Background: an optimization exercise with open tools, aiming at small area. Do not read the settings as production practice. In this exercise RTL edits were held to simulation tests only and were not proved equivalent to the original. The series may have gaps, and a smaller design here may also do less where the tests do not look. No driver is modelled on the clock port, so clocking that relies on it looks cheaper here than on a real chip.

==> design.v <==
module uart_core (
    input            I_CLK,
    input            I_RESETN,    
    input            I_TX_EN,     
    input      [2:0] I_WADDR,
    input      [7:0] I_WDATA,
    input            I_RX_EN,     
    input      [2:0] I_RADDR,
    output     [7:0] O_RDATA,
    input            SIN,
    output           RxRDYn,      
    output           SOUT,
    output           TxRDYn       
);
    localparam BIT_CLKS  = 2812;
    localparam HALF_CLKS = 1406;
    reg        rx_s1, rx_s2;      
    reg [1:0]  rx_phase;          
    reg [11:0] rx_cnt;
    reg [2:0]  rx_bit;
    reg [7:0]  rx_shift;
    reg [7:0]  rx_buf;
    reg        rx_ready;
    always @(posedge I_CLK) begin
        if (!I_RESETN) begin
            rx_s1    <= 1'b1;
            rx_s2    <= 1'b1;
            rx_phase <= 2'd0;
            rx_cnt   <= 12'd0;
            rx_bit   <= 3'd0;
            rx_shift <= 8'd0;
            rx_buf   <= 8'd0;
            rx_ready <= 1'b0;
        end else begin
            rx_s1 <= SIN;
            rx_s2 <= rx_s1;
            if (I_RX_EN && I_RADDR == 3'd0)
                rx_ready <= 1'b0;
            case (rx_phase)
                2'd0: begin
                    rx_cnt <= 12'd0;
                    if (!rx_s2)
                        rx_phase <= 2'd1;
                end
                2'd1: begin
                    if (rx_cnt == HALF_CLKS - 1) begin
                        rx_cnt <= 12'd0;
                        rx_bit <= 3'd0;
                        rx_phase <= rx_s2 ? 2'd0 : 2'd2;
                    end else begin
                        rx_cnt <= rx_cnt + 12'd1;
                    end
                end
                2'd2: begin
                    if (rx_cnt == BIT_CLKS - 1) begin
                        rx_cnt <= 12'd0;
                        rx_shift <= {rx_s2, rx_shift[7:1]};
                        rx_bit <= rx_bit + 3'd1;
                        if (rx_bit == 3'd7)
                            rx_phase <= 2'd3;
                    end else begin
                        rx_cnt <= rx_cnt + 12'd1;
                    end
                end
                default: begin
                    if (rx_cnt == BIT_CLKS - 1) begin
                        rx_cnt <= 12'd0;
                        rx_phase <= 2'd0;
                        if (rx_s2) begin
                            rx_buf <= rx_shift;
                            rx_ready <= 1'b1;
                        end
                    end else begin
                        rx_cnt <= rx_cnt + 12'd1;
                    end
                end
            endcase
        end
    end
    assign O_RDATA = rx_buf;
    assign RxRDYn  = ~rx_ready;
    reg        tx_busy;
    reg [11:0] tx_cnt;
    reg [3:0]  tx_bit;
    reg [9:0]  tx_shift;
    always @(posedge I_CLK) begin
        if (!I_RESETN) begin
            tx_busy  <= 1'b0;
            tx_cnt   <= 12'd0;
            tx_bit   <= 4'd0;
            tx_shift <= 10'h3ff;
        end else if (!tx_busy) begin
            if (I_TX_EN && I_WADDR == 3'd0) begin
                tx_busy  <= 1'b1;
                tx_cnt   <= 12'd0;
                tx_bit   <= 4'd0;
                tx_shift <= {1'b1, I_WDATA, 1'b0};
            end
        end else begin
            if (tx_cnt == BIT_CLKS - 1) begin
                tx_cnt   <= 12'd0;
                tx_shift <= {1'b1, tx_shift[9:1]};
                tx_bit   <= tx_bit + 4'd1;
                if (tx_bit == 4'd9)
                    tx_busy <= 1'b0;
            end else begin
                tx_cnt <= tx_cnt + 12'd1;
            end
        end
    end
    assign SOUT   = tx_busy ? tx_shift[0] : 1'b1;
    assign TxRDYn = tx_busy;
endmodule
module pwm (
  input wire clk,
  input wire rst,
  input wire up,
  input wire down,
  input wire [2:0] state_desired,
  input wire uart_command_valid,
  output reg target_reached,
  output reg [7:0] current_state_msg,
  output wire moving,
  output reg pwm
  );
  parameter size_counter = 25;  
  parameter max_count = 2**25;  
  parameter cycle_count = 539_999;  
  parameter duty_count = 53_999; 
  reg [size_counter:0] prev_count_cycle;
  reg [size_counter:0] count_cycle;
  reg [size_counter:0] count_duty;
  reg [size_counter:0] duty_count_reg;
  reg cycle_flag;
  reg value;
  reg up_prev;
  reg down_prev;
  reg [25:0] target_position;
  reg [17:0] increment_timer;      
  reg start_movement;              
  reg movement_active;             
  reg uart_command_valid_prev;     
  reg [7:0] current_state_reg;
  localparam auto_increment = 45;               
  localparam timer_5ms = 135_000;               
  localparam idle_count = 21_499,  
             preload_count = 12_499,  
             load_count = 21_499,  
             delivery_count = 37_999,  
             top_count = 42_999,  
             increment_count = 1000,
             decrement_count = 1000;
  localparam IDLE = 3'b001,
             PRELOAD = 3'b010,
             LOAD = 3'b011,
             DELIVERY = 3'b100,
             TOP = 3'b101,
             INCREMENT = 3'b110,
             DECREMENT = 3'b111;
  assign moving = movement_active;
  always @(posedge clk) begin
    if (rst) begin
      up_prev <= 0;
      down_prev <= 0;
      uart_command_valid_prev <= 0;
      start_movement <= 0;
      target_position <= idle_count;
      current_state_reg <= "I";
    end else begin
      up_prev <= up;
      down_prev <= down;
      uart_command_valid_prev <= uart_command_valid;
      start_movement <= 0;   
      if (uart_command_valid && !uart_command_valid_prev && !moving) begin
          case (state_desired)
              IDLE: begin
                  target_position <= idle_count;
                  current_state_reg <= "I";
                  start_movement <= 1;
              end
              PRELOAD: begin
                  target_position <= preload_count;
                  current_state_reg <= "P";
                  start_movement <= 1;
              end
              LOAD: begin
                  target_position <= load_count;
                  current_state_reg <= "L";
                  start_movement <= 1;
              end
              DELIVERY: begin
                  target_position <= delivery_count;
                  current_state_reg <= "E";
                  start_movement <= 1;
              end
              TOP: begin
                  target_position <= top_count;
                  current_state_reg <= "T";
                  start_movement <= 1;
              end
              INCREMENT: begin
                  if (target_position + increment_count <= top_count) begin
                      target_position <= target_position + increment_count;
                      current_state_reg <= "U";
                      start_movement <= 1;
                  end
              end
              DECREMENT: begin
                  if (target_position >= preload_count + decrement_count) begin
                      target_position <= target_position - decrement_count;
                      current_state_reg <= "D";
                      start_movement <= 1;
                  end
              end
              default: begin
              end
          endcase
      end else if (!moving && !uart_command_valid) begin
          if (up && !up_prev) begin
            if (target_position + increment_count <= top_count) begin
                target_position <= target_position + increment_count;
                current_state_reg <= "U";
                start_movement <= 1;
            end
          end
          if (down && !down_prev) begin
            if (target_position >= preload_count + decrement_count) begin
              target_position <= target_position - decrement_count;
              current_state_reg <= "D";
              start_movement <= 1;
            end
          end
      end 
    end
  end  
  always @(posedge clk) begin
    if (rst) begin
      target_reached <= 0;
      movement_active <= 0;
      increment_timer <= 0;
      duty_count_reg <= idle_count;
      current_state_msg <= "I";
    end else begin
      target_reached <= 0;   
      if (start_movement) begin
          movement_active <= 1;
          increment_timer <= 0;
      end
      else if (movement_active) begin
          if (increment_timer >= timer_5ms) begin
              increment_timer <= 0;
              if (duty_count_reg < target_position) begin
                  if ((target_position - duty_count_reg) >= auto_increment) begin
                      duty_count_reg <= duty_count_reg + auto_increment;
                  end else begin
                      duty_count_reg <= target_position;   
                      movement_active <= 0;
                      target_reached <= 1;   
                      current_state_msg <= current_state_reg;
                  end
              end else if (duty_count_reg > target_position) begin
                  if ((duty_count_reg - target_position) >= auto_increment) begin
                      duty_count_reg <= duty_count_reg - auto_increment;
                  end else begin
                      duty_count_reg <= target_position;   
                      movement_active <= 0;
                      target_reached <= 1;   
                      current_state_msg <= current_state_reg;
                  end
              end else begin
                  movement_active <= 0;   
                  target_reached <= 1;    
                  current_state_msg <= current_state_reg;
              end
          end else begin
              increment_timer <= increment_timer + 1;
          end
      end else begin
          increment_timer <= 0;
      end
    end
  end
  always @ (posedge clk ) begin  
    if (rst) begin
      count_cycle <= { (size_counter+1) {1'b0} };
      prev_count_cycle <= { (size_counter+1) {1'b0} };
      cycle_flag <= 1'b0;
    end else begin
    count_cycle <= count_cycle + 1'b1;
    if ( ( (count_cycle - prev_count_cycle) + max_count ) % max_count >= cycle_count ) begin
      cycle_flag <= 1'b1;
      prev_count_cycle <= count_cycle;
    end else begin
      cycle_flag <= 1'b0;
    end
    end
  end
  always @ (posedge clk) begin  
    if (rst) begin
      count_duty <= { (size_counter+1) {1'b0} };
      value = 1'b0;
    end else begin
    if(cycle_flag) begin 
      count_duty <= { (size_counter+1) {1'b0} };  
    end else begin
      count_duty <= count_duty + 1'b1;
    end
    if (count_duty < duty_count_reg ) begin
      value = 1'b1;
    end else begin
      value = 1'b0;
    end
    end
  end
  always @ ( * ) begin  
    pwm <= value; 
  end
endmodule
module uart (
    input clk,          
    input rst,          
    input rx,           
    input target_reached,   
    input [7:0] current_state_msg,   
    output tx,          
    output reg [2:0] state_desired,   
    output reg command_valid          
);
    reg reset_n;
    reg [7:0] reset_counter;
    always @(posedge clk) begin
        if (rst) begin
            reset_counter <= 0;
            reset_n <= 0;
        end else if (reset_counter < 100) begin
            reset_counter <= reset_counter + 1;
            reset_n <= 0;
        end else begin
            reset_n <= 1;
        end
    end
    reg tx_en;                  
    reg [2:0] waddr;            
    reg [7:0] wdata;            
    reg rx_en;                  
    reg [2:0] raddr;            
    wire [7:0] rdata;           
    wire rx_rdy_n;              
    wire tx_rdy_n;              
    reg [2:0] tx_state;
    reg [1:0] tx_pending;       
    reg [3:0] rx_state;
    localparam IDLE = 3'b001,
             PRELOAD = 3'b010,
             LOAD = 3'b011,
             DELIVERY = 3'b100,
             TOP = 3'b101,
             INCREMENT = 3'b110,
             DECREMENT = 3'b111;
    localparam timer_100ms = 2700000;   
    reg [21:0] timer_count_reg;         
    reg target_reached_prev;
    uart_core uart_master(
        .I_CLK(clk),               
        .I_RESETN(reset_n & ~rst),  
        .I_TX_EN(tx_en),           
        .I_WADDR(waddr),           
        .I_WDATA(wdata),           
        .I_RX_EN(rx_en),           
        .I_RADDR(raddr),           
        .O_RDATA(rdata),           
        .SIN(rx),                  
        .RxRDYn(rx_rdy_n),         
        .SOUT(tx),                 
        .TxRDYn(tx_rdy_n)          
    );
    always @(posedge clk) begin
        if (rst) begin
            tx_en <= 0;
            rx_en <= 0;
            waddr <= 0;
            wdata <= 0;
            raddr <= 0;
            tx_state <= 0;
            tx_pending <= 0;
            rx_state <= 0;
            state_desired <= IDLE;
            command_valid <= 0;
            timer_count_reg <= 0;
            target_reached_prev <= 0;
        end else if (!reset_n) begin
            timer_count_reg <= 0;
            tx_pending <= 0;
            target_reached_prev <= 0;
        end else begin
            if (timer_count_reg >= timer_100ms) begin
                timer_count_reg <= 0;
                if (tx_pending == 0) begin
                    tx_pending <= 2'b11;   
                end
            end else begin
                timer_count_reg <= timer_count_reg + 1;
            end
            target_reached_prev <= target_reached;
            if (target_reached && !target_reached_prev) begin
                if (tx_pending == 0 || tx_pending == 2'b11) begin
                    tx_pending <= 2'b10;  
                end
            end
            case (tx_state)
                0: begin   
                    if (tx_pending != 0 && !tx_rdy_n) begin
                        tx_state <= 1;
                    end
                end
                1: begin   
                    case (tx_pending)
                        2'b01: wdata <= "A";                     
                        2'b10: wdata <= "R";                     
                        2'b11: wdata <= current_state_msg;       
                        default: wdata <= "?";                   
                    endcase
                    waddr <= 3'b000;   
                    tx_en <= 1;
                    tx_state <= 2;
                end
                2: begin   
                    tx_en <= 0;
                    if (!tx_rdy_n) begin
                        tx_pending <= 0;   
                        tx_state <= 0;
                    end
                end
                default: tx_state <= 0;
            endcase
            command_valid <= 0;   
            case (rx_state)
                0: begin   
                    raddr <= 3'b000;   
                    rx_en <= 1;
                    if (!rx_rdy_n) begin   
                        rx_state <= 1;
                    end
                end               
                1: begin   
                    rx_en <= 0;
                    case (rdata)
                       "i": begin   
                            state_desired <= IDLE;
                            command_valid <= 1;
                            if (tx_pending == 0 || tx_pending == 2'b11) begin
                                tx_pending <= 2'b01;
                            end
                        end
                        "p": begin   
                            state_desired <= PRELOAD;
                            command_valid <= 1;
                            if (tx_pending == 0 || tx_pending == 2'b11) begin
                                tx_pending <= 2'b01;
                            end
                        end
                       "l": begin   
                            state_desired <= LOAD;
                            command_valid <= 1;
                            if (tx_pending == 0 || tx_pending == 2'b11) begin
                                tx_pending <= 2'b01;
                            end
                        end
                        "t": begin   
                            state_desired <= TOP;
                            command_valid <= 1;
                            if (tx_pending == 0 || tx_pending == 2'b11) begin
                                tx_pending <= 2'b01;
                            end
                        end
                        "e": begin   
                            state_desired <= DELIVERY;
                            command_valid <= 1;
                            if (tx_pending == 0 || tx_pending == 2'b11) begin
                                tx_pending <= 2'b01;
                            end
                        end
                        "u": begin   
                            state_desired <= INCREMENT;
                            command_valid <= 1;
                            if (tx_pending == 0 || tx_pending == 2'b11) begin
                                tx_pending <= 2'b01;
                            end
                        end
                        "d": begin   
                            state_desired <= DECREMENT;
                            command_valid <= 1;
                            if (tx_pending == 0 || tx_pending == 2'b11) begin
                                tx_pending <= 2'b01;
                            end
                        end
                        default: begin
                        end
                    endcase
                    rx_state <= 0;   
                end
                default: rx_state <= 0;
            endcase
        end
    end
endmodule
module top (
    input wire clk,           
    input wire rst,           
    input wire up,            
    input wire down,          
    input wire rx,            
    output wire tx,           
    output wire pwm           
);
    wire [2:0] state_desired;
    wire uart_command_valid;
    wire target_reached;
    wire [7:0] current_state_msg;
    pwm pwm_inst (
        .clk(clk),
        .rst(rst),
        .up(up),
        .down(down),
        .state_desired(state_desired),
        .uart_command_valid(uart_command_valid),
        .target_reached(target_reached),
        .current_state_msg(current_state_msg),
        .moving(),   
        .pwm(pwm)
    );
    uart uart_inst (
        .clk(clk),
        .rst(rst),
        .rx(rx),
        .target_reached(target_reached),
        .tx(tx),
        .state_desired(state_desired),
        .current_state_msg(current_state_msg),
        .command_valid(uart_command_valid)
    );
endmodule
==> run.sh <==
#!/bin/bash
# synth_recipe.tcl (not shown) runs the flow's synth.tcl, then flattens the netlist and writes it again
# the make line also repeats each setting of config.mk as NAME=value (left out here)
make -C /OpenROAD-flow-scripts/flow DESIGN_CONFIG=/design/flow/config.mk WORK_HOME=/design/flow/orfs CLKGATE_MAP_FILE= SYNTH_SCRIPT=/design/flow/synth_recipe.tcl finish
==> config.mk <==
export PLATFORM = sky130hd
export DESIGN_NAME = top
export DESIGN_NICKNAME = top
export VERILOG_FILES = /design/flow/design.v
export SDC_FILE = /design/flow/constraint.sdc
export NUM_CORES = 4
export LEC_CHECK = 0
export CAP_MARGIN = 20
export CORE_MARGIN = 2
export CORE_UTILIZATION = 40
export PLACE_DENSITY = 0.6
export SLEW_MARGIN = 20
==> constraint.sdc <==
create_clock -name core_clock -period 20.0 [get_ports {clk}]
set_input_delay 4.0000 -clock core_clock [delete_from_list [all_inputs] [get_ports {clk}]]
set_output_delay 4.0000 -clock core_clock [all_outputs]
set_load 0.01 [all_outputs]
Figure 1. Clock tree branches (run 1).
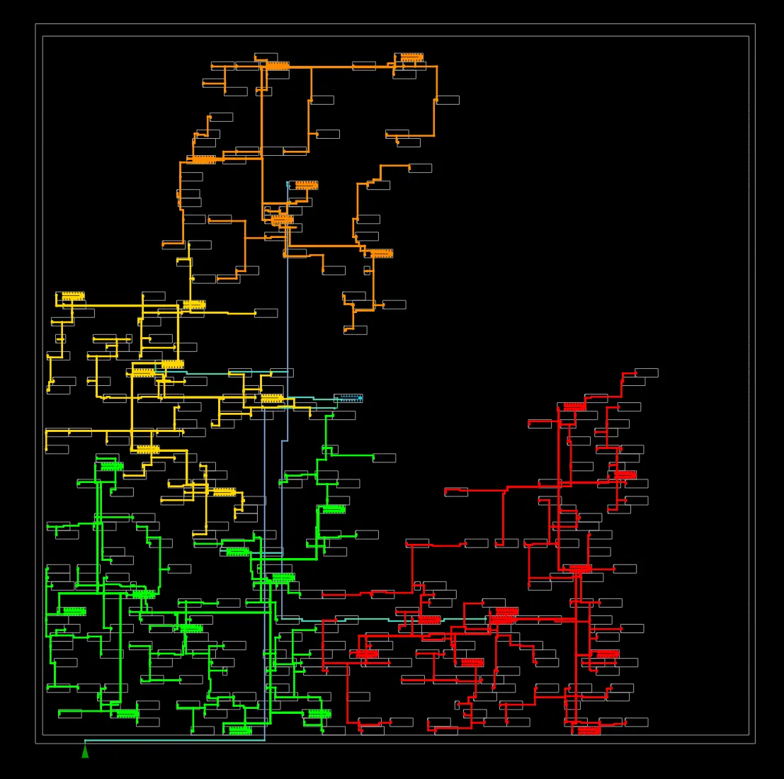
Root Driver: clkbuf_16
Seq Cell Count: 282

Figure 2. Logic cells by family (run 1).
Drawn at 1.5 px/µm.
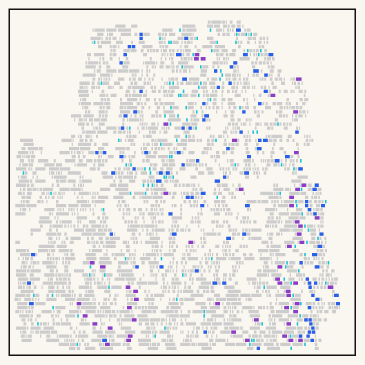
[non-inverting ao/oa cells] blue | cells: 107 | most used: a21o_1
[mux cells] purple | cells: 54 | most used: mux2i_1
[inv cells] cyan | cells: 124 | most used: inv_1

Figure 3. I/O nets highlighted (run 1).
Drawn at 3 px/µm.
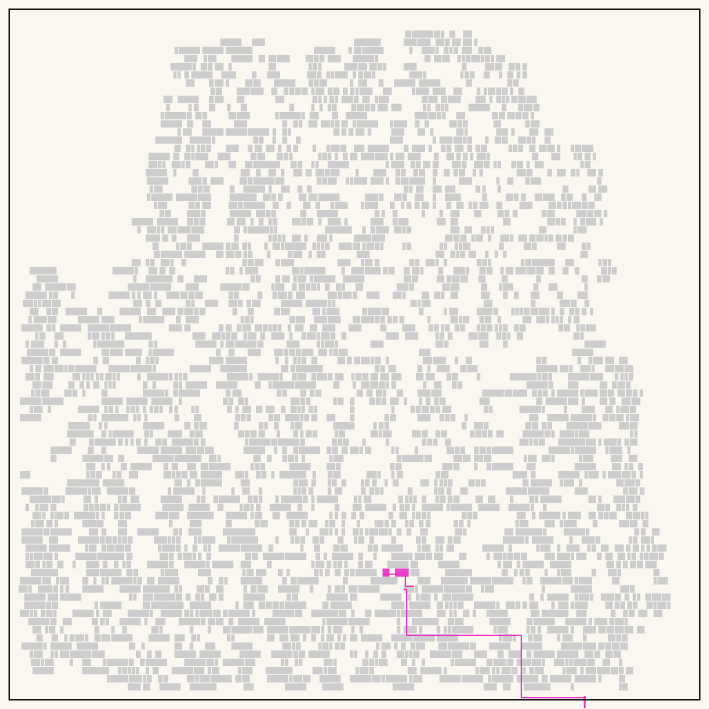
[up] magenta | bits: 1 | direction: input | edge: bottom | end cells: 3 | buffers: 1 | wire: 111 µm

Figure 4. Finished layout with every layer on (run 1).
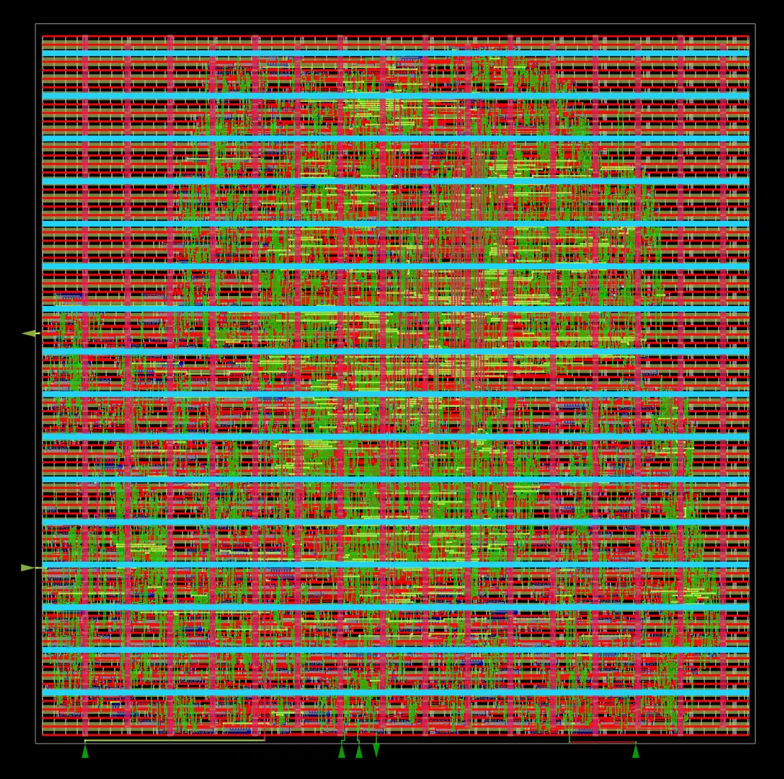
Final Instance Count excl. Fillers: 3333
I/O Pins: 7
final core occ: 0.437
die height: 230 µm

==> run 1: cell families (layout without fill, tap and decap cells) <==
logic type,count (synthesis),after routing,synth area share
AND/OR/NAND/NOR,1085,1085,0.258
AO/OA/AOI/OAI,748,748,0.237
flip-flops,282,282,0.277
buffers and inverters,266,210,0.0547
XOR/XNOR,152,152,0.0653
adder cells (fa/ha/maj),130,130,0.0809
multiplexers,54,54,0.0268
==> run 1: cell usage in the layout, fill, tap and decap left out, types with 8 or more instances in the layout <==
cell	instances
mux2i_1	50
nand2b_1	35
buf_4	20
xnor2_1	78
o21bai_1	8
o21ai_0	155
clkbuf_8	10
a22oi_1	11
a311oi_1	9
nand3_1	119
or4_1	15
inv_1	123
and3_1	45
xor2_1	74
o221ai_1	12
or2_2	18
ha_1	127
nand2_1	256
o31ai_1	12
o31a_1	13
nor2b_1	29
nor4_1	17
a21o_1	38
nor2_1	321
dfxtp_1	282
clkbuf_16	34
o211ai_1	33
a21oi_1	232
nand3b_1	14
a31oi_1	37
or3_1	25
o22ai_1	22
a211oi_1	32
nor3_1	73
nand4_1	51
o21a_1	16
and2_1	20
==> run 1: cell type report <==
class / count / area (µm²)
Fill cell: 5120 / 28300
Clock buffer: 48 / 1000
Multi-Input combinational cell: 2169 / 13600
Timing Repair Buffer: 25 / 200
Tap cell: 672 / 841
Sequential cell: 282 / 5650
Inverter: 124 / 465
Clock inverter: 13 / 176
==> run 1: synth_stat cells (all sizes together), types with 33 or more instances <==
library cell,n,area share
nand2b,36,0.011
nor3,73,0.018
buf,44,0.014
and3,46,0.014
a211oi,35,0.014
inv,123,0.023
o21ai,164,0.041
mux2i,50,0.025
o211ai,33,0.012
ha,127,0.078
nand4,52,0.016
a21oi,236,0.059
xnor2,78,0.034
nor2,323,0.060
nand3,119,0.029
a31oi,37,0.011
nand2,259,0.048
xor2,74,0.032
dfxtp,282,0.28
a21o,38,0.014
clkbuf,98,0.018
==> run 1: worst min path at each step <==
stage / start / endpoint / slack, ns / cells past startpoint
finish: uart_inst.uart_master.rx_s1$_SDFF_PN1_ / uart_inst.uart_master.rx_s2$_SDFF_PN1_ / 0.41 / 1
global placement: uart_inst.uart_master.rx_s1$_SDFF_PN1_ / uart_inst.uart_master.rx_s2$_SDFF_PN1_ / 0.40 / 1
floorplan: uart_inst.uart_master.rx_s1$_SDFF_PN1_ / uart_inst.uart_master.rx_s2$_SDFF_PN1_ / 0.39 / 1
detailed placement: uart_inst.uart_master.rx_s1$_SDFF_PN1_ / uart_inst.uart_master.rx_s2$_SDFF_PN1_ / 0.40 / 1
global route: uart_inst.uart_master.rx_s1$_SDFF_PN1_ / uart_inst.uart_master.rx_s2$_SDFF_PN1_ / 0.45 / 1
CTS: uart_inst.uart_master.rx_s1$_SDFF_PN1_ / uart_inst.uart_master.rx_s2$_SDFF_PN1_ / 0.41 / 1
==> run 1: metal layers <==
metal,GRT usage,part of all wire,up-vias
met4,0.0970,0.042,0
met3,0.0293,0.064,125
met5,0,0,-
met1,0.306,0.46,9372
li1,-,-,9636
met2,0.354,0.44,753
==> run 1: through the flow <==
stage / hold WS, ns / std cells / cell area [µm²]
after floorplan: 0.386 / 2717 / 20400
after global placement: 0.400 / 3272 / 20800
after detailed placement: 0.400 / 3272 / 20800
after CTS: 0.414 / 3333 / 22000
after global routing: 0.454 / 3333 / 22000
final: 0.408 / 3333 / 22000
==> flow_summary.ini, run 1 <==
[run_status]
status = finished clean

[detailed_routing]
ant_nets = 0
drc = 0
drt-initial-drc-count = 1977
first_pass_iters = 6
route.vias.total = 19900
wire_per_inst_um = 18.4

[timing]
fin_crit_ns = 6.10
worst_slew_pin_slew_ns = 1.03
fin_tns_setup_ns = 0
hold_viol = 0
max_slew_margin = 0.298
clock_skew_ns = 0.0269
fmax_ghz = 0.164

[die]
core-area_um2 = 50300
fp-row-count = 82

[critical_path]
cp-end-kind = flip-flop
cp_num_cells = 12
start_kind = flip-flop
crit_start = pwm_inst.target_position[13]$_SDFFE_PP0P_
cp_num_buf_inv = 1
crit_arrival_ns = 6.48
crit_path_frequent_cell = o21ai_0
critical-path-max-stage-delay_ns = 0.75
reg2regPathDepth = 12
worstReg2RegStart = pwm_inst.target_position[13]$_SDFFE_PP0P_
timing.critical_path.cells = inv_1 > ha_1 > nand4_1 > o31ai_1 > a21boi_0 > xnor2_1 > or4_1 > or4_4 > nand2_1 > o21ai_0 > o21ai_0 > a21oi_1

[logic_synthesis]
synth_area_um2 = 20400
ys_types = 99
yosys_most_used_dff = dfxtp_1
syn_inst = 2717
ys_seq_area_frac = 0.277
synthArstFlopShare = 0

[global_routing]
track_usage = 0.224
grt_pass1_wl_um = 98000
grt_overflow_total = 0
grt_start_max_net_pins = 80
antenna_found_initial = 0

[flow_run]
cap_violations = 0

[final_layout]
area_growth_pct = 7.75
layout-drive-gt1-share = 0.0526
diodes = 0
layout.nets = 2771

[clock_tree]
clkSinkCount = 282
path_clk_slew_ns = 0.06
cts_resized = 0
cts_tree = yes
clk_latency_ns = 0.55

[placed_design]
io_buffers = 6
gp_congestion = 1.08
dp_hpwl_um = 45700

[worst_hold_path]
hp-class = flip-flop to flip-flop
Figure 5. M1 wires (run 1).
Drawn at 2 px/µm. Cells faint in the background.
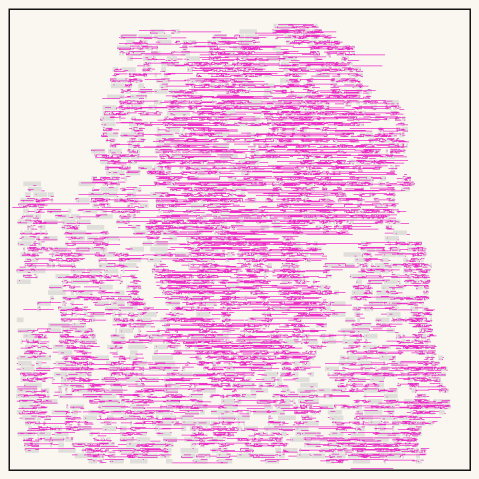

--- run 2 (changed files replaced; the others as in run 1) ---
==> design.v <==
module top (
    input  wire clk,
    input  wire rst,
    input  wire up,
    input  wire down,
    input  wire rx,
    output wire tx,
    output wire pwm
);
    reg [19:0] cnt;
    reg        first;
    reg        pwm_q;
    wire cnt_wrap = first ? (cnt == 20'd540000) : (cnt == 20'd539998);
    always @(posedge clk) begin
        if (rst) begin
            cnt   <= 20'd0;
            first <= 1'b1;
        end else if (cnt_wrap) begin
            cnt   <= 20'd0;
            first <= 1'b0;
        end else begin
            cnt <= cnt + 20'd1;
        end
    end
    wire ureset = rst | (first & (cnt < 20'd101));
    localparam [3:0] L_I = 4'b0101, L_P = 4'b1000, L_L = 4'b0110,
                     L_T = 4'b1010, L_E = 4'b0011, L_U = 4'b1011,
                     L_D = 4'b0010;
    reg [15:0] duty;
    reg [13:0] tgt_q;
    reg [17:0] itmr;           
    reg        active, start, reached;
    reg [3:0]  cur_l, msg_l;
    reg        up_p, dn_p;
    wire [3:0] rxd;            
    wire       cv;             
    wire can_up = (tgt_q <= 14'd10499);
    wire can_dn = (tgt_q >= 14'd3374);
    wire [13:0] tgt_inc = tgt_q + 14'd250;
    wire [13:0] tgt_dec = tgt_q - 14'd250;
    always @(posedge clk) begin
        if (rst) begin
            up_p  <= 1'b0;
            dn_p  <= 1'b0;
            start <= 1'b0;
            tgt_q <= 14'd5374;
            cur_l <= L_I;
        end else begin
            up_p  <= up;
            dn_p  <= down;
            start <= 1'b0;
            if (cv && !active) begin
                case (rxd)
                    L_I, L_L: begin tgt_q <= 14'd5374;  cur_l <= rxd; start <= 1'b1; end
                    L_P:      begin tgt_q <= 14'd3124;  cur_l <= rxd; start <= 1'b1; end
                    L_E:      begin tgt_q <= 14'd9499;  cur_l <= rxd; start <= 1'b1; end
                    L_T:      begin tgt_q <= 14'd10749; cur_l <= rxd; start <= 1'b1; end
                    L_U: if (can_up) begin tgt_q <= tgt_inc; cur_l <= rxd; start <= 1'b1; end
                    L_D: if (can_dn) begin tgt_q <= tgt_dec; cur_l <= rxd; start <= 1'b1; end
                    default: ;
                endcase
            end else if (!active && !cv) begin
                if (up && !up_p && can_up) begin
                    tgt_q <= tgt_inc; cur_l <= L_U; start <= 1'b1;
                end
                if (down && !dn_p && can_dn) begin
                    tgt_q <= tgt_dec; cur_l <= L_D; start <= 1'b1;
                end
            end
        end
    end
    wire [15:0] tgt  = {tgt_q, 2'b11};
    wire [16:0] diff = {1'b0, tgt} - {1'b0, duty};
    wire        near = diff[16] ? (~diff < 17'd44) : (diff < 17'd45);
    wire        itmr_done = (itmr == 18'h35314);
    always @(posedge clk) begin
        if (rst) begin
            reached <= 1'b0;
            active  <= 1'b0;
            duty    <= 16'd21499;
            msg_l   <= L_I;
        end else begin
            reached <= 1'b0;
            if (start) begin
                active <= 1'b1;
            end else if (active && itmr_done) begin
                if (!near) begin
                    duty <= diff[16] ? duty - 16'd45 : duty + 16'd45;
                end else begin
                    duty    <= tgt;
                    active  <= 1'b0;
                    reached <= 1'b1;
                    msg_l   <= cur_l;
                end
            end
        end
    end
    always @(posedge clk) begin
        if (start || !active || itmr_done)
            itmr <= 18'd0;
        else
            itmr <= {itmr[16:0], ~(itmr[17] ^ itmr[10])};
    end
    always @(posedge clk) begin
        if (rst) pwm_q <= 1'b0;
        else     pwm_q <= (cnt < {4'd0, duty});
    end
    assign pwm = pwm_q;
    reg [21:0] utmr;           
    wire utmr_done = (utmr == 22'h34f018);
    always @(posedge clk) begin
        if (ureset || utmr_done)
            utmr <= 22'd0;
        else
            utmr <= {utmr[20:0], ~(utmr[21] ^ utmr[20])};
    end
    reg        s1, s2;
    reg [3:0]  rxv;            
    reg [11:0] rc;
    reg [3:0]  rxd_q;          
    reg        rok;            
    reg [1:0]  rp;             
    wire rc_done = (rc == 12'h0c5);
    always @(posedge clk) begin
        if (ureset) begin
            s1  <= 1'b1;
            s2  <= 1'b1;
            rxv <= 4'd0;
            rp  <= 2'd0;
        end else begin
            s1 <= rx;
            s2 <= s1;
            if (rp != 2'd0)
                rp <= rp + 2'd1;
            else if (rxv == 4'd10 && rc_done && s2)
                rp <= 2'd1;
            case (rxv)
                4'd0: if (!s2) rxv <= 4'd1;
                4'd1: if (rc_done) rxv <= s2 ? 4'd0 : 4'd2;
                4'd10: if (rc_done) rxv <= 4'd0;
                4'd2, 4'd3, 4'd4, 4'd5, 4'd6, 4'd7, 4'd8, 4'd9:
                    if (rc_done) rxv <= rxv + 4'd1;
                default: rxv <= 4'd0;
            endcase
        end
    end
    always @(posedge clk) begin
        if (rxv == 4'd0)
            rc <= 12'hd8b;
        else if (rc_done)
            rc <= 12'd0;
        else
            rc <= {rc[10:0], ~(rc[11] ^ rc[10])};
    end
    always @(posedge clk) begin
        if (rc_done) begin
            case (rxv)
                4'd2: begin rxd_q[0] <= s2; rok <= 1'b1; end
                4'd3: rok <= rok & ~s2;
                4'd4: rxd_q[1] <= s2;
                4'd5: rxd_q[2] <= s2;
                4'd6: rxd_q[3] <= s2;
                4'd7, 4'd8: rok <= rok & s2;
                4'd9: rok <= rok & ~s2;
                default: ;
            endcase
        end
    end
    assign rxd = rxd_q;
    reg rvalid;
    always @(*) begin
        case (rxd_q)
            L_I, L_P, L_L, L_T, L_E, L_U, L_D: rvalid = rok;
            default: rvalid = 1'b0;
        endcase
    end
    assign cv = (rp == 2'd3) & rvalid;
    reg [1:0]  pend;           
    reg [3:0]  txv;
    reg [11:0] tc;
    reg [4:0]  ch;             
    wire tc_done = (tc == 12'h0c5);
    wire busy    = txv[3] | (txv[2] & txv[1]);
    wire p_free  = (pend == 2'd0) | (pend == 2'd3);
    always @(posedge clk) begin
        if (ureset) begin
            pend <= 2'd0;
        end else if (rp == 2'd2 && rvalid && p_free) begin
            pend <= 2'd1;
        end else if (txv == 4'd5) begin
            pend <= 2'd0;
        end else if (reached && p_free) begin
            pend <= 2'd2;
        end else if (utmr_done && pend == 2'd0) begin
            pend <= 2'd3;
        end
    end
    always @(posedge clk) begin
        if (ureset) begin
            txv <= 4'd0;
        end else begin
            case (txv)
                4'd0: if (pend != 2'd0) txv <= 4'd4;
                4'd4, 4'd5: txv <= txv + 4'd1;
                4'd1, 4'd2, 4'd3: txv <= 4'd0;
                default: if (tc_done) txv <= txv + 4'd1;
            endcase
        end
    end
    always @(posedge clk) begin
        if (!busy || tc_done)
            tc <= 12'd0;
        else
            tc <= {tc[10:0], ~(tc[11] ^ tc[10])};
    end
    always @(posedge clk) begin
        if (txv == 4'd4) begin
            case (pend)
                2'd1:    ch <= 5'b00001;                                    
                2'd2:    ch <= 5'b10010;                                    
                default: ch <= {msg_l[3], msg_l[2], msg_l[1], 1'b0, msg_l[0]};
            endcase
        end
    end
    reg txo;
    always @(*) begin
        case (txv)
            4'd6:  txo = 1'b0;
            4'd7:  txo = ch[0];
            4'd8:  txo = ch[1];
            4'd9:  txo = ch[2];
            4'd10: txo = ch[3];
            4'd11: txo = ch[4];
            4'd12: txo = 1'b0;
            4'd13: txo = 1'b1;
            4'd14: txo = 1'b0;
            default: txo = 1'b1;
        endcase
    end
    assign tx = txo;
endmodule
Figure 6. M1 wires (run 2).
Drawn at 4 px/µm. Cells faint in the background.
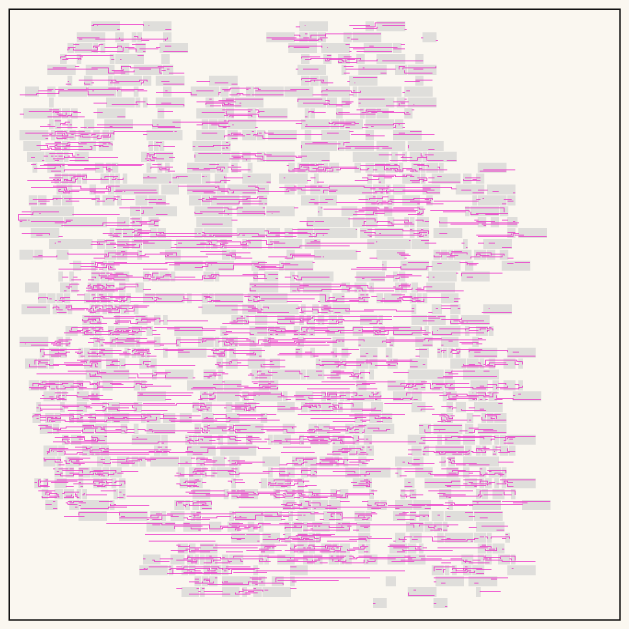
share of all routed wire: 50%
main direction: horizontal
wire length on this layer: 9820 µm
longest straight run: 45.1 µm
nets with wire on the layer: 1042
Routed WL: 19800 µm
vias: 7315

Figure 7. Logic cells by family (run 2).
Drawn at 2 px/µm.
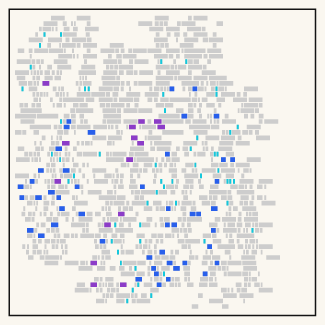
[inv cells] cyan | cells: 53 | most used: inv_1
[non-inverting ao/oa cells] blue | cells: 48 | most used: a21o_1
[mux cells] purple | cells: 15 | most used: mux2i_1

==> flow_summary.ini, run 2 <==
[worst_hold_path]
hold_depth = 1
hp-class = flip-flop to flip-flop

[logic_synthesis]
ys_types = 85
synthTopCellsByArea = dfxtp_1 (33%), ha_1 (9.1%), nor2_1 (4.2%)
ys_seq_area_frac = 0.359
synthAdderAreaFrac = 0.0955
syn_inst = 1040
yosys.area.top_type = dfxtp_1
synth_xor_area_frac = 0.0388
synthArstFlopShare = 0
synth_area_um2 = 8800
synth_commonest_cells = dfxtp_1 (143), nor2_1 (99), nand2_1 (75), ha_1 (64), o21ai_0 (63)
synth-simple-area-share = 0.253
yosysMostFrequentCell = dfxtp_1

[detailed_routing]
drc = 0
ant_nets = 0
drt-initial-drc-count = 424
first_pass_iters = 5
wire_per_inst_um = 15.1

[final_layout]
diodes = 0
area_growth_pct = 9.19
layout.nets = 1091
layout-drive-gt1-share = 0.0571
final_common_cell = dfxtp_1

[critical_path]
start_kind = flip-flop
reg2regPathDepth = 16
crit_arrival_ns = 2.42

[global_routing]
grt_pass1_wl_um = 33600
grt_overflow_total = 0
grt_start_max_net_pins = 31
track_usage = 0.173
antenna_found_initial = 0

[die]
fp-row-count = 54
die_y_um = 152
pin_count = 7

[flow_run]
cap_violations = 0

[placed_design]
gp_congestion = 0.868
dp_hpwl_um = 14100
placed_cells = 1281

[run_status]
status = finished clean

[timing]
max_slew_margin = 0.392
fin_hold_ws_ns = 0.414
fmax_ghz = 0.156
worst_slew_pin_slew_ns = 0.910
clock_skew_ns = 0.00833
fin_crit_ns = 6.42

[clock_tree]
clkSinkCount = 153
clk_latency_ns = 0.43
cts_resized = 0
path_clk_slew_ns = 0.07
Figure 8. I/O nets highlighted (run 2).
Drawn at 4 px/µm.
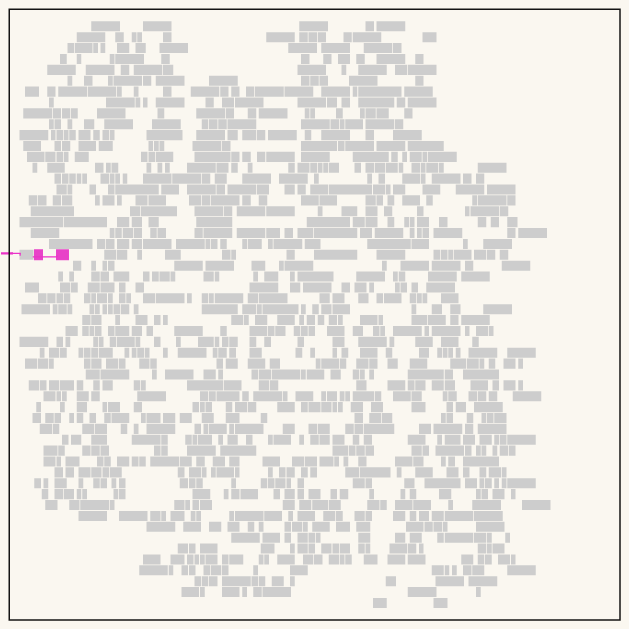
[up] magenta | bits: 1 | direction: input | edge: left | end cells: 2 | buffers: 1 | wire: 8.90 µm
port bufs: 6

Figure 9. Finished layout with every layer on (run 2).
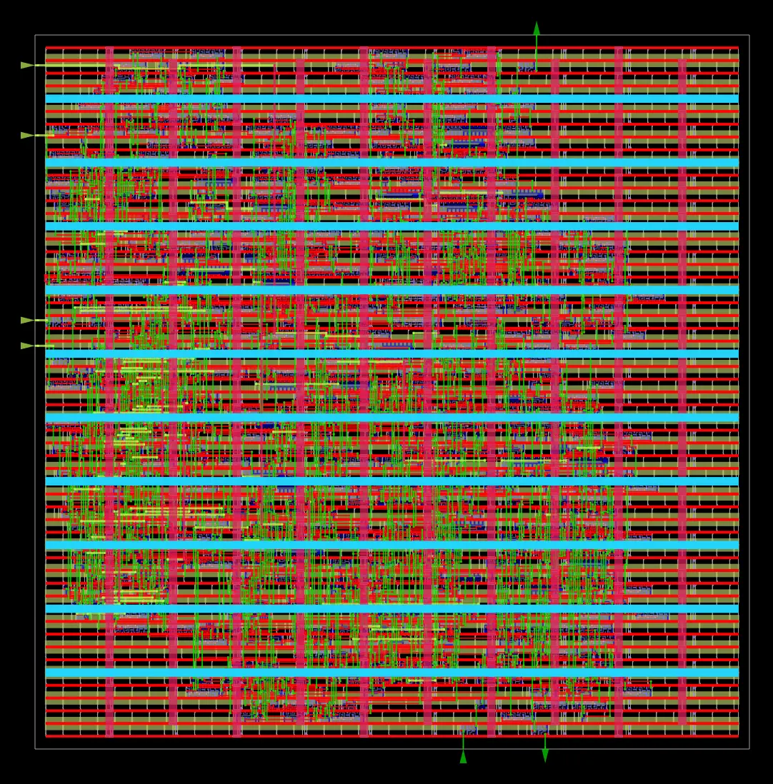
final core occ: 0.443
cell area after layout: 9610 µm²
Final Instance Count excl. Fillers: 1313

run 2: cell types whose count changed in the layout (fill, tap and decap cells not counted), moves of 53 or more:
cell and change:
inv_1 -70, dfxtp_1 -139, o21ai_0 -94, xnor2_1 -60
nor2_1 -222, ha_1 -63, nand2_1 -181, a21oi_1 -182
xor2_1 -53, nand3_1 -87
run 2: layer usage:
metal	share of wire	up-vias	GRT usage	wire length, µm
met5	0	-	0	0
met4	0.018	0	0.0596	358
met3	0.035	28	0.0304	684
met2	0.45	153	0.271	8900
met1	0.50	3406	0.240	9820
li1	-	3728	-	-
run 2: path summary, 6_finish.rpt:
path	startpoint	to	slack, ns
setup reg to reg	tgt_q[9]$_SDFFE_PP0P_	duty[14]$_SDFFE_PP1P_	15.17
setup / recovery	txv[1]$_SDFFE_PP0P_	tx	13.58
hold / removal	s1$_SDFF_PP1_	s2$_SDFF_PP1_	0.41
hold reg to reg	s1$_SDFF_PP1_	s2$_SDFF_PP1_	0.41
run 2: layout make-up:
| class | instances | area [µm²] | area share |
|---|---|---|---|
| Multi-Input combinational cell | 785 | 5220 | 0.543 |
| Sequential cell | 153 | 3160 | 0.329 |
| Clock buffer | 17 | 425 | 0.0443 |
| Tap cell | 280 | 350 | 0.0365 |
| Inverter | 53 | 199 | 0.0207 |
| Clock inverter | 15 | 165 | 0.0172 |
| Timing Repair Buffer | 10 | 90.1 | 0.00938 |
run 2: cells by family (layout without fill, tap and decap cells):
family                   after synthesis  in the layout
AND/OR/NAND/NOR                      418            418
AO/OA/AOI/OAI                        247            247
flip-flops                           153            153
buffers and inverters                102             95
adder cells (fa/ha/maj)               66             66
XOR/XNOR                              39             39
multiplexers                          15             15
run 2: worst max-delay path, stage by stage, from the launching register on:
cell and delay, ns:
dfxtp_1 0.42, inv_1 0.10, ha_1 0.27, a22o_1 0.22, a221oi_1 0.19, o21ai_0 0.11
nand2_1 0.08, o21ai_0 0.12, clkdlybuf4s50_1 0.50
run 2: through the flow:
step | util | cell area [µm²]
2_1_floorplan | - | 8800
3_3_place_gp | 0.416 | 9020
3_5_place_dp | 0.416 | 9020
4_1_cts | 0.443 | 9610
5_1_grt | 0.443 | 9610
6_report | 0.443 | 9610
Figure 10. Sequential cells colored by netlist name (run 2).
Drawn at 4 px/µm. Other sequential cells in the stronger gray, the rest of the logic in the fainter gray.
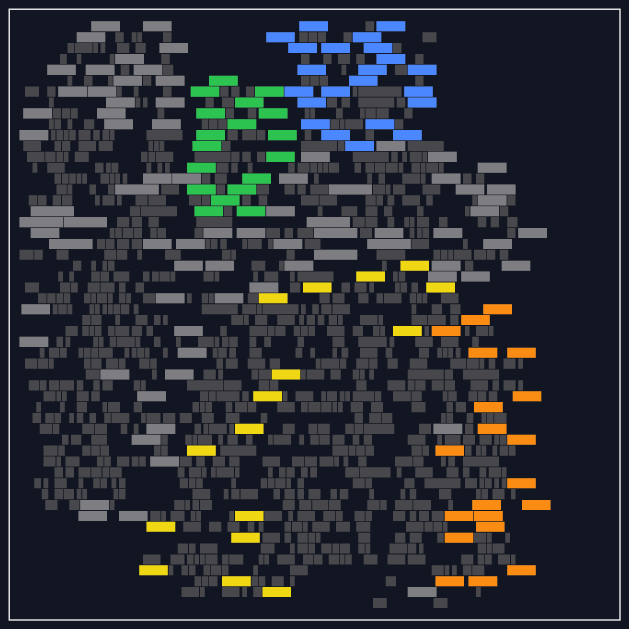

==> run 3: a larger rewrite; changed files in full <==
removed: run.sh
==> design.v <==
module top (
    input  wire clk,
    input  wire rst,
    input  wire up,
    input  wire down,
    input  wire rx,
    output wire tx,
    output wire pwm
);
    reg [10:0] ca;
    reg [6:0]  cb;
    reg [2:0]  cm;
    reg        first;
    reg        pwm_q;
    wire cm_end = (cm == 3'd4);
    wire cb_end = (cb == 7'd99);
    wire cnt_wrap = first ? (ca == 11'd1080 && cb == 7'd0 && cm == 3'd1)
                          : (ca == 11'd1079 && cb_end && cm_end);
    always @(posedge clk) begin
        if (rst || cnt_wrap) begin
            ca <= 11'd0;
            cb <= 7'd0;
            cm <= 3'd1;
        end else if (cm_end) begin
            cm <= 3'd0;
            if (cb_end) begin
                cb <= 7'd0;
                ca <= ca + 11'd1;
            end else begin
                cb <= cb + 7'd1;
            end
        end else begin
            cm <= cm + 3'd1;
        end
        if (rst)
            first <= 1'b1;
        else if (cnt_wrap)
            first <= 1'b0;
    end
    wire ureset = rst | (first & (ca == 11'd0) & ((cb < 7'd20) | (cb == 7'd20 && cm <= 3'd1)));
    localparam [3:0] L_I = 4'b0101, L_P = 4'b1000, L_L = 4'b0110,
                     L_T = 4'b1010, L_E = 4'b0011, L_U = 4'b1011,
                     L_D = 4'b0010;
    reg [6:0]  da, db;
    reg [6:0]  tj;
    reg [17:0] itmr;           
    reg        active, start, reached;
    reg [3:0]  cur_l, msg_l;
    reg        up_p, dn_p;
    wire [3:0] rxd;            
    wire       cv;             
    wire can_up = (tj <= 7'd84);
    wire can_dn = (tj >= 7'd27);
    wire [6:0] tj_inc = tj + 7'd2;
    wire [6:0] tj_dec = tj - 7'd2;
    always @(posedge clk) begin
        if (rst) begin
            up_p  <= 1'b0;
            dn_p  <= 1'b0;
            start <= 1'b0;
            tj    <= 7'd43;
            cur_l <= L_I;
        end else begin
            up_p  <= up;
            dn_p  <= down;
            start <= 1'b0;
            if (cv && !active) begin
                case (rxd)
                    L_I, L_L: begin tj <= 7'd43; cur_l <= rxd; start <= 1'b1; end
                    L_P:      begin tj <= 7'd25; cur_l <= rxd; start <= 1'b1; end
                    L_E:      begin tj <= 7'd76; cur_l <= rxd; start <= 1'b1; end
                    L_T:      begin tj <= 7'd86; cur_l <= rxd; start <= 1'b1; end
                    L_U: if (can_up) begin tj <= tj_inc; cur_l <= rxd; start <= 1'b1; end
                    L_D: if (can_dn) begin tj <= tj_dec; cur_l <= rxd; start <= 1'b1; end
                    default: ;
                endcase
            end else if (!active && !cv) begin
                if (up && !up_p && can_up) begin
                    tj <= tj_inc; cur_l <= L_U; start <= 1'b1;
                end
                if (down && !dn_p && can_dn) begin
                    tj <= tj_dec; cur_l <= L_D; start <= 1'b1;
                end
            end
        end
    end
    wire [6:0] da_inc = da + 7'd1;
    wire [6:0] da_dec = da - 7'd1;
    wire       a_lt   = (da < tj);
    wire       near   = ((da == tj) & (db < 7'd9)) | ((da_inc == tj) & (db > 7'd91));
    wire       itmr_done = (itmr == 18'h35314);
    always @(posedge clk) begin
        if (rst) begin
            reached <= 1'b0;
            active  <= 1'b0;
            da      <= 7'd43;
            db      <= 7'd0;
            msg_l   <= L_I;
        end else begin
            reached <= 1'b0;
            if (start) begin
                active <= 1'b1;
            end else if (active && itmr_done) begin
                if (near) begin
                    da      <= tj;
                    db      <= 7'd0;
                    active  <= 1'b0;
                    reached <= 1'b1;
                    msg_l   <= cur_l;
                end else if (a_lt) begin
                    if (db >= 7'd91) begin
                        db <= db - 7'd91;
                        da <= da_inc;
                    end else begin
                        db <= db + 7'd9;
                    end
                end else begin
                    if (db < 7'd9) begin
                        db <= db + 7'd91;
                        da <= da_dec;
                    end else begin
                        db <= db - 7'd9;
                    end
                end
            end
        end
    end
    always @(posedge clk) begin
        if (start || !active || itmr_done)
            itmr <= 18'd0;
        else
            itmr <= {itmr[16:0], ~(itmr[17] ^ itmr[10])};
    end
    always @(posedge clk) begin
        if (rst) pwm_q <= 1'b0;
        else     pwm_q <= (ca < {4'd0, da}) | ((ca == {4'd0, da}) & (cb < db));
    end
    assign pwm = pwm_q;
    reg [21:0] utmr;           
    wire utmr_done = (utmr == 22'h34f018);
    always @(posedge clk) begin
        if (ureset || utmr_done)
            utmr <= 22'd0;
        else
            utmr <= {utmr[20:0], ~(utmr[21] ^ utmr[20])};
    end
    reg        s1, s2;
    reg [3:0]  rxv;            
    reg [11:0] rc;
    reg [3:0]  rxd_q;          
    reg        rok;            
    reg [1:0]  rp;             
    wire rc_done = (rc == 12'h0c5);
    always @(posedge clk) begin
        if (ureset) begin
            s1  <= 1'b1;
            s2  <= 1'b1;
            rxv <= 4'd0;
            rp  <= 2'd0;
        end else begin
            s1 <= rx;
            s2 <= s1;
            if (rp != 2'd0)
                rp <= rp + 2'd1;
            else if (rxv == 4'd10 && rc_done && s2)
                rp <= 2'd1;
            case (rxv)
                4'd0: if (!s2) rxv <= 4'd1;
                4'd1: if (rc_done) rxv <= s2 ? 4'd0 : 4'd2;
                4'd10: if (rc_done) rxv <= 4'd0;
                4'd2, 4'd3, 4'd4, 4'd5, 4'd6, 4'd7, 4'd8, 4'd9:
                    if (rc_done) rxv <= rxv + 4'd1;
                default: rxv <= 4'd0;
            endcase
        end
    end
    always @(posedge clk) begin
        if (rxv == 4'd0)
            rc <= 12'hd8b;
        else if (rc_done)
            rc <= 12'd0;
        else
            rc <= {rc[10:0], ~(rc[11] ^ rc[10])};
    end
    always @(posedge clk) begin
        if (rc_done) begin
            case (rxv)
                4'd2: begin rxd_q[0] <= s2; rok <= 1'b1; end
                4'd3: rok <= rok & ~s2;
                4'd4: rxd_q[1] <= s2;
                4'd5: rxd_q[2] <= s2;
                4'd6: rxd_q[3] <= s2;
                4'd7, 4'd8: rok <= rok & s2;
                4'd9: rok <= rok & ~s2;
                default: ;
            endcase
        end
    end
    assign rxd = rxd_q;
    reg rvalid;
    always @(*) begin
        case (rxd_q)
            L_I, L_P, L_L, L_T, L_E, L_U, L_D: rvalid = rok;
            default: rvalid = 1'b0;
        endcase
    end
    assign cv = (rp == 2'd3) & rvalid;
    reg [1:0]  pend;           
    reg [3:0]  txv;
    reg [11:0] tc;
    reg [4:0]  ch;             
    wire tc_done = (tc == 12'h0c5);
    wire busy    = txv[3] | (txv[2] & txv[1]);
    wire p_free  = (pend == 2'd0) | (pend == 2'd3);
    always @(posedge clk) begin
        if (ureset) begin
            pend <= 2'd0;
        end else if (rp == 2'd2 && rvalid && p_free) begin
            pend <= 2'd1;
        end else if (txv == 4'd5) begin
            pend <= 2'd0;
        end else if (reached && p_free) begin
            pend <= 2'd2;
        end else if (utmr_done && pend == 2'd0) begin
            pend <= 2'd3;
        end
    end
    always @(posedge clk) begin
        if (ureset) begin
            txv <= 4'd0;
        end else begin
            case (txv)
                4'd0: if (pend != 2'd0) txv <= 4'd4;
                4'd4, 4'd5: txv <= txv + 4'd1;
                4'd1, 4'd2, 4'd3: txv <= 4'd0;
                default: if (tc_done) txv <= txv + 4'd1;
            endcase
        end
    end
    always @(posedge clk) begin
        if (!busy || tc_done)
            tc <= 12'd0;
        else
            tc <= {tc[10:0], ~(tc[11] ^ tc[10])};
    end
    always @(posedge clk) begin
        if (txv == 4'd4) begin
            case (pend)
                2'd1:    ch <= 5'b00001;                                    
                2'd2:    ch <= 5'b10010;                                    
                default: ch <= {msg_l[3], msg_l[2], msg_l[1], 1'b0, msg_l[0]};
            endcase
        end
    end
    reg txo;
    always @(*) begin
        case (txv)
            4'd6:  txo = 1'b0;
            4'd7:  txo = ch[0];
            4'd8:  txo = ch[1];
            4'd9:  txo = ch[2];
            4'd10: txo = ch[3];
            4'd11: txo = ch[4];
            4'd12: txo = 1'b0;
            4'd13: txo = 1'b1;
            4'd14: txo = 1'b0;
            default: txo = 1'b1;
        endcase
    end
    assign tx = txo;
endmodule
==> flow/run.sh <==
#!/bin/bash
# Standard ORFS flow with two changes: an area-oriented ABC script for
# synthesis (ABC_AREA=1 with flow/abc_area.script), and a clock tree built
# from clkbuf_8 cells without dummy loads.  Everything else is standard.sh.
set -euo pipefail
rm -rf scripts
cp -r "$FLOW_HOME/scripts" scripts
cp flow/abc_area.script scripts/abc_area.script
bash standard.sh SCRIPTS_DIR="$PWD/scripts" ABC_AREA=1 \
  "CTS_ARGS=-sink_clustering_enable -repair_clock_nets -dont_use_dummy_load -buf_list sky130_fd_sc_hd__clkbuf_8" \
  finish > flow.log 2>&1
==> flow/abc_area.script <==
strash
&get -n
&fraig -x
&put
scorr
dc2
dretime
strash
&get -n
&dch -f
&nf
&put
==> standard.sh <==
#!/bin/bash
# synth_recipe.tcl (not shown) runs the flow's synth.tcl, then flattens the netlist and writes it again
# the make line also repeats each setting of config.mk as NAME=value (left out here)
make -C /OpenROAD-flow-scripts/flow DESIGN_CONFIG=/design/flow/config.mk WORK_HOME=/design/flow/orfs CLKGATE_MAP_FILE= SYNTH_SCRIPT=/design/flow/synth_recipe.tcl "${@:-finish}"
Figure 11. Sequential cells colored by netlist name (run 3).
Drawn at 4 px/µm. Other sequential cells in the stronger gray, the rest of the logic in the fainter gray.
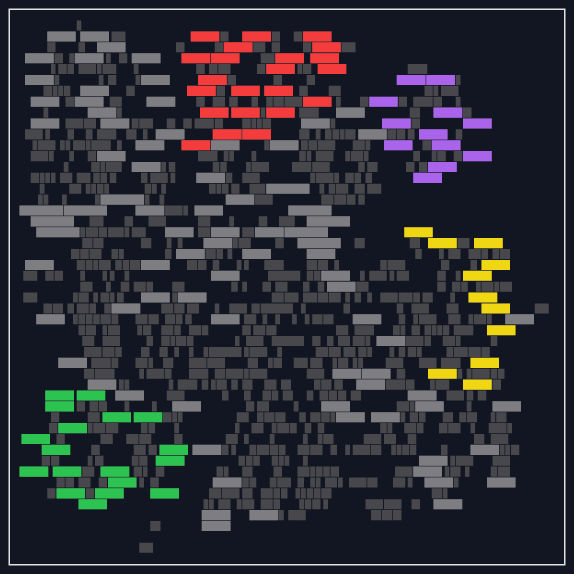
[tc] purple | sequential cells: 12 | where: upper right
[itmr] green | sequential cells: 18 | where: lower left
[ca] yellow | sequential cells: 11 | where: middle right
[utmr] red | sequential cells: 22 | where: top center
not colored: 82

Figure 12. I/O nets highlighted (run 3).
Drawn at 4 px/µm.
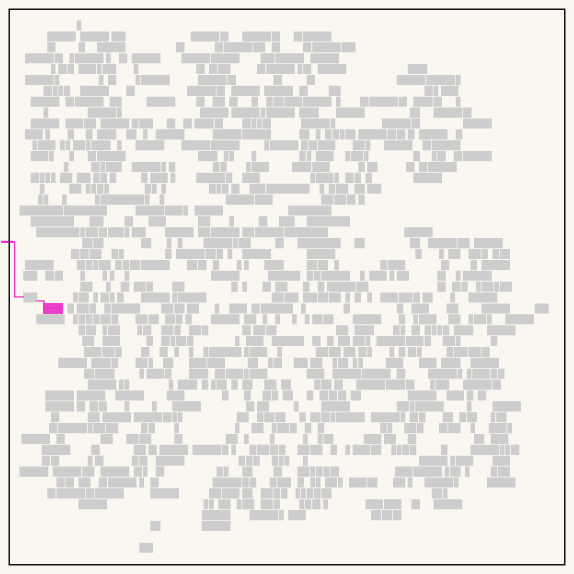
[up] magenta | bits: 1 | direction: input | edge: left | end cells: 2 | buffers: 1 | wire: 25.1 µm

==> flow_summary.ini, run 3 <==
[placed_design]
dp_hpwl_um = 10900
placed_cell_area_um2 = 7620
io_buffers = 6

[critical_path]
crit_arrival_ns = 2.36
reg2reg_to = msg_l[2]$_SDFFE_PP1P_
start_kind = flip-flop
cpMaxStageDelayCell = clkdlybuf4s50_1
ff2ff_setup_slack_ns = 16.54
critical-path-max-stage-delay_ns = 0.63
worstReg2RegStart = da[0]$_SDFFE_PP1P_
timing.critical_path.cells = clkinv_1 > ha_1 > nor3_1 > o21ai_0 > o311ai_0 > clkdlybuf4s50_1

[timing]
clock_skew_ns = 0.0331
fin_crit_ns = 6.36
fmax_ghz = 0.157
worst_slew_pin_slew_ns = 0.999
max_slew_margin = 0.334

[detailed_routing]
drc = 0
ant_nets = 0
first_pass_iters = 7
wire_per_inst_um = 14.2
drt-initial-drc-count = 297

[clock_tree]
cts_resized = 0
clk_latency_ns = 0.44

[logic_synthesis]
synthTopCellsByArea = dfxtp_1 (37%), ha_1 (8.8%), edfxtp_1 (4.1%)
synth_seq_cells = 145
synth_area_um2 = 7240
synthAdderAreaFrac = 0.0881
synthArstFlopShare = 0
synth_commonest_cells = dfxtp_1 (135), nor2_1 (75), nand2_1 (63), clkinv_1 (53), ha_1 (51)
yosysMostFrequentCell = dfxtp_1
yosys.area.top_type = dfxtp_1
ys_seq_area_frac = 0.415

[flow_run]
cap_violations = 0

[global_routing]
grt_start_max_net_pins = 24
grt_overflow_total = 0
track_usage = 0.161
antenna_found_initial = 0
grt_pass1_wl_um = 25800

[final_layout]
layout-drive-gt1-share = 0.0276
multiInputGateArea_um2 = 4040
fin_area_um2 = 7870
area_growth_pct = 8.64
layout.nets = 892
final_common_cell = dfxtp_1

[die]
fp-row-count = 49
pin_count = 7

[worst_hold_path]
hold-path-endpoint = s2$_SDFF_PP1_
hold_start = s1$_SDFF_PP1_
hold_depth = 1

[run_status]
status = finished clean
Figure 13. Logic cells by family (run 3).
Drawn at 3 px/µm.
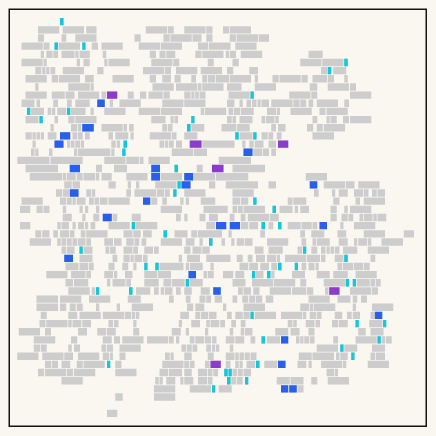
[mux cells] purple | cells: 6 | most used: mux2i_1
[inv cells] cyan | cells: 53 | most used: clkinv_1 | where: widely spread
[non-inverting ao/oa cells] blue | cells: 25 | most used: a21o_1
Final Instance Count excl. Fillers: 1063
multi-input combinational area share: 0.513

Figure 14. Clock tree branches (run 3).
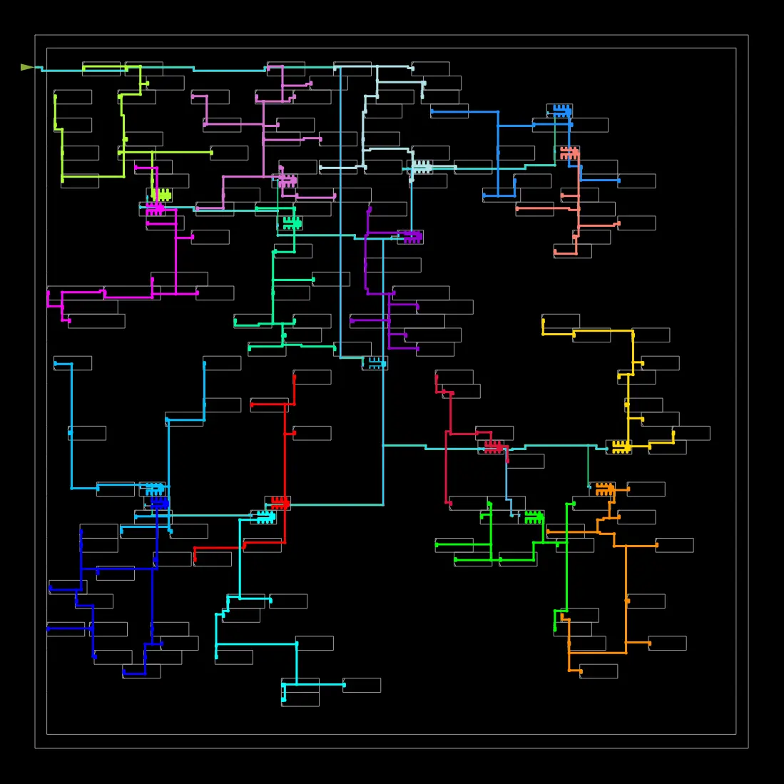
CTS Buf Count: 17
clk sinks: 145
H-tree levels: 4
Seq Cell Count: 145
Root Driver: clkbuf_8

run 3: cell type report:
| class | count | area share |
|---|---|---|
| tap | 229 | 0.0364 |
| inverter | 53 | 0.0253 |
| multi-input combinational | 607 | 0.513 |
| timing repair buffer | 12 | 0.0134 |
| sequential | 145 | 0.382 |
| clock buffer | 17 | 0.0297 |
run 3: kinds of logic (layout without fill, tap and decap cells):
logic type      after synthesis  in the layout
compound gates              165            165
flops                       145            145
xor+xnor                     42             42
mux                           6              6
simple gates                343            343
fa+ha+maj                    51             51
buf+inv                      53             82
run 3: per-layer routing:
metal	wire, µm	track usage	vias to the layer above
met5	0	0	-
met3	673	0.0390	20
met4	221	0.0505	0
met1	7750	0.232	2664
li1	-	-	2961
met2	6410	0.239	113
run 3: worst max-delay path by stage:
stage | cells after the start | endpoint | slack, ns | startpoint
floorplan | 7 | tj[6]$_SDFFE_PP0P_ | 14.39 | down
global placement | 7 | utmr[3]$_SDFF_PP0_ | 13.81 | rst
detailed placement | 7 | utmr[12]$_SDFF_PP0_ | 13.77 | rst
CTS | 5 | tx | 13.58 | txv[1]$_SDFFE_PP0P_
global route | 6 | tx | 13.47 | txv[0]$_SDFFE_PP0P_
finish | 6 | tx | 13.64 | txv[1]$_SDFFE_PP0P_
run 3: metrics by stage:
stage	util	std cells	setup WS, ns	hold WS, ns
after floorplan	-	805	14.39	0.394
after global placement	0.427	1045	13.81	0.419
after detailed placement	0.427	1045	13.77	0.414
after CTS	0.440	1062	13.58	0.430
after global routing	0.441	1063	13.47	0.447
final	0.441	1063	13.64	0.421
run 3: worst max-delay path, delay by kind of cell, from the launching register on:
family          cells  cell delay [ns]
compound gates      2             0.27
fa+ha+maj           1             0.23
flops               1             0.41
simple gates        1             0.25
buf+inv             2             0.76
Figure 15. Finished layout with every layer on (run 3).
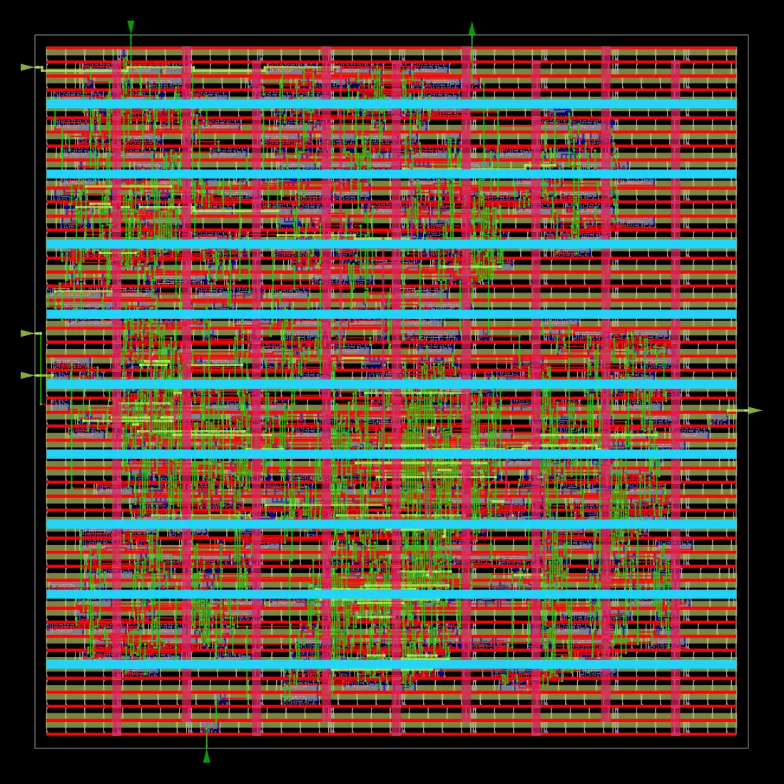

==> run 4: changes to the inputs <==
==> run.sh (new file) <==
#!/bin/bash
# synth_recipe.tcl (not shown) runs the flow's synth.tcl, then flattens the netlist and writes it again
# the make line also repeats each setting of config.mk as NAME=value (left out here)
make -C /OpenROAD-flow-scripts/flow DESIGN_CONFIG=/design/flow/config.mk WORK_HOME=/design/flow/orfs CLKGATE_MAP_FILE= SYNTH_SCRIPT=/design/flow/synth_recipe.tcl finish
removed: flow/run.sh
removed: flow/abc_area.script
removed: standard.sh
Figure 16. Finished layout with every layer on (run 4).
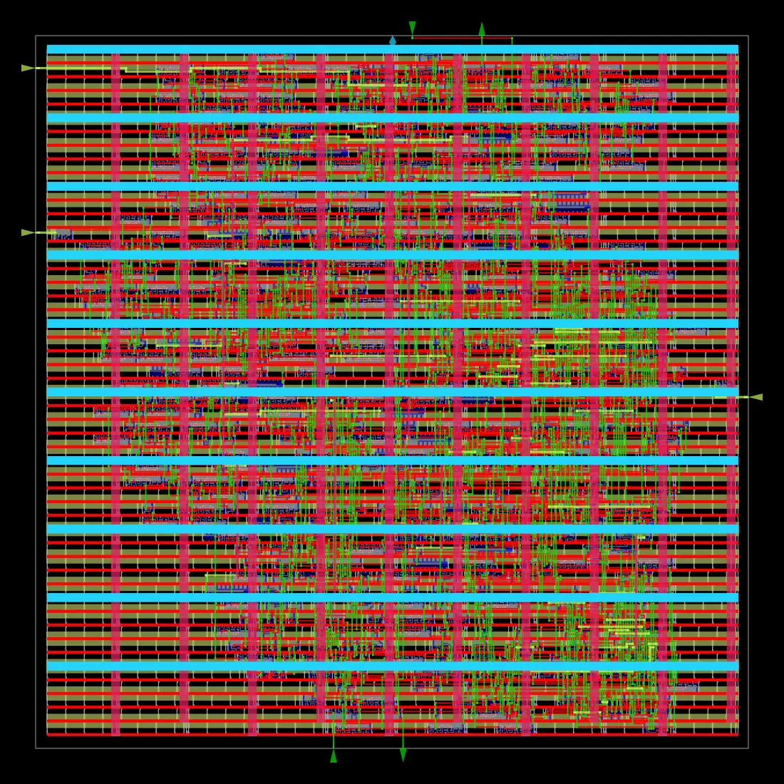
Die ar.: 20000 µm²
FP Rows: 50
die height: 141 µm

Figure 17. M1 wires (run 4).
Drawn at 4 px/µm. Cells faint in the background.
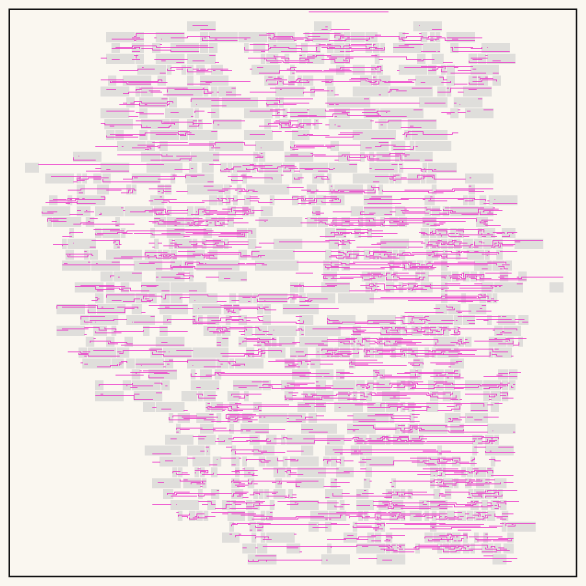
main direction: horizontal
share of all routed wire: 53%
nets with wire on the layer: 874
longest straight run: 35.9 µm

Figure 18. I/O nets highlighted (run 4).
Drawn at 4 px/µm.
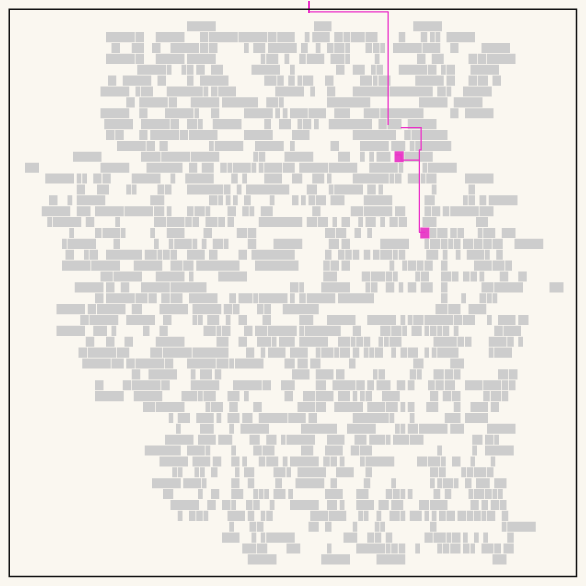
[up] magenta | bits: 1 | direction: input | edge: top | end cells: 2 | buffers: 1 | wire: 88.6 µm

Figure 19. Clock tree branches (run 4).
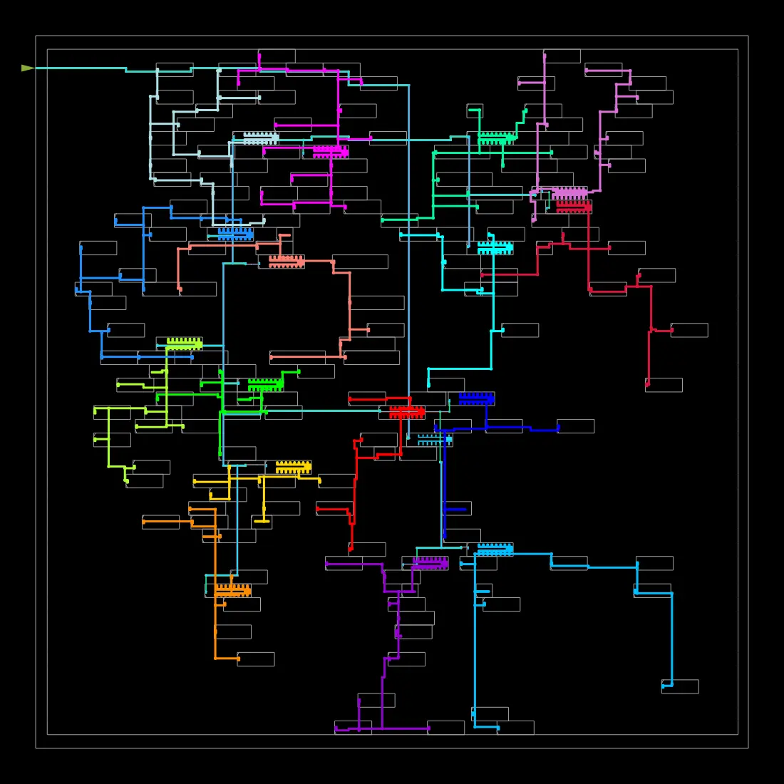
Root Driver: clkbuf_16

==> flow_summary.ini, run 4 <==
[run_status]
status = finished clean

[final_layout]
multiInputGateArea_um2 = 4190
layout-drive-gt1-share = 0.0576
area_growth_pct = 10.2
stdcell_count = 1119
layout.nets = 929
fin_area_um2 = 8330
final_util = 0.447
final_common_cell = dfxtp_1

[global_routing]
track_usage = 0.164
antenna_found_initial = 0
grt_start_max_net_pins = 42

[placed_design]
placed_cell_area_um2 = 7760
placed_cells = 1088
io_buffers = 6

[timing]
fin_tns_setup_ns = 0
fin_hold_ws_ns = 0.416
max_slew_margin = 0.428
clock_skew_ns = 0.0113
worst_slew_pin_slew_ns = 0.855
fin_crit_ns = 6.33
fmax_ghz = 0.158

[flow_run]
cap_violations = 0

[critical_path]
start_kind = flip-flop
cp_num_buf_inv = 2
critical-path-top-delay-family = compound AO/OA/AOI/OAI gates
crit_arrival_ns = 2.33
cpMaxStageDelayCell = clkdlybuf4s50_1
critical-path-max-stage-delay_ns = 0.48

[logic_synthesis]
yosys.area.top_type = dfxtp_1
synthArstFlopShare = 0
synthTopCellsByArea = dfxtp_1 (36%), ha_1 (8.4%), nor2_1 (4.6%)
synth_area_um2 = 7550
yosysMostFrequentCell = dfxtp_1
synth_seq_cells = 145

[clock_tree]
clk_latency_ns = 0.42
cts_resized = 0
cts_buffers = 17
clkSinkCount = 145

[detailed_routing]
wire_per_inst_um = 13.8
drc = 0

[die]
pin_count = 7
[run 4: cell types whose count changed in the layout (fill, tap and decap cells not counted), moves of 7 or more]
cell and change:
a211oi_1 -7, and2_0 -40, and2_1 +53, and3_1 -24
clkbuf_16 +17, clkbuf_8 -16, clkinv_1 -51, inv_1 +47
nand3b_1 +9, nor2_1 +18, nor2b_1 +8, o21ai_0 +10
xnor2_1 -14
[run 4: worst register-to-register path, delay by kind of cell (launching register included)]
| family | cells | cell delay (ns) |
|---|---|---|
| compound gates | 4 | 1.11 |
| buf+inv | 1 | 0.14 |
| simple gates | 3 | 1.18 |
| xor+xnor | 1 | 0.14 |
| flops | 1 | 0.43 |
| fa+ha+maj | 1 | 0.36 |
[run 4: layer usage]
layer,GRT usage,up-vias,part of all wire
met5,0,-,0
met4,0.0611,0,0.017
met3,0.0341,22,0.034
li1,-,3105,-
met1,0.236,2788,0.53
met2,0.241,96,0.42
[run 4: layout make-up]
class	count	share of cell area
Timing Repair Buffer	10	0.0108
Clock inverter	13	0.0147
Sequential cell	145	0.361
Multi-Input combinational cell	650	0.504
Inverter	49	0.0221
Clock buffer	18	0.0528
Tap cell	234	0.0352
[run 4: path summary, 6_finish.rpt]
check                            from                  to  slack [ns]  depth (start not counted)
setup / recovery  txv[0]$_SDFFE_PP0P_                  tx       13.67                          8
hold / removal          s1$_SDFF_PP1_       s2$_SDFF_PP1_        0.42                          1
setup reg to reg   da[0]$_SDFFE_PP1P_  da[5]$_SDFFE_PP1P_       16.49                         10
hold reg to reg         s1$_SDFF_PP1_       s2$_SDFF_PP1_        0.42                          1
[run 4: cells by family after synthesis]
kind of cell	Yosys count	synth area share
AOI/OAI and AO/OA	191	0.167
adders and majority gates	51	0.0845
and+or+nand+nor	373	0.259
DFF	145	0.398
muxes	11	0.0157
xor gates and xnor gates	24	0.0288
buffers and inverters	89	0.0472
[run 4: stage by stage]
stage               worst slack, ns
floorplan                     14.63
global placement              13.50
detailed placement            13.42
CTS                           13.64
global route                  13.44
finish                        13.67
Figure 20. Logic cells by family (run 4).
Drawn at 3 px/µm.
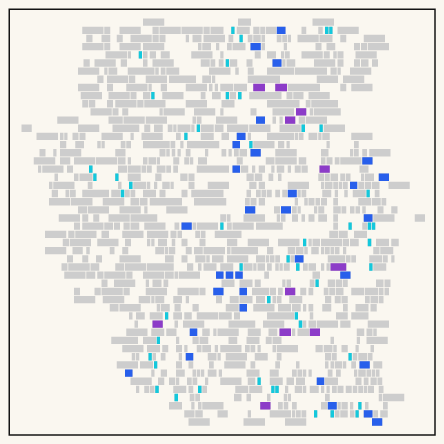

## Run 5: files that changed since run 4, shown whole
removed: run.sh
==> design.v <==
module top (
    input  wire clk,
    input  wire rst,
    input  wire up,
    input  wire down,
    input  wire rx,
    output wire tx,
    output wire pwm
);
    reg [10:0] ca;
    reg [6:0]  cb;
    reg [2:0]  cm;
    reg        first;
    reg        pwm_q;
    wire cm_end = (cm == 3'd4);
    wire cb_end = (cb == 7'd99);
    wire cnt_wrap = first ? (ca == 11'd1080 && cb == 7'd0 && cm == 3'd1)
                          : (ca == 11'd1079 && cb_end && cm_end);
    always @(posedge clk) begin
        if (rst || cnt_wrap) begin
            ca <= 11'd0;
            cb <= 7'd0;
            cm <= 3'd1;
        end else if (cm_end) begin
            cm <= 3'd0;
            if (cb_end) begin
                cb <= 7'd0;
                ca <= ca + 11'd1;
            end else begin
                cb <= cb + 7'd1;
            end
        end else begin
            cm <= cm + 3'd1;
        end
        if (rst)
            first <= 1'b1;
        else if (cnt_wrap)
            first <= 1'b0;
    end
    wire ureset = rst | (first & (ca == 11'd0) & ((cb < 7'd20) | (cb == 7'd20 && cm <= 3'd1)));
    localparam [3:0] L_I = 4'b0101, L_P = 4'b1000, L_L = 4'b0110,
                     L_T = 4'b1010, L_E = 4'b0011, L_U = 4'b1011,
                     L_D = 4'b0010;
    reg [6:0]  da, db;
    reg [6:0]  tj;
    reg [17:0] itmr;           
    reg        active, start, reached;
    reg [3:0]  cur_l, msg_l;
    reg        up_p, dn_p;
    wire [3:0] rxd;            
    wire       cv;             
    wire can_up = (tj <= 7'd84);
    wire can_dn = (tj >= 7'd27);
    wire [6:0] tj_inc = tj + 7'd2;
    wire [6:0] tj_dec = tj - 7'd2;
    wire is_u   = rxd[3] & rxd[0];
    wire is_d   = ~rxd[3] & ~rxd[2] & ~rxd[0];
    wire idle   = ~active;
    wire cmd    = cv & idle;
    wire b_up   = idle & ~cv & up & ~up_p & can_up;
    wire b_dn   = idle & ~cv & down & ~dn_p & can_dn;
    wire do_dec = cmd ? (is_d & can_dn) : b_dn;
    wire do_inc = cmd ? (is_u & can_up) : (b_up & ~b_dn);
    wire do_abs = cmd & ~is_u & ~is_d;
    wire go     = do_abs | do_inc | do_dec;
    wire [6:0] tj_abs = rxd[3] ? (rxd[1] ? 7'd86 : 7'd25) : (rxd[2] ? 7'd43 : 7'd76);
    always @(posedge clk) begin
        if (rst) begin
            up_p  <= 1'b0;
            dn_p  <= 1'b0;
            start <= 1'b0;
            tj    <= 7'd43;
            cur_l <= L_I;
        end else begin
            up_p  <= up;
            dn_p  <= down;
            start <= go;
            if (do_abs)
                tj <= tj_abs;
            else if (do_inc)
                tj <= tj_inc;
            else if (do_dec)
                tj <= tj_dec;
            if (go)
                cur_l <= cmd ? rxd : (do_dec ? L_D : L_U);
        end
    end
    wire [7:0] dd     = {1'b0, tj} - {1'b0, da};           
    wire       a_lt   = ~dd[7] & (dd != 8'd0);
    wire       wrap_up = (db > 7'd90);
    wire       wrap_dn = (db < 7'd9);
    wire       near   = ((dd == 8'd0) & wrap_dn) | ((dd == 8'd1) & wrap_up & (db != 7'd91));
    wire [6:0] db_k   = a_lt ? (wrap_up ? 7'd37 : 7'd9) : (wrap_dn ? 7'd91 : 7'd119);
    wire [6:0] db_s   = db + db_k;
    wire [6:0] da_s   = da + (a_lt ? {6'd0, wrap_up} : {7{wrap_dn}});
    wire       itmr_done = (itmr == 18'h35314);
    always @(posedge clk) begin
        if (rst) begin
            reached <= 1'b0;
            active  <= 1'b0;
            da      <= 7'd43;
            db      <= 7'd0;
            msg_l   <= L_I;
        end else begin
            reached <= 1'b0;
            if (start) begin
                active <= 1'b1;
            end else if (active && itmr_done) begin
                if (near) begin
                    da      <= tj;
                    db      <= 7'd0;
                    active  <= 1'b0;
                    reached <= 1'b1;
                    msg_l   <= cur_l;
                end else begin
                    da <= da_s;
                    db <= db_s;
                end
            end
        end
    end
    always @(posedge clk) begin
        if (start || !active || itmr_done)
            itmr <= 18'd0;
        else
            itmr <= {itmr[16:0], ~(itmr[17] ^ itmr[10])};
    end
    always @(posedge clk) begin
        if (rst) pwm_q <= 1'b0;
        else     pwm_q <= (ca < {4'd0, da}) | ((ca == {4'd0, da}) & (cb < db));
    end
    assign pwm = pwm_q;
    reg [21:0] utmr;           
    wire utmr_done = (utmr == 22'h34f018);
    always @(posedge clk) begin
        if (ureset || utmr_done)
            utmr <= 22'd0;
        else
            utmr <= {utmr[20:0], ~(utmr[21] ^ utmr[20])};
    end
    reg        s1, s2;
    reg [3:0]  rxv;            
    reg [11:0] rc;
    reg [3:0]  rxd_q;          
    reg        rok;            
    reg [1:0]  rp;             
    wire rc_done = (rc == 12'h0c5);
    always @(posedge clk) begin
        if (ureset) begin
            s1  <= 1'b1;
            s2  <= 1'b1;
            rxv <= 4'd0;
            rp  <= 2'd0;
        end else begin
            s1 <= rx;
            s2 <= s1;
            if (rp != 2'd0)
                rp <= rp + 2'd1;
            else if (rxv == 4'd10 && rc_done && s2)
                rp <= 2'd1;
            case (rxv)
                4'd0: if (!s2) rxv <= 4'd1;
                4'd1: if (rc_done) rxv <= s2 ? 4'd0 : 4'd2;
                4'd10: if (rc_done) rxv <= 4'd0;
                4'd2, 4'd3, 4'd4, 4'd5, 4'd6, 4'd7, 4'd8, 4'd9:
                    if (rc_done) rxv <= rxv + 4'd1;
                default: rxv <= 4'd0;
            endcase
        end
    end
    always @(posedge clk) begin
        if (rxv == 4'd0)
            rc <= 12'hd8b;
        else if (rc_done)
            rc <= 12'd0;
        else
            rc <= {rc[10:0], ~(rc[11] ^ rc[10])};
    end
    always @(posedge clk) begin
        if (rc_done) begin
            case (rxv)
                4'd2: begin rxd_q[0] <= s2; rok <= 1'b1; end
                4'd3: rok <= rok & ~s2;
                4'd4: rxd_q[1] <= s2;
                4'd5: rxd_q[2] <= s2;
                4'd6: rxd_q[3] <= s2;
                4'd7, 4'd8: rok <= rok & s2;
                4'd9: rok <= rok & ~s2;
                default: ;
            endcase
        end
    end
    assign rxd = rxd_q;
    reg rvalid;
    always @(*) begin
        case (rxd_q)
            L_I, L_P, L_L, L_T, L_E, L_U, L_D: rvalid = rok;
            default: rvalid = 1'b0;
        endcase
    end
    assign cv = (rp == 2'd3) & rvalid;
    reg [1:0]  pend;           
    reg [3:0]  txv;
    reg [11:0] tc;
    reg [3:0]  ch;             
    wire tc_done = (tc == 12'h0c5);
    wire busy    = txv[3] | (txv[2] & txv[1]);
    wire p_free  = (pend == 2'd0) | (pend == 2'd3);
    always @(posedge clk) begin
        if (ureset) begin
            pend <= 2'd0;
        end else if (rp == 2'd2 && rvalid && p_free) begin
            pend <= 2'd1;
        end else if (txv == 4'd5) begin
            pend <= 2'd0;
        end else if (reached && p_free) begin
            pend <= 2'd2;
        end else if (utmr_done && pend == 2'd0) begin
            pend <= 2'd3;
        end
    end
    always @(posedge clk) begin
        if (ureset) begin
            txv <= 4'd0;
        end else begin
            case (txv)
                4'd0: if (pend != 2'd0) txv <= 4'd4;
                4'd4, 4'd5: txv <= txv + 4'd1;
                4'd1, 4'd2, 4'd3: txv <= 4'd0;
                default: if (tc_done) txv <= txv + 4'd1;
            endcase
        end
    end
    always @(posedge clk) begin
        if (!busy || tc_done)
            tc <= 12'd0;
        else
            tc <= {tc[10:0], ~(tc[11] ^ tc[10])};
    end
    always @(posedge clk) begin
        if (txv == 4'd4) begin
            case (pend)
                2'd1:    ch <= 4'b0001;    
                2'd2:    ch <= 4'b0000;    
                default: ch <= msg_l;
            endcase
        end
    end
    wire ch_r = (ch == 4'b0000);
    reg txo;
    always @(*) begin
        case (txv)
            4'd6:  txo = 1'b0;
            4'd7:  txo = ch[0];
            4'd8:  txo = ch_r;
            4'd9:  txo = ch[1];
            4'd10: txo = ch[2];
            4'd11: txo = ch[3] | ch_r;
            4'd12: txo = 1'b0;
            4'd13: txo = 1'b1;
            4'd14: txo = 1'b0;
            default: txo = 1'b1;
        endcase
    end
    assign tx = txo;
endmodule
==> flow/run.sh <==
#!/bin/bash
# Standard ORFS flow (standard.sh) with three changes:
#  - synthesis maps with an area-oriented ABC script (flow/abc_area.script,
#    selected with ABC_AREA=1);
#  - the clock tree uses clkbuf_4 cells (clkbuf_8 at the root) and no dummy
#    loads;
#  - right after clock tree synthesis, flow/fix_clk.tcl upsizes any clock
#    buffer that drives more than 12 pins to clkbuf_8, to keep clock-pin
#    slews low.
set -euo pipefail
rm -rf scripts
cp -r "$FLOW_HOME/scripts" scripts
cp flow/abc_area.script scripts/abc_area.script
cp flow/fix_clk.tcl scripts/fix_clk.tcl
sed -i 's|^log_cmd clock_tree_synthesis {\*}$cts_args|&\nsource $::env(SCRIPTS_DIR)/fix_clk.tcl|' scripts/cts.tcl
grep -q fix_clk scripts/cts.tcl
bash standard.sh SCRIPTS_DIR="$PWD/scripts" ABC_AREA=1 \
  "CTS_ARGS=-sink_clustering_enable -repair_clock_nets -dont_use_dummy_load -buf_list sky130_fd_sc_hd__clkbuf_4 -root_buf sky130_fd_sc_hd__clkbuf_8" \
  finish > flow.log 2>&1
==> flow/abc_area.script <==
strash
&get -n
&fraig -x
&put
dc2
strash
&get -n
&dch -f
&nf -R 1000
&put
==> flow/fix_clk.tcl <==
# Upsize clock buffers that drive many flip-flops so that every clock pin
# keeps a fast edge.
set db [ord::get_db]
set big [$db findMaster sky130_fd_sc_hd__clkbuf_8]
foreach inst [[ord::get_db_block] getInsts] {
  if {[[$inst getMaster] getName] eq "sky130_fd_sc_hd__clkbuf_4"} {
    set net [[$inst findITerm X] getNet]
    if {$net ne "NULL" && [llength [$net getITerms]] > 12} {
      puts "fix_clk: upsizing [$inst getName] ([llength [$net getITerms]] pins)"
      $inst swapMaster $big
    }
  }
}
==> standard.sh <==
#!/bin/bash
# synth_recipe.tcl (not shown) runs the flow's synth.tcl, then flattens the netlist and writes it again
# the make line also repeats each setting of config.mk as NAME=value (left out here)
make -C /OpenROAD-flow-scripts/flow DESIGN_CONFIG=/design/flow/config.mk WORK_HOME=/design/flow/orfs CLKGATE_MAP_FILE= SYNTH_SCRIPT=/design/flow/synth_recipe.tcl "${@:-finish}"
Figure 21. Logic cells by family (run 5).
Drawn at 3 px/µm.
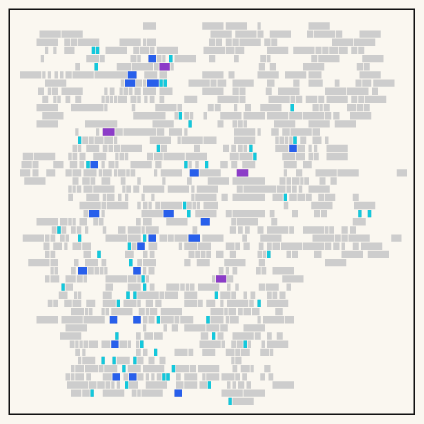
[mux cells] purple | cells: 4
[inv cells] cyan | cells: 55 | most used: clkinv_1
[non-inverting ao/oa cells] blue | cells: 21 | most used: a21o_1
Final Instance Count excl. Fillers: 1004
commonest non-fill, non-tap cell in the layout: dfxtp_1
multi-input combinational area share: 0.497

Figure 22. Clock tree branches (run 5).
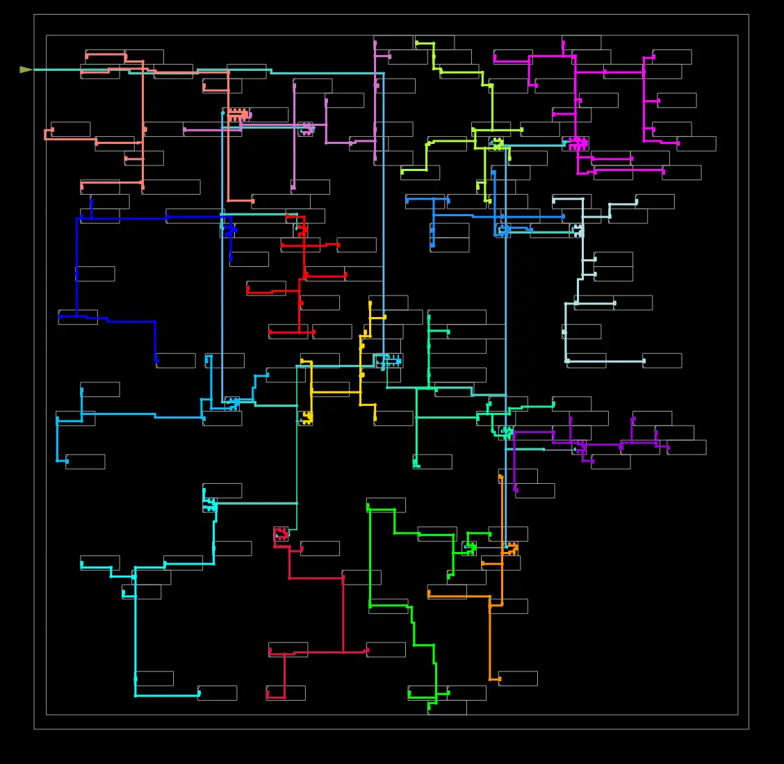
Seq Cell Count: 144
clk sinks: 144

Figure 23. Finished layout with every layer on (run 5).
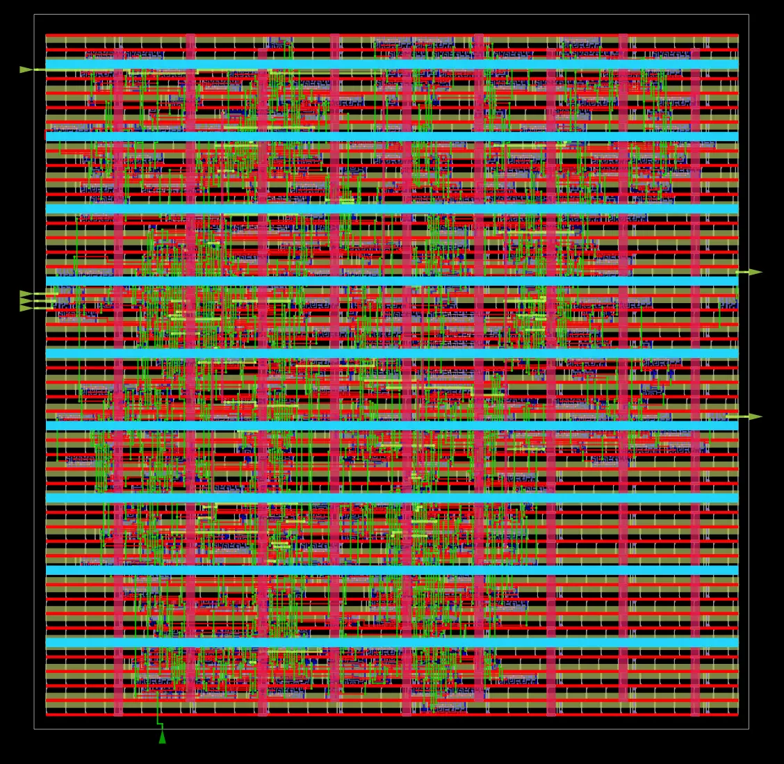
cell area after layout: 7320 µm²
FP Rows: 47

Figure 24. I/O nets highlighted (run 5).
Drawn at 4 px/µm.
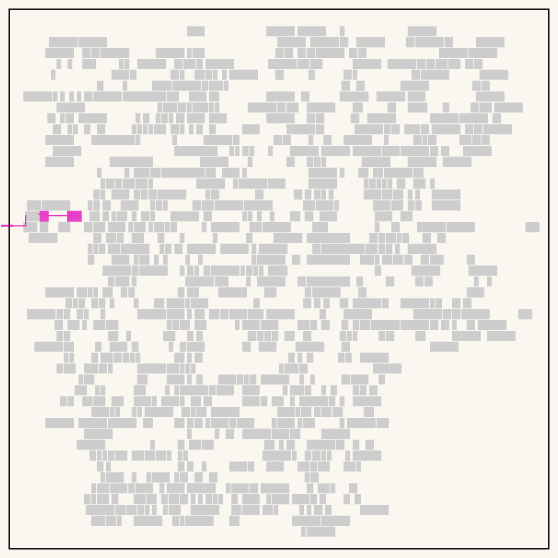
[up] magenta | bits: 1 | direction: input | edge: left | end cells: 2 | buffers: 1 | wire: 16.5 µm

==> flow_summary.ini, run 5 <==
[logic_synthesis]
yosysMostFrequentCell = dfxtp_1
synth_top_family_by_area = simple AND/OR/NAND/NOR gates
synth_compound_area_frac = 0.131
synth.area.mux_share = 0.00624
yosys.area.top_type = dfxtp_1
synth-simple-area-share = 0.250
synthAdderAreaFrac = 0.114
synth_area_um2 = 6810
synth_xor_area_frac = 0.0321
synthArstFlopShare = 0

[final_layout]
area_growth_pct = 7.40
layout.nets = 850
layout-drive-gt1-share = 0.0255

[critical_path]
crit_start = down
reg2reg_to = da[6]$_SDFFE_PP0P_
critical-path-top-delay-family = compound AO/OA/AOI/OAI gates
critical-path-max-stage-delay_ns = 0.47
start_kind = primary input
crit_arrival_ns = 7.01

[die]
die_y_um = 135
die_area_um2 = 18100

[global_routing]
grt_start_max_net_pins = 25
antenna_found_initial = 0
track_usage = 0.161

[placed_design]
placed_cells = 987
io_buffers = 6

[detailed_routing]
wire_per_inst_um = 13.6

[timing]
fin_hold_ws_ns = 0.445
worst_slew_pin_slew_ns = 0.947

[run_status]
status = finished clean
==> run 5: changes by cell type after synthesis, sizes merged, moves of 8 or more <==
cell    before  now
clkinv       2   55
inv         47    0
nor2        93   60
clkbuf      32    0
o21ai       47   32
nand2       69   81
nand3       21   12
and3         6   14
buf          8    0
==> run 5: worst min-delay path by stage <==
stage                                start          endpoint  slack, ns  cells past startpoint
final                        s1$_SDFF_PP1_     s2$_SDFF_PP1_       0.44                      1
after floorplan              s1$_SDFF_PP1_     s2$_SDFF_PP1_       0.39                      1
after detailed placement     s1$_SDFF_PP1_     s2$_SDFF_PP1_       0.41                      1
after global placement       s1$_SDFF_PP1_     s2$_SDFF_PP1_       0.41                      1
after global routing      rc[7]$_SDFF_PN1_  rc[8]$_SDFF_PN1_       0.47                      2
after CTS                 rc[7]$_SDFF_PN1_  rc[8]$_SDFF_PN1_       0.45                      2
==> run 5: per-stage QoR <==
step                      utilization  instance area [µm²]  setup slack (ns)
final                           0.440                 7320             13.32
after global routing            0.440                 7320             13.07
after CTS                       0.440                 7320             13.36
after detailed placement        0.431                 7170             12.90
after global placement          0.431                 7170             13.06
after floorplan                     -                 6810             13.74
==> run 5: layout make-up <==
| class | count | area (µm²) | share of cell area |
|---|---|---|---|
| Timing Repair Buffer | 9 | 82.6 | 0.0113 |
| Tap cell | 220 | 275 | 0.0376 |
| Sequential cell | 144 | 2970 | 0.406 |
| Inverter | 55 | 206 | 0.0282 |
| Clock buffer | 17 | 146 | 0.0200 |
| Multi-Input combinational cell | 559 | 3630 | 0.497 |
==> run 5: cell families after synthesis <==
group,count (synthesis)
flops,144
buf+inv,55
compound gates,144
xor+xnor,25
fa+ha+maj,60
simple gates,326
mux,4
==> run 5: layer usage <==
metal / up-vias / global-route usage / routed length, µm
met2: 91 / 0.259 / 6140
li1: 2704 / - / -
met1: 2483 / 0.212 / 6810
met5: - / 0 / 0
met4: 0 / 0.0690 / 283
met3: 20 / 0.0334 / 400
==> run 5: worst register-to-register path, cell delays in order, from the launching register on <==
cell and delay (ns):
dfxtp_1 0.62, ha_1 0.32, a21oi_1 0.14, o21ai_0 0.10
and2_0 0.18, o21ai_0 0.19, nand2_1 0.12, a21o_1 0.19
a21o_1 0.20, nand2_1 0.07, o21a_1 0.26, nor2_1 0.09
buf_4 0.20, a21o_1 0.17, ha_1 0.21, fa_1 0.41
maj3_1 0.34, a21oi_1 0.19, nor2_1 0.07, o21ai_0 0.09
and3_1 0.18, o21ai_0 0.07, a21oi_1 0.18
Figure 25. M1 wires (run 5).
Drawn at 4 px/µm. Cells faint in the background.
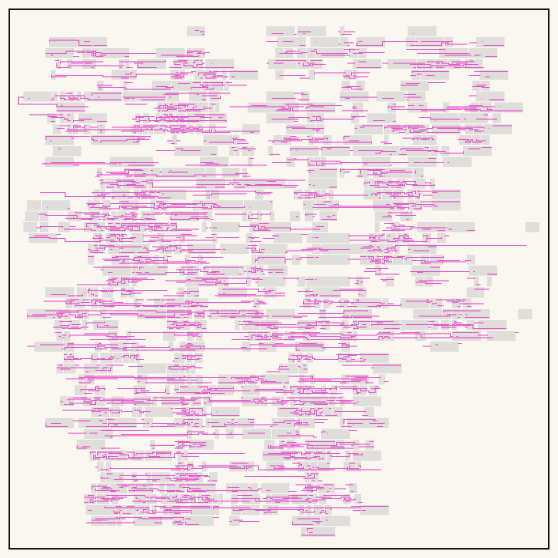

==> run 6: changes to the inputs <==
==> flow/run.sh (replaced) <==
#!/bin/bash
# Standard ORFS flow (standard.sh) with these changes:
#  - synthesis maps with an area-oriented ABC script (flow/abc_area.script,
#    selected with ABC_AREA=1), and adders are left to ABC instead of being
#    mapped to half/full-adder cells first (ADDER_MAP_FILE empty);
#  - port buffers use buf_1;
#  - the clock tree uses clkbuf_4 cells (clkbuf_8 at the root) and no dummy
#    loads, and right after clock tree synthesis flow/fix_clk.tcl upsizes
#    any clock buffer that drives more than 12 pins to clkbuf_8, to keep
#    clock-pin slews low.
# The make output goes to flow.log; ORFS writes each step's log under orfs/logs.
set -euo pipefail
rm -rf scripts
cp -r "$FLOW_HOME/scripts" scripts
cp flow/abc_area.script scripts/abc_area.script
cp flow/fix_clk.tcl scripts/fix_clk.tcl
sed -i 's|^log_cmd clock_tree_synthesis {\*}$cts_args|&\nsource $::env(SCRIPTS_DIR)/fix_clk.tcl|' scripts/cts.tcl
grep -q fix_clk scripts/cts.tcl
bash standard.sh SCRIPTS_DIR="$PWD/scripts" ABC_AREA=1 ADDER_MAP_FILE= \
  "BUFFER_PORTS_ARGS=-buffer_cell sky130_fd_sc_hd__buf_1" \
  "CTS_ARGS=-sink_clustering_enable -repair_clock_nets -dont_use_dummy_load -buf_list sky130_fd_sc_hd__clkbuf_4 -root_buf sky130_fd_sc_hd__clkbuf_8" \
  finish > flow.log 2>&1
==> flow/abc_area.script (replaced) <==
strash
&get -n
&fraig -x
&put
dc2
balance
rewrite
refactor
balance
rewrite
rewrite -z
balance
refactor -z
rewrite -z
balance
dc2
balance
rewrite
refactor
balance
rewrite
rewrite -z
balance
refactor -z
rewrite -z
balance
strash
&get -n
&dch -f
&nf -R 1000
&put
Figure 26. M1 wires (run 6).
Drawn at 4 px/µm. Cells faint in the background.
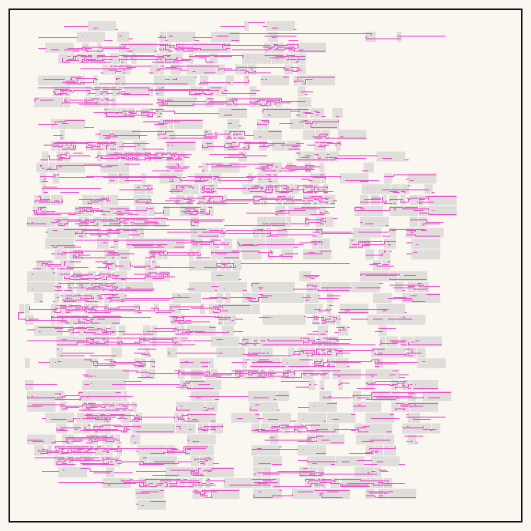
main direction: horizontal
wire length on this layer: 5920 µm
share of all routed wire: 49%
nets with wire on the layer: 702
met1 GRT Util: 0.216
vias: 4920
Routed WL: 12100 µm

Figure 27. Sequential cells colored by netlist name (run 6).
Drawn at 4 px/µm. Other sequential cells in the stronger gray, the rest of the logic in the fainter gray.
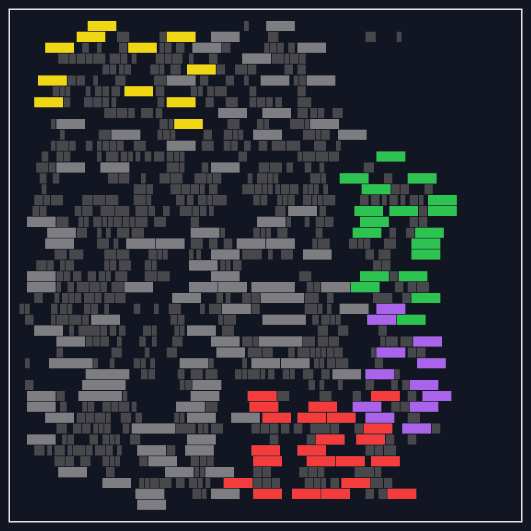
[itmr] green | sequential cells: 18 | where: middle right
[utmr] red | sequential cells: 22 | where: bottom center
[ca] yellow | sequential cells: 11 | where: upper left
[tc] purple | sequential cells: 12 | where: lower right
not colored: 81

Figure 28. I/O nets highlighted (run 6).
Drawn at 4 px/µm.
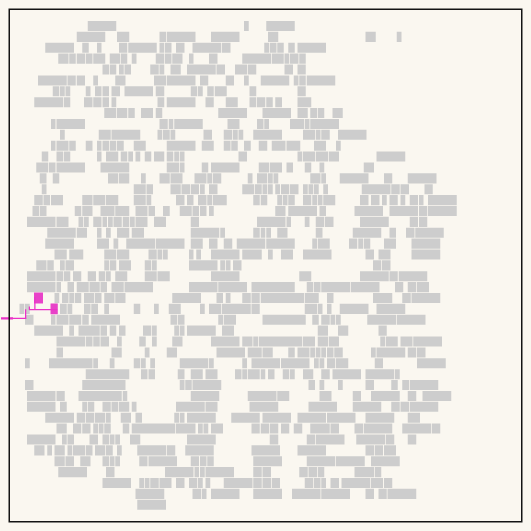
[up] magenta | bits: 1 | direction: input | edge: left | end cells: 2 | buffers: 1 | wire: 16.3 µm

Figure 29. Clock tree branches (run 6).
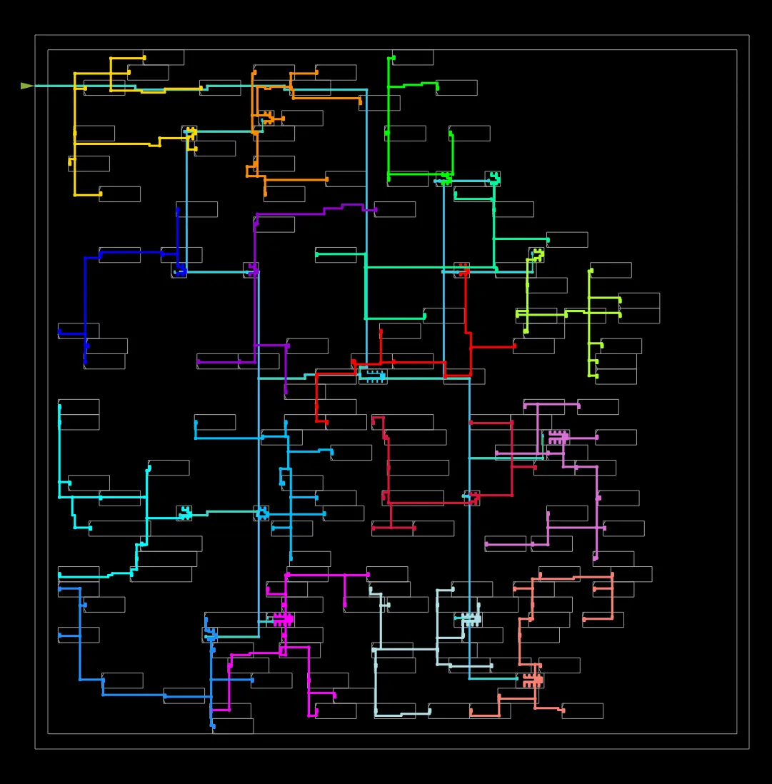

==> flow_summary.ini, run 6 <==
[run_status]
status = finished clean

[final_layout]
layout.nets = 724
layout-drive-gt1-share = 0.0307
final_util = 0.435
multiInputGateArea_um2 = 3060
final_common_cell = dfxtp_1
register_area_um2 = 2970
stdcell_count = 905
num-fill-cells = 1498

[timing]
fin_hold_ws_ns = 0.431
setup_viol = 0
worst_slew_pin_slew_ns = 1.07
max_slew_margin = 0.288

[logic_synthesis]
synth_commonest_cells = dfxtp_1 (135), nor2_1 (78), a21oi_1 (54), and2_0 (53), nand2_1 (49)
yosys_warnings = 1
yosysMostFrequentCell = dfxtp_1
synthArstFlopShare = 0
synth_top_cell_area_share = 0.441
yosys.area.top_type = dfxtp_1

[detailed_routing]
wire_per_inst_um = 13.3
drc = 0

[global_routing]
track_usage = 0.163
antenna_found_initial = 0

[die]
die_area_um2 = 16300
start_util = 0.406
fp-row-count = 45
die_y_um = 128

[placed_design]
placed_cells = 888
io_buffers = 6

[critical_path]
critical-path-max-stage-delay_ns = 0.55
crit_arrival_ns = 7.18
critical-path-top-delay-family = simple AND/OR/NAND/NOR gates
timing.critical_path.cells = buf_1 > nor4b_1 > nor2_1 > nand3_1 > nand2_1 > o2111ai_1 > nor2b_1 > xnor2_1 > nand2_1 > o21ai_0 > o21ai_0 > o21ai_0 > a21boi_0 > a21oi_1 > a21oi_1 > or3_1 > nand3_1 > a221oi_1
cp-end-kind = flip-flop

[clock_tree]
clkSinkCount = 144

[worst_hold_path]
hold_start = rc[2]$_SDFF_PP0_
[run 6: cell types whose count changed in the layout (fill, tap and decap cells not counted), moves of 8 or more]
cell / delta
clkinv_1: -26
ha_1: -55
nand2_1: -32
nor2_1: +17
xnor2_1: +8
[run 6: layout make-up]
cell class              instances  area share
inverters                      29      0.0166
repair buffers                  7     0.00457
multi-input cells             520       0.466
flip-flops and latches        144       0.453
clock buffers                  17      0.0242
well taps                     188      0.0358
[run 6: worst register-to-register path: cells and delay by family (launching register included)]
kind,cells,cell delay [ns]
flip-flops,1,0.52
AND/OR/NAND/NOR,13,2.50
AO/OA/AOI/OAI,10,1.43
adder cells (fa/ha/maj),2,0.81
[run 6: path summary, 6_finish.rpt]
| path | end | slack [ns] | cells after the start |
|---|---|---|---|
| setup / recovery | tj[6]$_SDFFE_PP0P_ | 13.14 | 18 |
| hold / removal | rc[3]$_SDFF_PN1_ | 0.43 | 2 |
| hold reg to reg | rc[3]$_SDFF_PN1_ | 0.43 | 2 |
| setup reg to reg | da[6]$_SDFFE_PP0P_ | 14.61 | 25 |
[run 6: logic make-up after synthesis]
group / after synthesis / share of synthesized area
AOI/OAI and AO/OA: 150 / 0.155
muxes: 1 / 0.00163
DFF: 144 / 0.485
buffers and inverters: 29 / 0.0178
xor gates and xnor gates: 39 / 0.0557
adders and majority gates: 7 / 0.0114
and+or+nand+nor: 323 / 0.273
[run 6: per-layer routing]
metal  share of wire  vias to the layer above  global-route usage
met5               0                        -                   0
met4           0.023                        0              0.0769
met3           0.032                       25              0.0380
met2            0.45                       76               0.252
met1            0.49                     2303               0.216
li1                -                     2516                   -
[run 6: stage by stage]
| step | setup slack (ns) | instance area [µm²] |
|---|---|---|
| 2_1_floorplan | 13.39 | 6130 |
| 3_3_place_gp | 12.98 | 6400 |
| 3_5_place_dp | 12.81 | 6400 |
| 4_1_cts | 13.22 | 6560 |
| 5_1_grt | 12.72 | 6570 |
| 6_report | 13.14 | 6570 |
Figure 30. Logic cells by family (run 6).
Drawn at 3 px/µm.
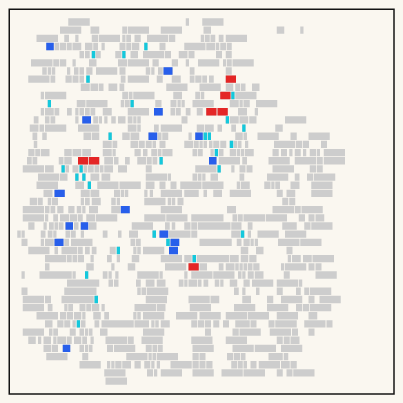

==> run 7: changes to the inputs <==
--- a/design.v
+++ b/design.v
@@ -92,7 +92,9 @@
     wire       near   = ((dd == 8'd0) & wrap_dn) | ((dd == 8'd1) & wrap_up & (db != 7'd91));
     wire [6:0] db_k   = a_lt ? (wrap_up ? 7'd37 : 7'd9) : (wrap_dn ? 7'd91 : 7'd119);
     wire [6:0] db_s   = db + db_k;
-    wire [6:0] da_s   = da + (a_lt ? {6'd0, wrap_up} : {7{wrap_dn}});
+    wire       da_up  = near ? dd[0] : (a_lt & wrap_up);
+    wire       da_dn  = ~near & ~a_lt & wrap_dn;
+    wire [6:0] da_s   = da + {{6{da_dn}}, da_up | da_dn};
     wire       itmr_done = (itmr == 18'h35314);
     always @(posedge clk) begin
         if (rst) begin
@@ -106,14 +108,13 @@
             if (start) begin
                 active <= 1'b1;
             end else if (active && itmr_done) begin
+                da <= da_s;
                 if (near) begin
-                    da      <= tj;
                     db      <= 7'd0;
                     active  <= 1'b0;
                     reached <= 1'b1;
                     msg_l   <= cur_l;
                 end else begin
-                    da <= da_s;
                     db <= db_s;
                 end
             end
@@ -130,13 +131,12 @@
         else     pwm_q <= (ca < {4'd0, da}) | ((ca == {4'd0, da}) & (cb < db));
     end
     assign pwm = pwm_q;
-    reg [21:0] utmr;           
-    wire utmr_done = (utmr == 22'h34f018);
-    always @(posedge clk) begin
-        if (ureset || utmr_done)
-            utmr <= 22'd0;
-        else
-            utmr <= {utmr[20:0], ~(utmr[21] ^ utmr[20])};
+    localparam [21:0] UT_E = 22'h34e820;
+    reg [21:0] utmr;
+    wire utmr_done = (utmr == UT_E);
+    always @(posedge clk) begin
+        utmr <= {utmr[20:0] & ~({21{utmr_done}} & UT_E[20:0]),
+                 ~ureset & ~(utmr[21] ^ utmr[12])};
     end
     reg        s1, s2;
     reg [3:0]  rxv;            
@@ -144,7 +144,9 @@
     reg [3:0]  rxd_q;          
     reg        rok;            
     reg [1:0]  rp;             
-    wire rc_done = (rc == 12'h0c5);
+    localparam [11:0] RC_E  = 12'h0c5;
+    localparam [11:0] RC_EH = 12'hec5;
+    wire rc_done = (rxv == 4'd1) ? (rc == RC_EH) : (rc == RC_E);
     always @(posedge clk) begin
         if (ureset) begin
             s1  <= 1'b1;
@@ -156,36 +158,33 @@
             s2 <= s1;
             if (rp != 2'd0)
                 rp <= rp + 2'd1;
-            else if (rxv == 4'd10 && rc_done && s2)
+            else if (rxv == 4'd2 && rc_done && s2)
                 rp <= 2'd1;
             case (rxv)
                 4'd0: if (!s2) rxv <= 4'd1;
-                4'd1: if (rc_done) rxv <= s2 ? 4'd0 : 4'd2;
-                4'd10: if (rc_done) rxv <= 4'd0;
-                4'd2, 4'd3, 4'd4, 4'd5, 4'd6, 4'd7, 4'd8, 4'd9:
+                4'd1: if (rc_done) rxv <= s2 ? 4'd0 : 4'd8;
+                4'd2: if (rc_done) rxv <= 4'd0;
+                4'd15: if (rc_done) rxv <= 4'd2;
+                4'd8, 4'd9, 4'd10, 4'd11, 4'd12, 4'd13, 4'd14:
                     if (rc_done) rxv <= rxv + 4'd1;
                 default: rxv <= 4'd0;
             endcase
         end
     end
     always @(posedge clk) begin
-        if (rxv == 4'd0)
-            rc <= 12'hd8b;
-        else if (rc_done)
-            rc <= 12'd0;
-        else
-            rc <= {rc[10:0], ~(rc[11] ^ rc[10])};
+        rc <= {rc[10:0] & ~({11{rc_done}} & (RC_E[10:0] | RC_EH[10:0])),
+               (rxv != 4'd0) & ~rc_done & ~(rc[11] ^ rc[10])};
     end
     always @(posedge clk) begin
         if (rc_done) begin
             case (rxv)
-                4'd2: begin rxd_q[0] <= s2; rok <= 1'b1; end
-                4'd3: rok <= rok & ~s2;
-                4'd4: rxd_q[1] <= s2;
-                4'd5: rxd_q[2] <= s2;
-                4'd6: rxd_q[3] <= s2;
-                4'd7, 4'd8: rok <= rok & s2;
+                4'd8: begin rxd_q[0] <= s2; rok <= 1'b1; end
                 4'd9: rok <= rok & ~s2;
+                4'd10: rxd_q[1] <= s2;
+                4'd11: rxd_q[2] <= s2;
+                4'd12: rxd_q[3] <= s2;
+                4'd13, 4'd14: rok <= rok & s2;
+                4'd15: rok <= rok & ~s2;
                 default: ;
             endcase
         end
@@ -203,15 +202,16 @@
     reg [3:0]  txv;
     reg [11:0] tc;
     reg [3:0]  ch;             
-    wire tc_done = (tc == 12'h0c5);
-    wire busy    = txv[3] | (txv[2] & txv[1]);
+    localparam [11:0] TC_E = 12'h0c5;
+    wire tc_done = (tc == TC_E);
+    wire busy    = txv[3] | (txv == 4'd7) | (txv == 4'd1);
     wire p_free  = (pend == 2'd0) | (pend == 2'd3);
     always @(posedge clk) begin
         if (ureset) begin
             pend <= 2'd0;
         end else if (rp == 2'd2 && rvalid && p_free) begin
             pend <= 2'd1;
-        end else if (txv == 4'd5) begin
+        end else if (txv == 4'd6) begin
             pend <= 2'd0;
         end else if (reached && p_free) begin
             pend <= 2'd2;
@@ -224,21 +224,22 @@
             txv <= 4'd0;
         end else begin
             case (txv)
-                4'd0: if (pend != 2'd0) txv <= 4'd4;
-                4'd4, 4'd5: txv <= txv + 4'd1;
-                4'd1, 4'd2, 4'd3: txv <= 4'd0;
-                default: if (tc_done) txv <= txv + 4'd1;
-            endcase
-        end
-    end
-    always @(posedge clk) begin
-        if (!busy || tc_done)
-            tc <= 12'd0;
-        else
-            tc <= {tc[10:0], ~(tc[11] ^ tc[10])};
-    end
-    always @(posedge clk) begin
-        if (txv == 4'd4) begin
+                4'd0: if (pend != 2'd0) txv <= 4'd5;
+                4'd5, 4'd6: txv <= txv + 4'd1;
+                4'd1: if (tc_done) txv <= 4'd0;
+                4'd15: if (tc_done) txv <= 4'd1;
+                4'd7, 4'd8, 4'd9, 4'd10, 4'd11, 4'd12, 4'd13, 4'd14:
+                    if (tc_done) txv <= txv + 4'd1;
+                default: txv <= 4'd0;
+            endcase
+        end
+    end
+    always @(posedge clk) begin
+        tc <= {tc[10:0] & ~({11{tc_done}} & TC_E[10:0]),
+               busy & ~tc_done & ~(tc[11] ^ tc[10])};
+    end
+    always @(posedge clk) begin
+        if (txv == 4'd5) begin
             case (pend)
                 2'd1:    ch <= 4'b0001;    
                 2'd2:    ch <= 4'b0000;    
@@ -250,15 +251,15 @@
     reg txo;
     always @(*) begin
         case (txv)
-            4'd6:  txo = 1'b0;
-            4'd7:  txo = ch[0];
-            4'd8:  txo = ch_r;
-            4'd9:  txo = ch[1];
-            4'd10: txo = ch[2];
-            4'd11: txo = ch[3] | ch_r;
-            4'd12: txo = 1'b0;
-            4'd13: txo = 1'b1;
-            4'd14: txo = 1'b0;
+            4'd7:  txo = 1'b0;
+            4'd8:  txo = ch[0];
+            4'd9:  txo = ch_r;
+            4'd10: txo = ch[1];
+            4'd11: txo = ch[2];
+            4'd12: txo = ch[3] | ch_r;
+            4'd13: txo = 1'b0;
+            4'd14: txo = 1'b1;
+            4'd15: txo = 1'b0;
             default: txo = 1'b1;
         endcase
     end
Figure 31. Logic cells by family (run 7).
Drawn at 3 px/µm.
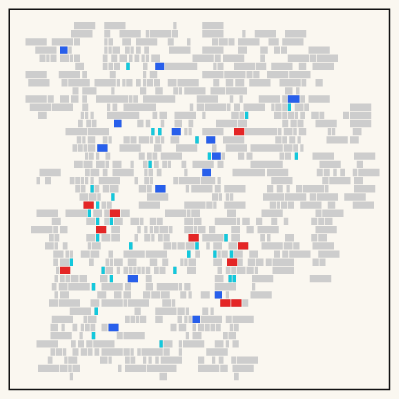
[fa/ha/maj cells] red | cells: 10 | most used: maj3_1
[inv cells] cyan | cells: 32 | most used: clkinv_1
[non-inverting ao/oa cells] blue | cells: 14 | most used: a21o_1

Figure 32. Finished layout with every layer on (run 7).
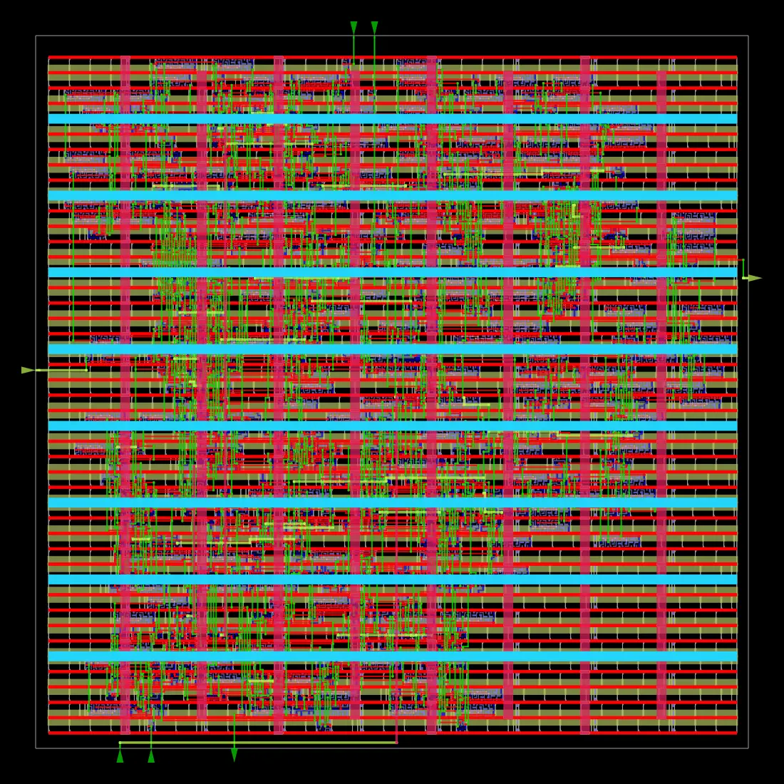
Routed WL: 11600 µm
Die Width: 126 µm
final core occ: 0.440

Figure 33. Sequential cells colored by netlist name (run 7).
Drawn at 6 px/µm. Other sequential cells in the stronger gray, the rest of the logic in the fainter gray.
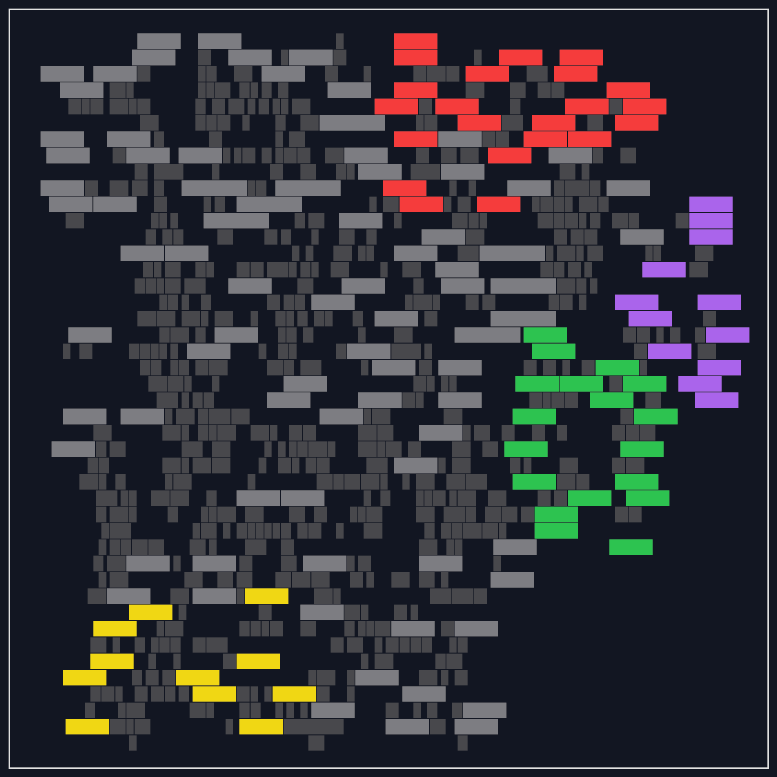
[tc] purple | sequential cells: 12 | where: middle right
[itmr] green | sequential cells: 18 | where: middle right
[utmr] red | sequential cells: 22
[ca] yellow | sequential cells: 11 | where: lower left
not colored: 81
fraction of area in registers: 0.463
FF+latch area: 2970 µm²

Figure 34. M1 wires (run 7).
Drawn at 4 px/µm. Cells faint in the background.
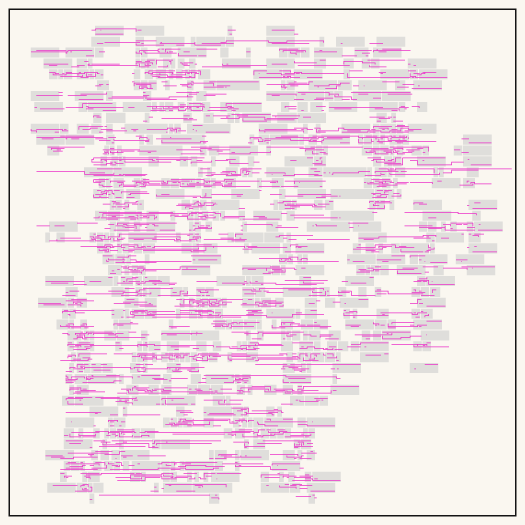
wire length on this layer: 5790 µm
main direction: horizontal
nets with wire on the layer: 673
share of all routed wire: 50%

==> flow_summary.ini, run 7 <==
[run_status]
status = finished clean

[placed_design]
gp_congestion = 0.865
placed_cell_area_um2 = 6280

[detailed_routing]
wire_per_inst_um = 13.3
route.vias.total = 4631
drc = 0

[critical_path]
timing.critical_path.cells = buf_1 > nand4b_1 > and2_0 > and4b_1 > a31oi_1 > nor2_1 > nor2_1 > xnor2_1 > clkinv_1 > nand2_1 > a21boi_0 > nor2_1 > a21oi_1 > nor2_1 > nand2_1 > o211ai_1 > xor2_1 > nand2_1 > a221oi_1
critical-path-top-delay-family = simple AND/OR/NAND/NOR gates
ff2ff_setup_slack_ns = 14.31
crit_type = primary input to flip-flop
critical-path-max-stage-delay_ns = 0.51
crit_arrival_ns = 7.29
cp-end-kind = flip-flop

[global_routing]
antenna_found_initial = 0
track_usage = 0.153

[logic_synthesis]
synthAdderAreaFrac = 0.0167
synth_top_cell_area_share = 0.452
synth_top_family_by_area = simple AND/OR/NAND/NOR gates
synth-simple-area-share = 0.248
avgSynthCellArea_um2 = 9.07
synth_compound_area_frac = 0.156
yosys.area.top_type = dfxtp_1
synth.area.mux_share = 0
yosysMostFrequentCell = dfxtp_1
synthArstFlopShare = 0
yosys_warnings = 1

[timing]
worst_slew_pin_slew_ns = 0.943
max_slew_margin = 0.369
fin_hold_ws_ns = 0.327
setup_viol = 0

[die]
die_area_um2 = 15900
start_util = 0.410
fp-row-count = 44
pin_count = 7

[final_layout]
largest-register = utmr
layout.nets = 693
num-fill-cells = 1417
final_common_cell = dfxtp_1
fin_area_um2 = 6420
diodes = 0

[clock_tree]
clkSinkCount = 144
cts_hold_buf = 0

[worst_hold_path]
hp-class = flip-flop to flip-flop
## run 7: metrics by stage
step | cells | util | setup WS, ns
after floorplan | 659 | - | 13.32
after global placement | 853 | 0.430 | 12.90
after detailed placement | 853 | 0.430 | 12.68
after CTS | 870 | 0.440 | 13.13
after global routing | 870 | 0.440 | 12.57
final | 870 | 0.440 | 13.01
## run 7: cell type report
class	count	area [µm²]	area share
well taps	184	230	0.0358
clock buffers	17	146	0.0228
flip-flops and latches	144	2970	0.463
repair buffers	10	52.6	0.00818
multi-input cells	483	2900	0.452
inverters	32	120	0.0187
## run 7: path summary, 6_finish.rpt
kind                           start                  to  depth (start not counted)
setup / recovery                down  tj[6]$_SDFFE_PP0P_                         19
hold / removal       utmr[1]$_DFF_P_     utmr[2]$_DFF_P_                          0
setup reg to reg  tj[1]$_SDFFE_PP1P_  da[5]$_SDFFE_PP1P_                         26
hold reg to reg      utmr[1]$_DFF_P_     utmr[2]$_DFF_P_                          0
## run 7: logic make-up (layout without fill, tap and decap cells)
logic type,after synthesis,after routing
simple gates,288,288
xor+xnor,42,42
buf+inv,32,59
flops,144,144
compound gates,143,143
fa+ha+maj,10,10
## run 7: routing by layer
metal,part of all wire,vias up,global-route usage
met4,0.015,0,0.0640
met5,0,-,0
met2,0.45,68,0.240
li1,-,2401,-
met1,0.50,2156,0.199
met3,0.033,6,0.0404
Figure 35. I/O nets highlighted (run 7).
Drawn at 6 px/µm.
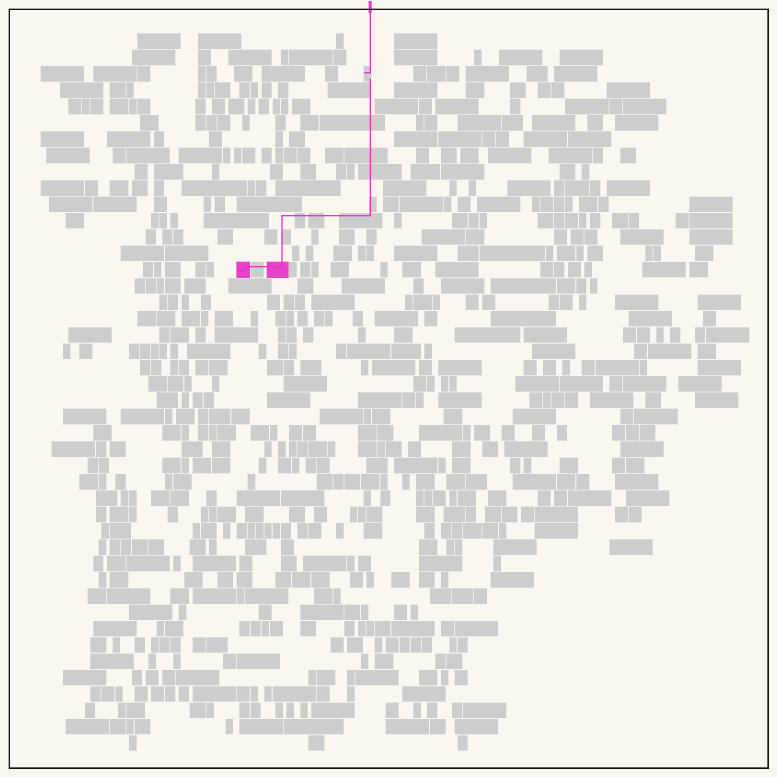

==> run 8: changes to the inputs <==
--- a/flow/abc_area.script
+++ b/flow/abc_area.script
@@ -24,8 +24,19 @@
 refactor -z
 rewrite -z
 balance
+dc2
+balance
+rewrite
+refactor
+balance
+rewrite
+rewrite -z
+balance
+refactor -z
+rewrite -z
+balance
 strash
 &get -n
 &dch -f
-&nf -R 1000
+&nf -R 1000 -p -E 20
 &put
Figure 36. I/O nets highlighted (run 8).
Drawn at 6 px/µm.
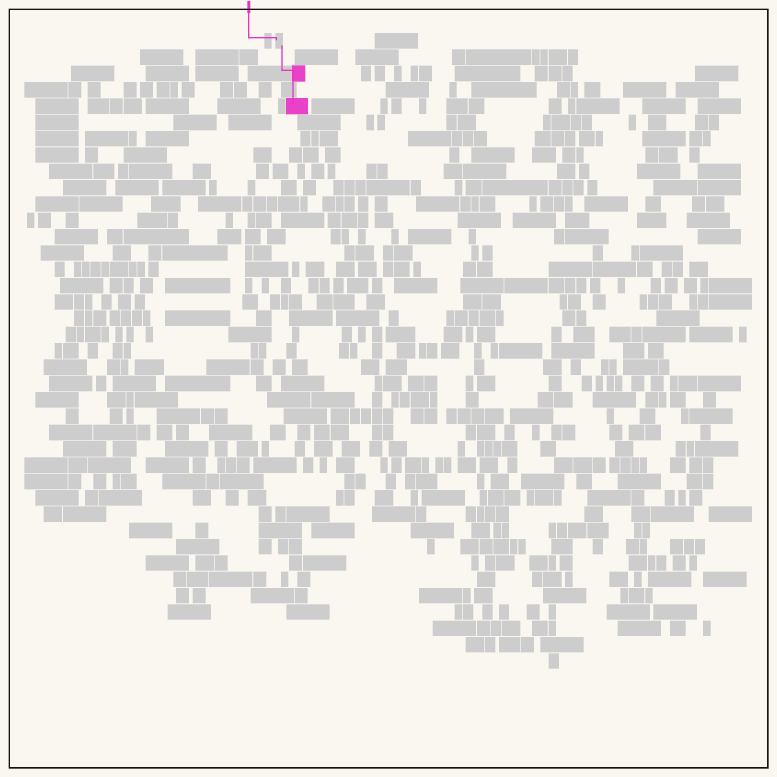
[up] magenta | bits: 1 | direction: input | edge: top | end cells: 2 | buffers: 1 | wire: 21.0 µm

Figure 37. Logic cells by family (run 8).
Drawn at 3 px/µm.
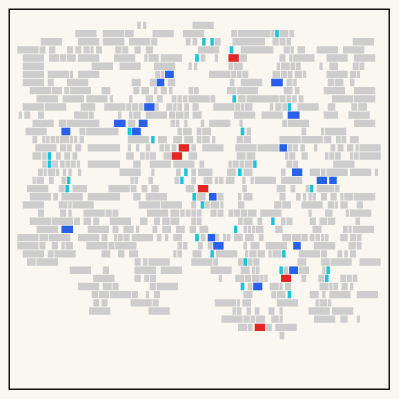
[inv cells] cyan | cells: 32 | most used: clkinv_1
[fa/ha/maj cells] red | cells: 6 | most used: maj3_1
[non-inverting ao/oa cells] blue | cells: 20 | most used: a211o_1
Final Instance Count excl. Fillers: 863
multi-input combinational area share: 0.450

==> flow_summary.ini, run 8 <==
[global_routing]
grt.met3_usage = 0.0387

[final_layout]
multiInputGateArea_um2 = 2890
inverters = 32
register_area_um2 = 2970
seq_cells = 144
nonClockBufferCount = 9
nClkBuffers = 17

[die]
n_tap_cell = 184
die_width_um = 126
fp-row-count = 44

[critical_path]
crit_arrival_ns = 6.83
reg2reg_to = da[6]$_SDFFE_PP0P_
crit_type = primary input to flip-flop

[run_status]
status = finished clean

[timing]
setup_viol = 0
fin_ws_ns = 13.47
fin_hold_ws_ns = 0.332
max_slew_margin = 0.267

[placed_design]
gp_congestion = 0.859
post-place-ws_ns = 13.10

[logic_synthesis]
synthArstFlopShare = 0
synth_top_cell_area_share = 0.453
yosys.area.top_type = dfxtp_1
synth-simple-area-share = 0.238
synth_top_family_by_area = simple AND/OR/NAND/NOR gates

[detailed_routing]
wl_um = 11700
route.met3.wl_um = 382
met1Wirelength_um = 5680

[clock_tree]
cts_hold_buf = 0
Figure 38. Clock tree branches (run 8).
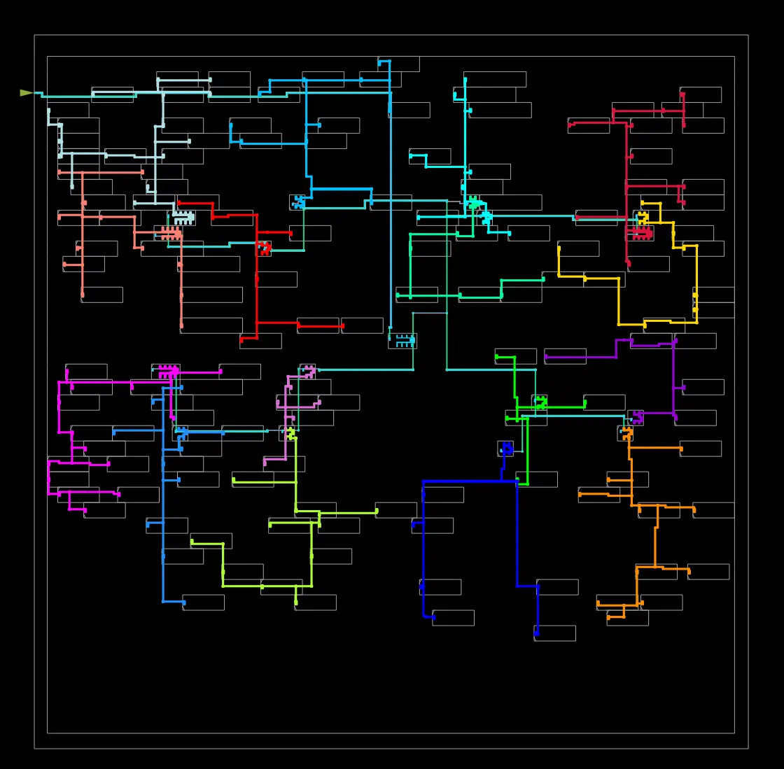

Figure 39. M1 wires (run 8).
Drawn at 4 px/µm. Cells faint in the background.
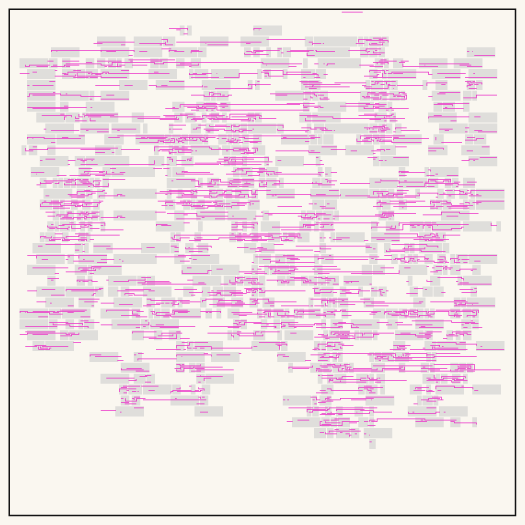
wire length on this layer: 5680 µm
share of all routed wire: 49%
longest straight run: 47.4 µm
nets with wire on the layer: 648
main direction: horizontal

## run 8: cell types whose count changed in the layout (fill, tap and decap cells not counted), moves of 3 or more
cell,change
nor2b_1,-13
nor3_1,+7
a22oi_1,-4
a21oi_1,+9
a211oi_1,+4
maj3_1,-4
and3_1,+19
a211o_1,+3
nor2_1,-25
o221ai_1,-3
o21ai_0,+7
a2111oi_0,-3
## run 8: cells by family (layout without fill, tap and decap cells)
family | after synthesis | after routing
DFF | 144 | 144
adders and majority gates | 6 | 6
and+or+nand+nor | 268 | 268
buffers and inverters | 32 | 58
xor gates and xnor gates | 40 | 40
AOI/OAI and AO/OA | 163 | 163
## run 8: worst max-delay path by stage
stage,startpoint,slack (ns),to,cells past startpoint
global route,down,13.19,tj[6]$_SDFFE_PP0P_,13
detailed placement,down,13.10,tj[6]$_SDFFE_PP0P_,13
floorplan,down,13.56,tj[6]$_SDFFE_PP0P_,12
global placement,down,13.25,tj[6]$_SDFFE_PP0P_,13
CTS,down,13.52,tj[6]$_SDFFE_PP0P_,13
finish,down,13.47,tj[6]$_SDFFE_PP0P_,13

-- re-timing with driven ports --
How much do the figures lean on ideal ports? The routed layouts below were timed once more, with nothing changed but the port constraints. Step 1: set_driving_cell puts a clkbuf_16 on clk and a buf_2 on each other input, an assumption about the parent block. Step 2 moves the port delays by t, midway between the first and last clock arrival at a register: inputs arrive t later, outputs are due t later. That takes back most of the time a late clock gives input paths. Slacks: ideal ports / drivers / drivers and shift; pairs: ideal ports / drivers.
run | t, ns | setup slack, ns | clock arrival spread, ns | worst register clock-pin slew, ns
run 1 | 0.584 | 13.905 / 13.905 / 13.591 | 0.032 / 0.032 | 0.07 / 0.07
run 2 | 0.465 | 13.577 / 13.534 / 13.370 | 0.011 / 0.011 | 0.07 / 0.07
run 3 | 0.461 | 13.637 / 13.601 / 13.867 | 0.033 / 0.033 | 0.09 / 0.09
run 4 | 0.460 | 13.668 / 13.622 / 13.435 | 0.012 / 0.012 | 0.07 / 0.07
run 5 | 0.457 | 13.319 / 13.335 / 12.878 | 0.034 / 0.034 | 0.11 / 0.11
run 6 | 0.456 | 13.135 / 13.151 / 12.695 | 0.027 / 0.027 | 0.10 / 0.10
run 7 | 0.434 | 13.011 / 13.020 / 12.586 | 0.038 / 0.038 | 0.11 / 0.11
run 8 | 0.431 | 13.468 / 13.480 / 13.049 | 0.038 / 0.038 | 0.11 / 0.11
After both steps every run listed still meets setup and hold. The setup slack of run 5, which loses most, moves by +0.016 ns with the drivers and by -0.441 ns with both steps.
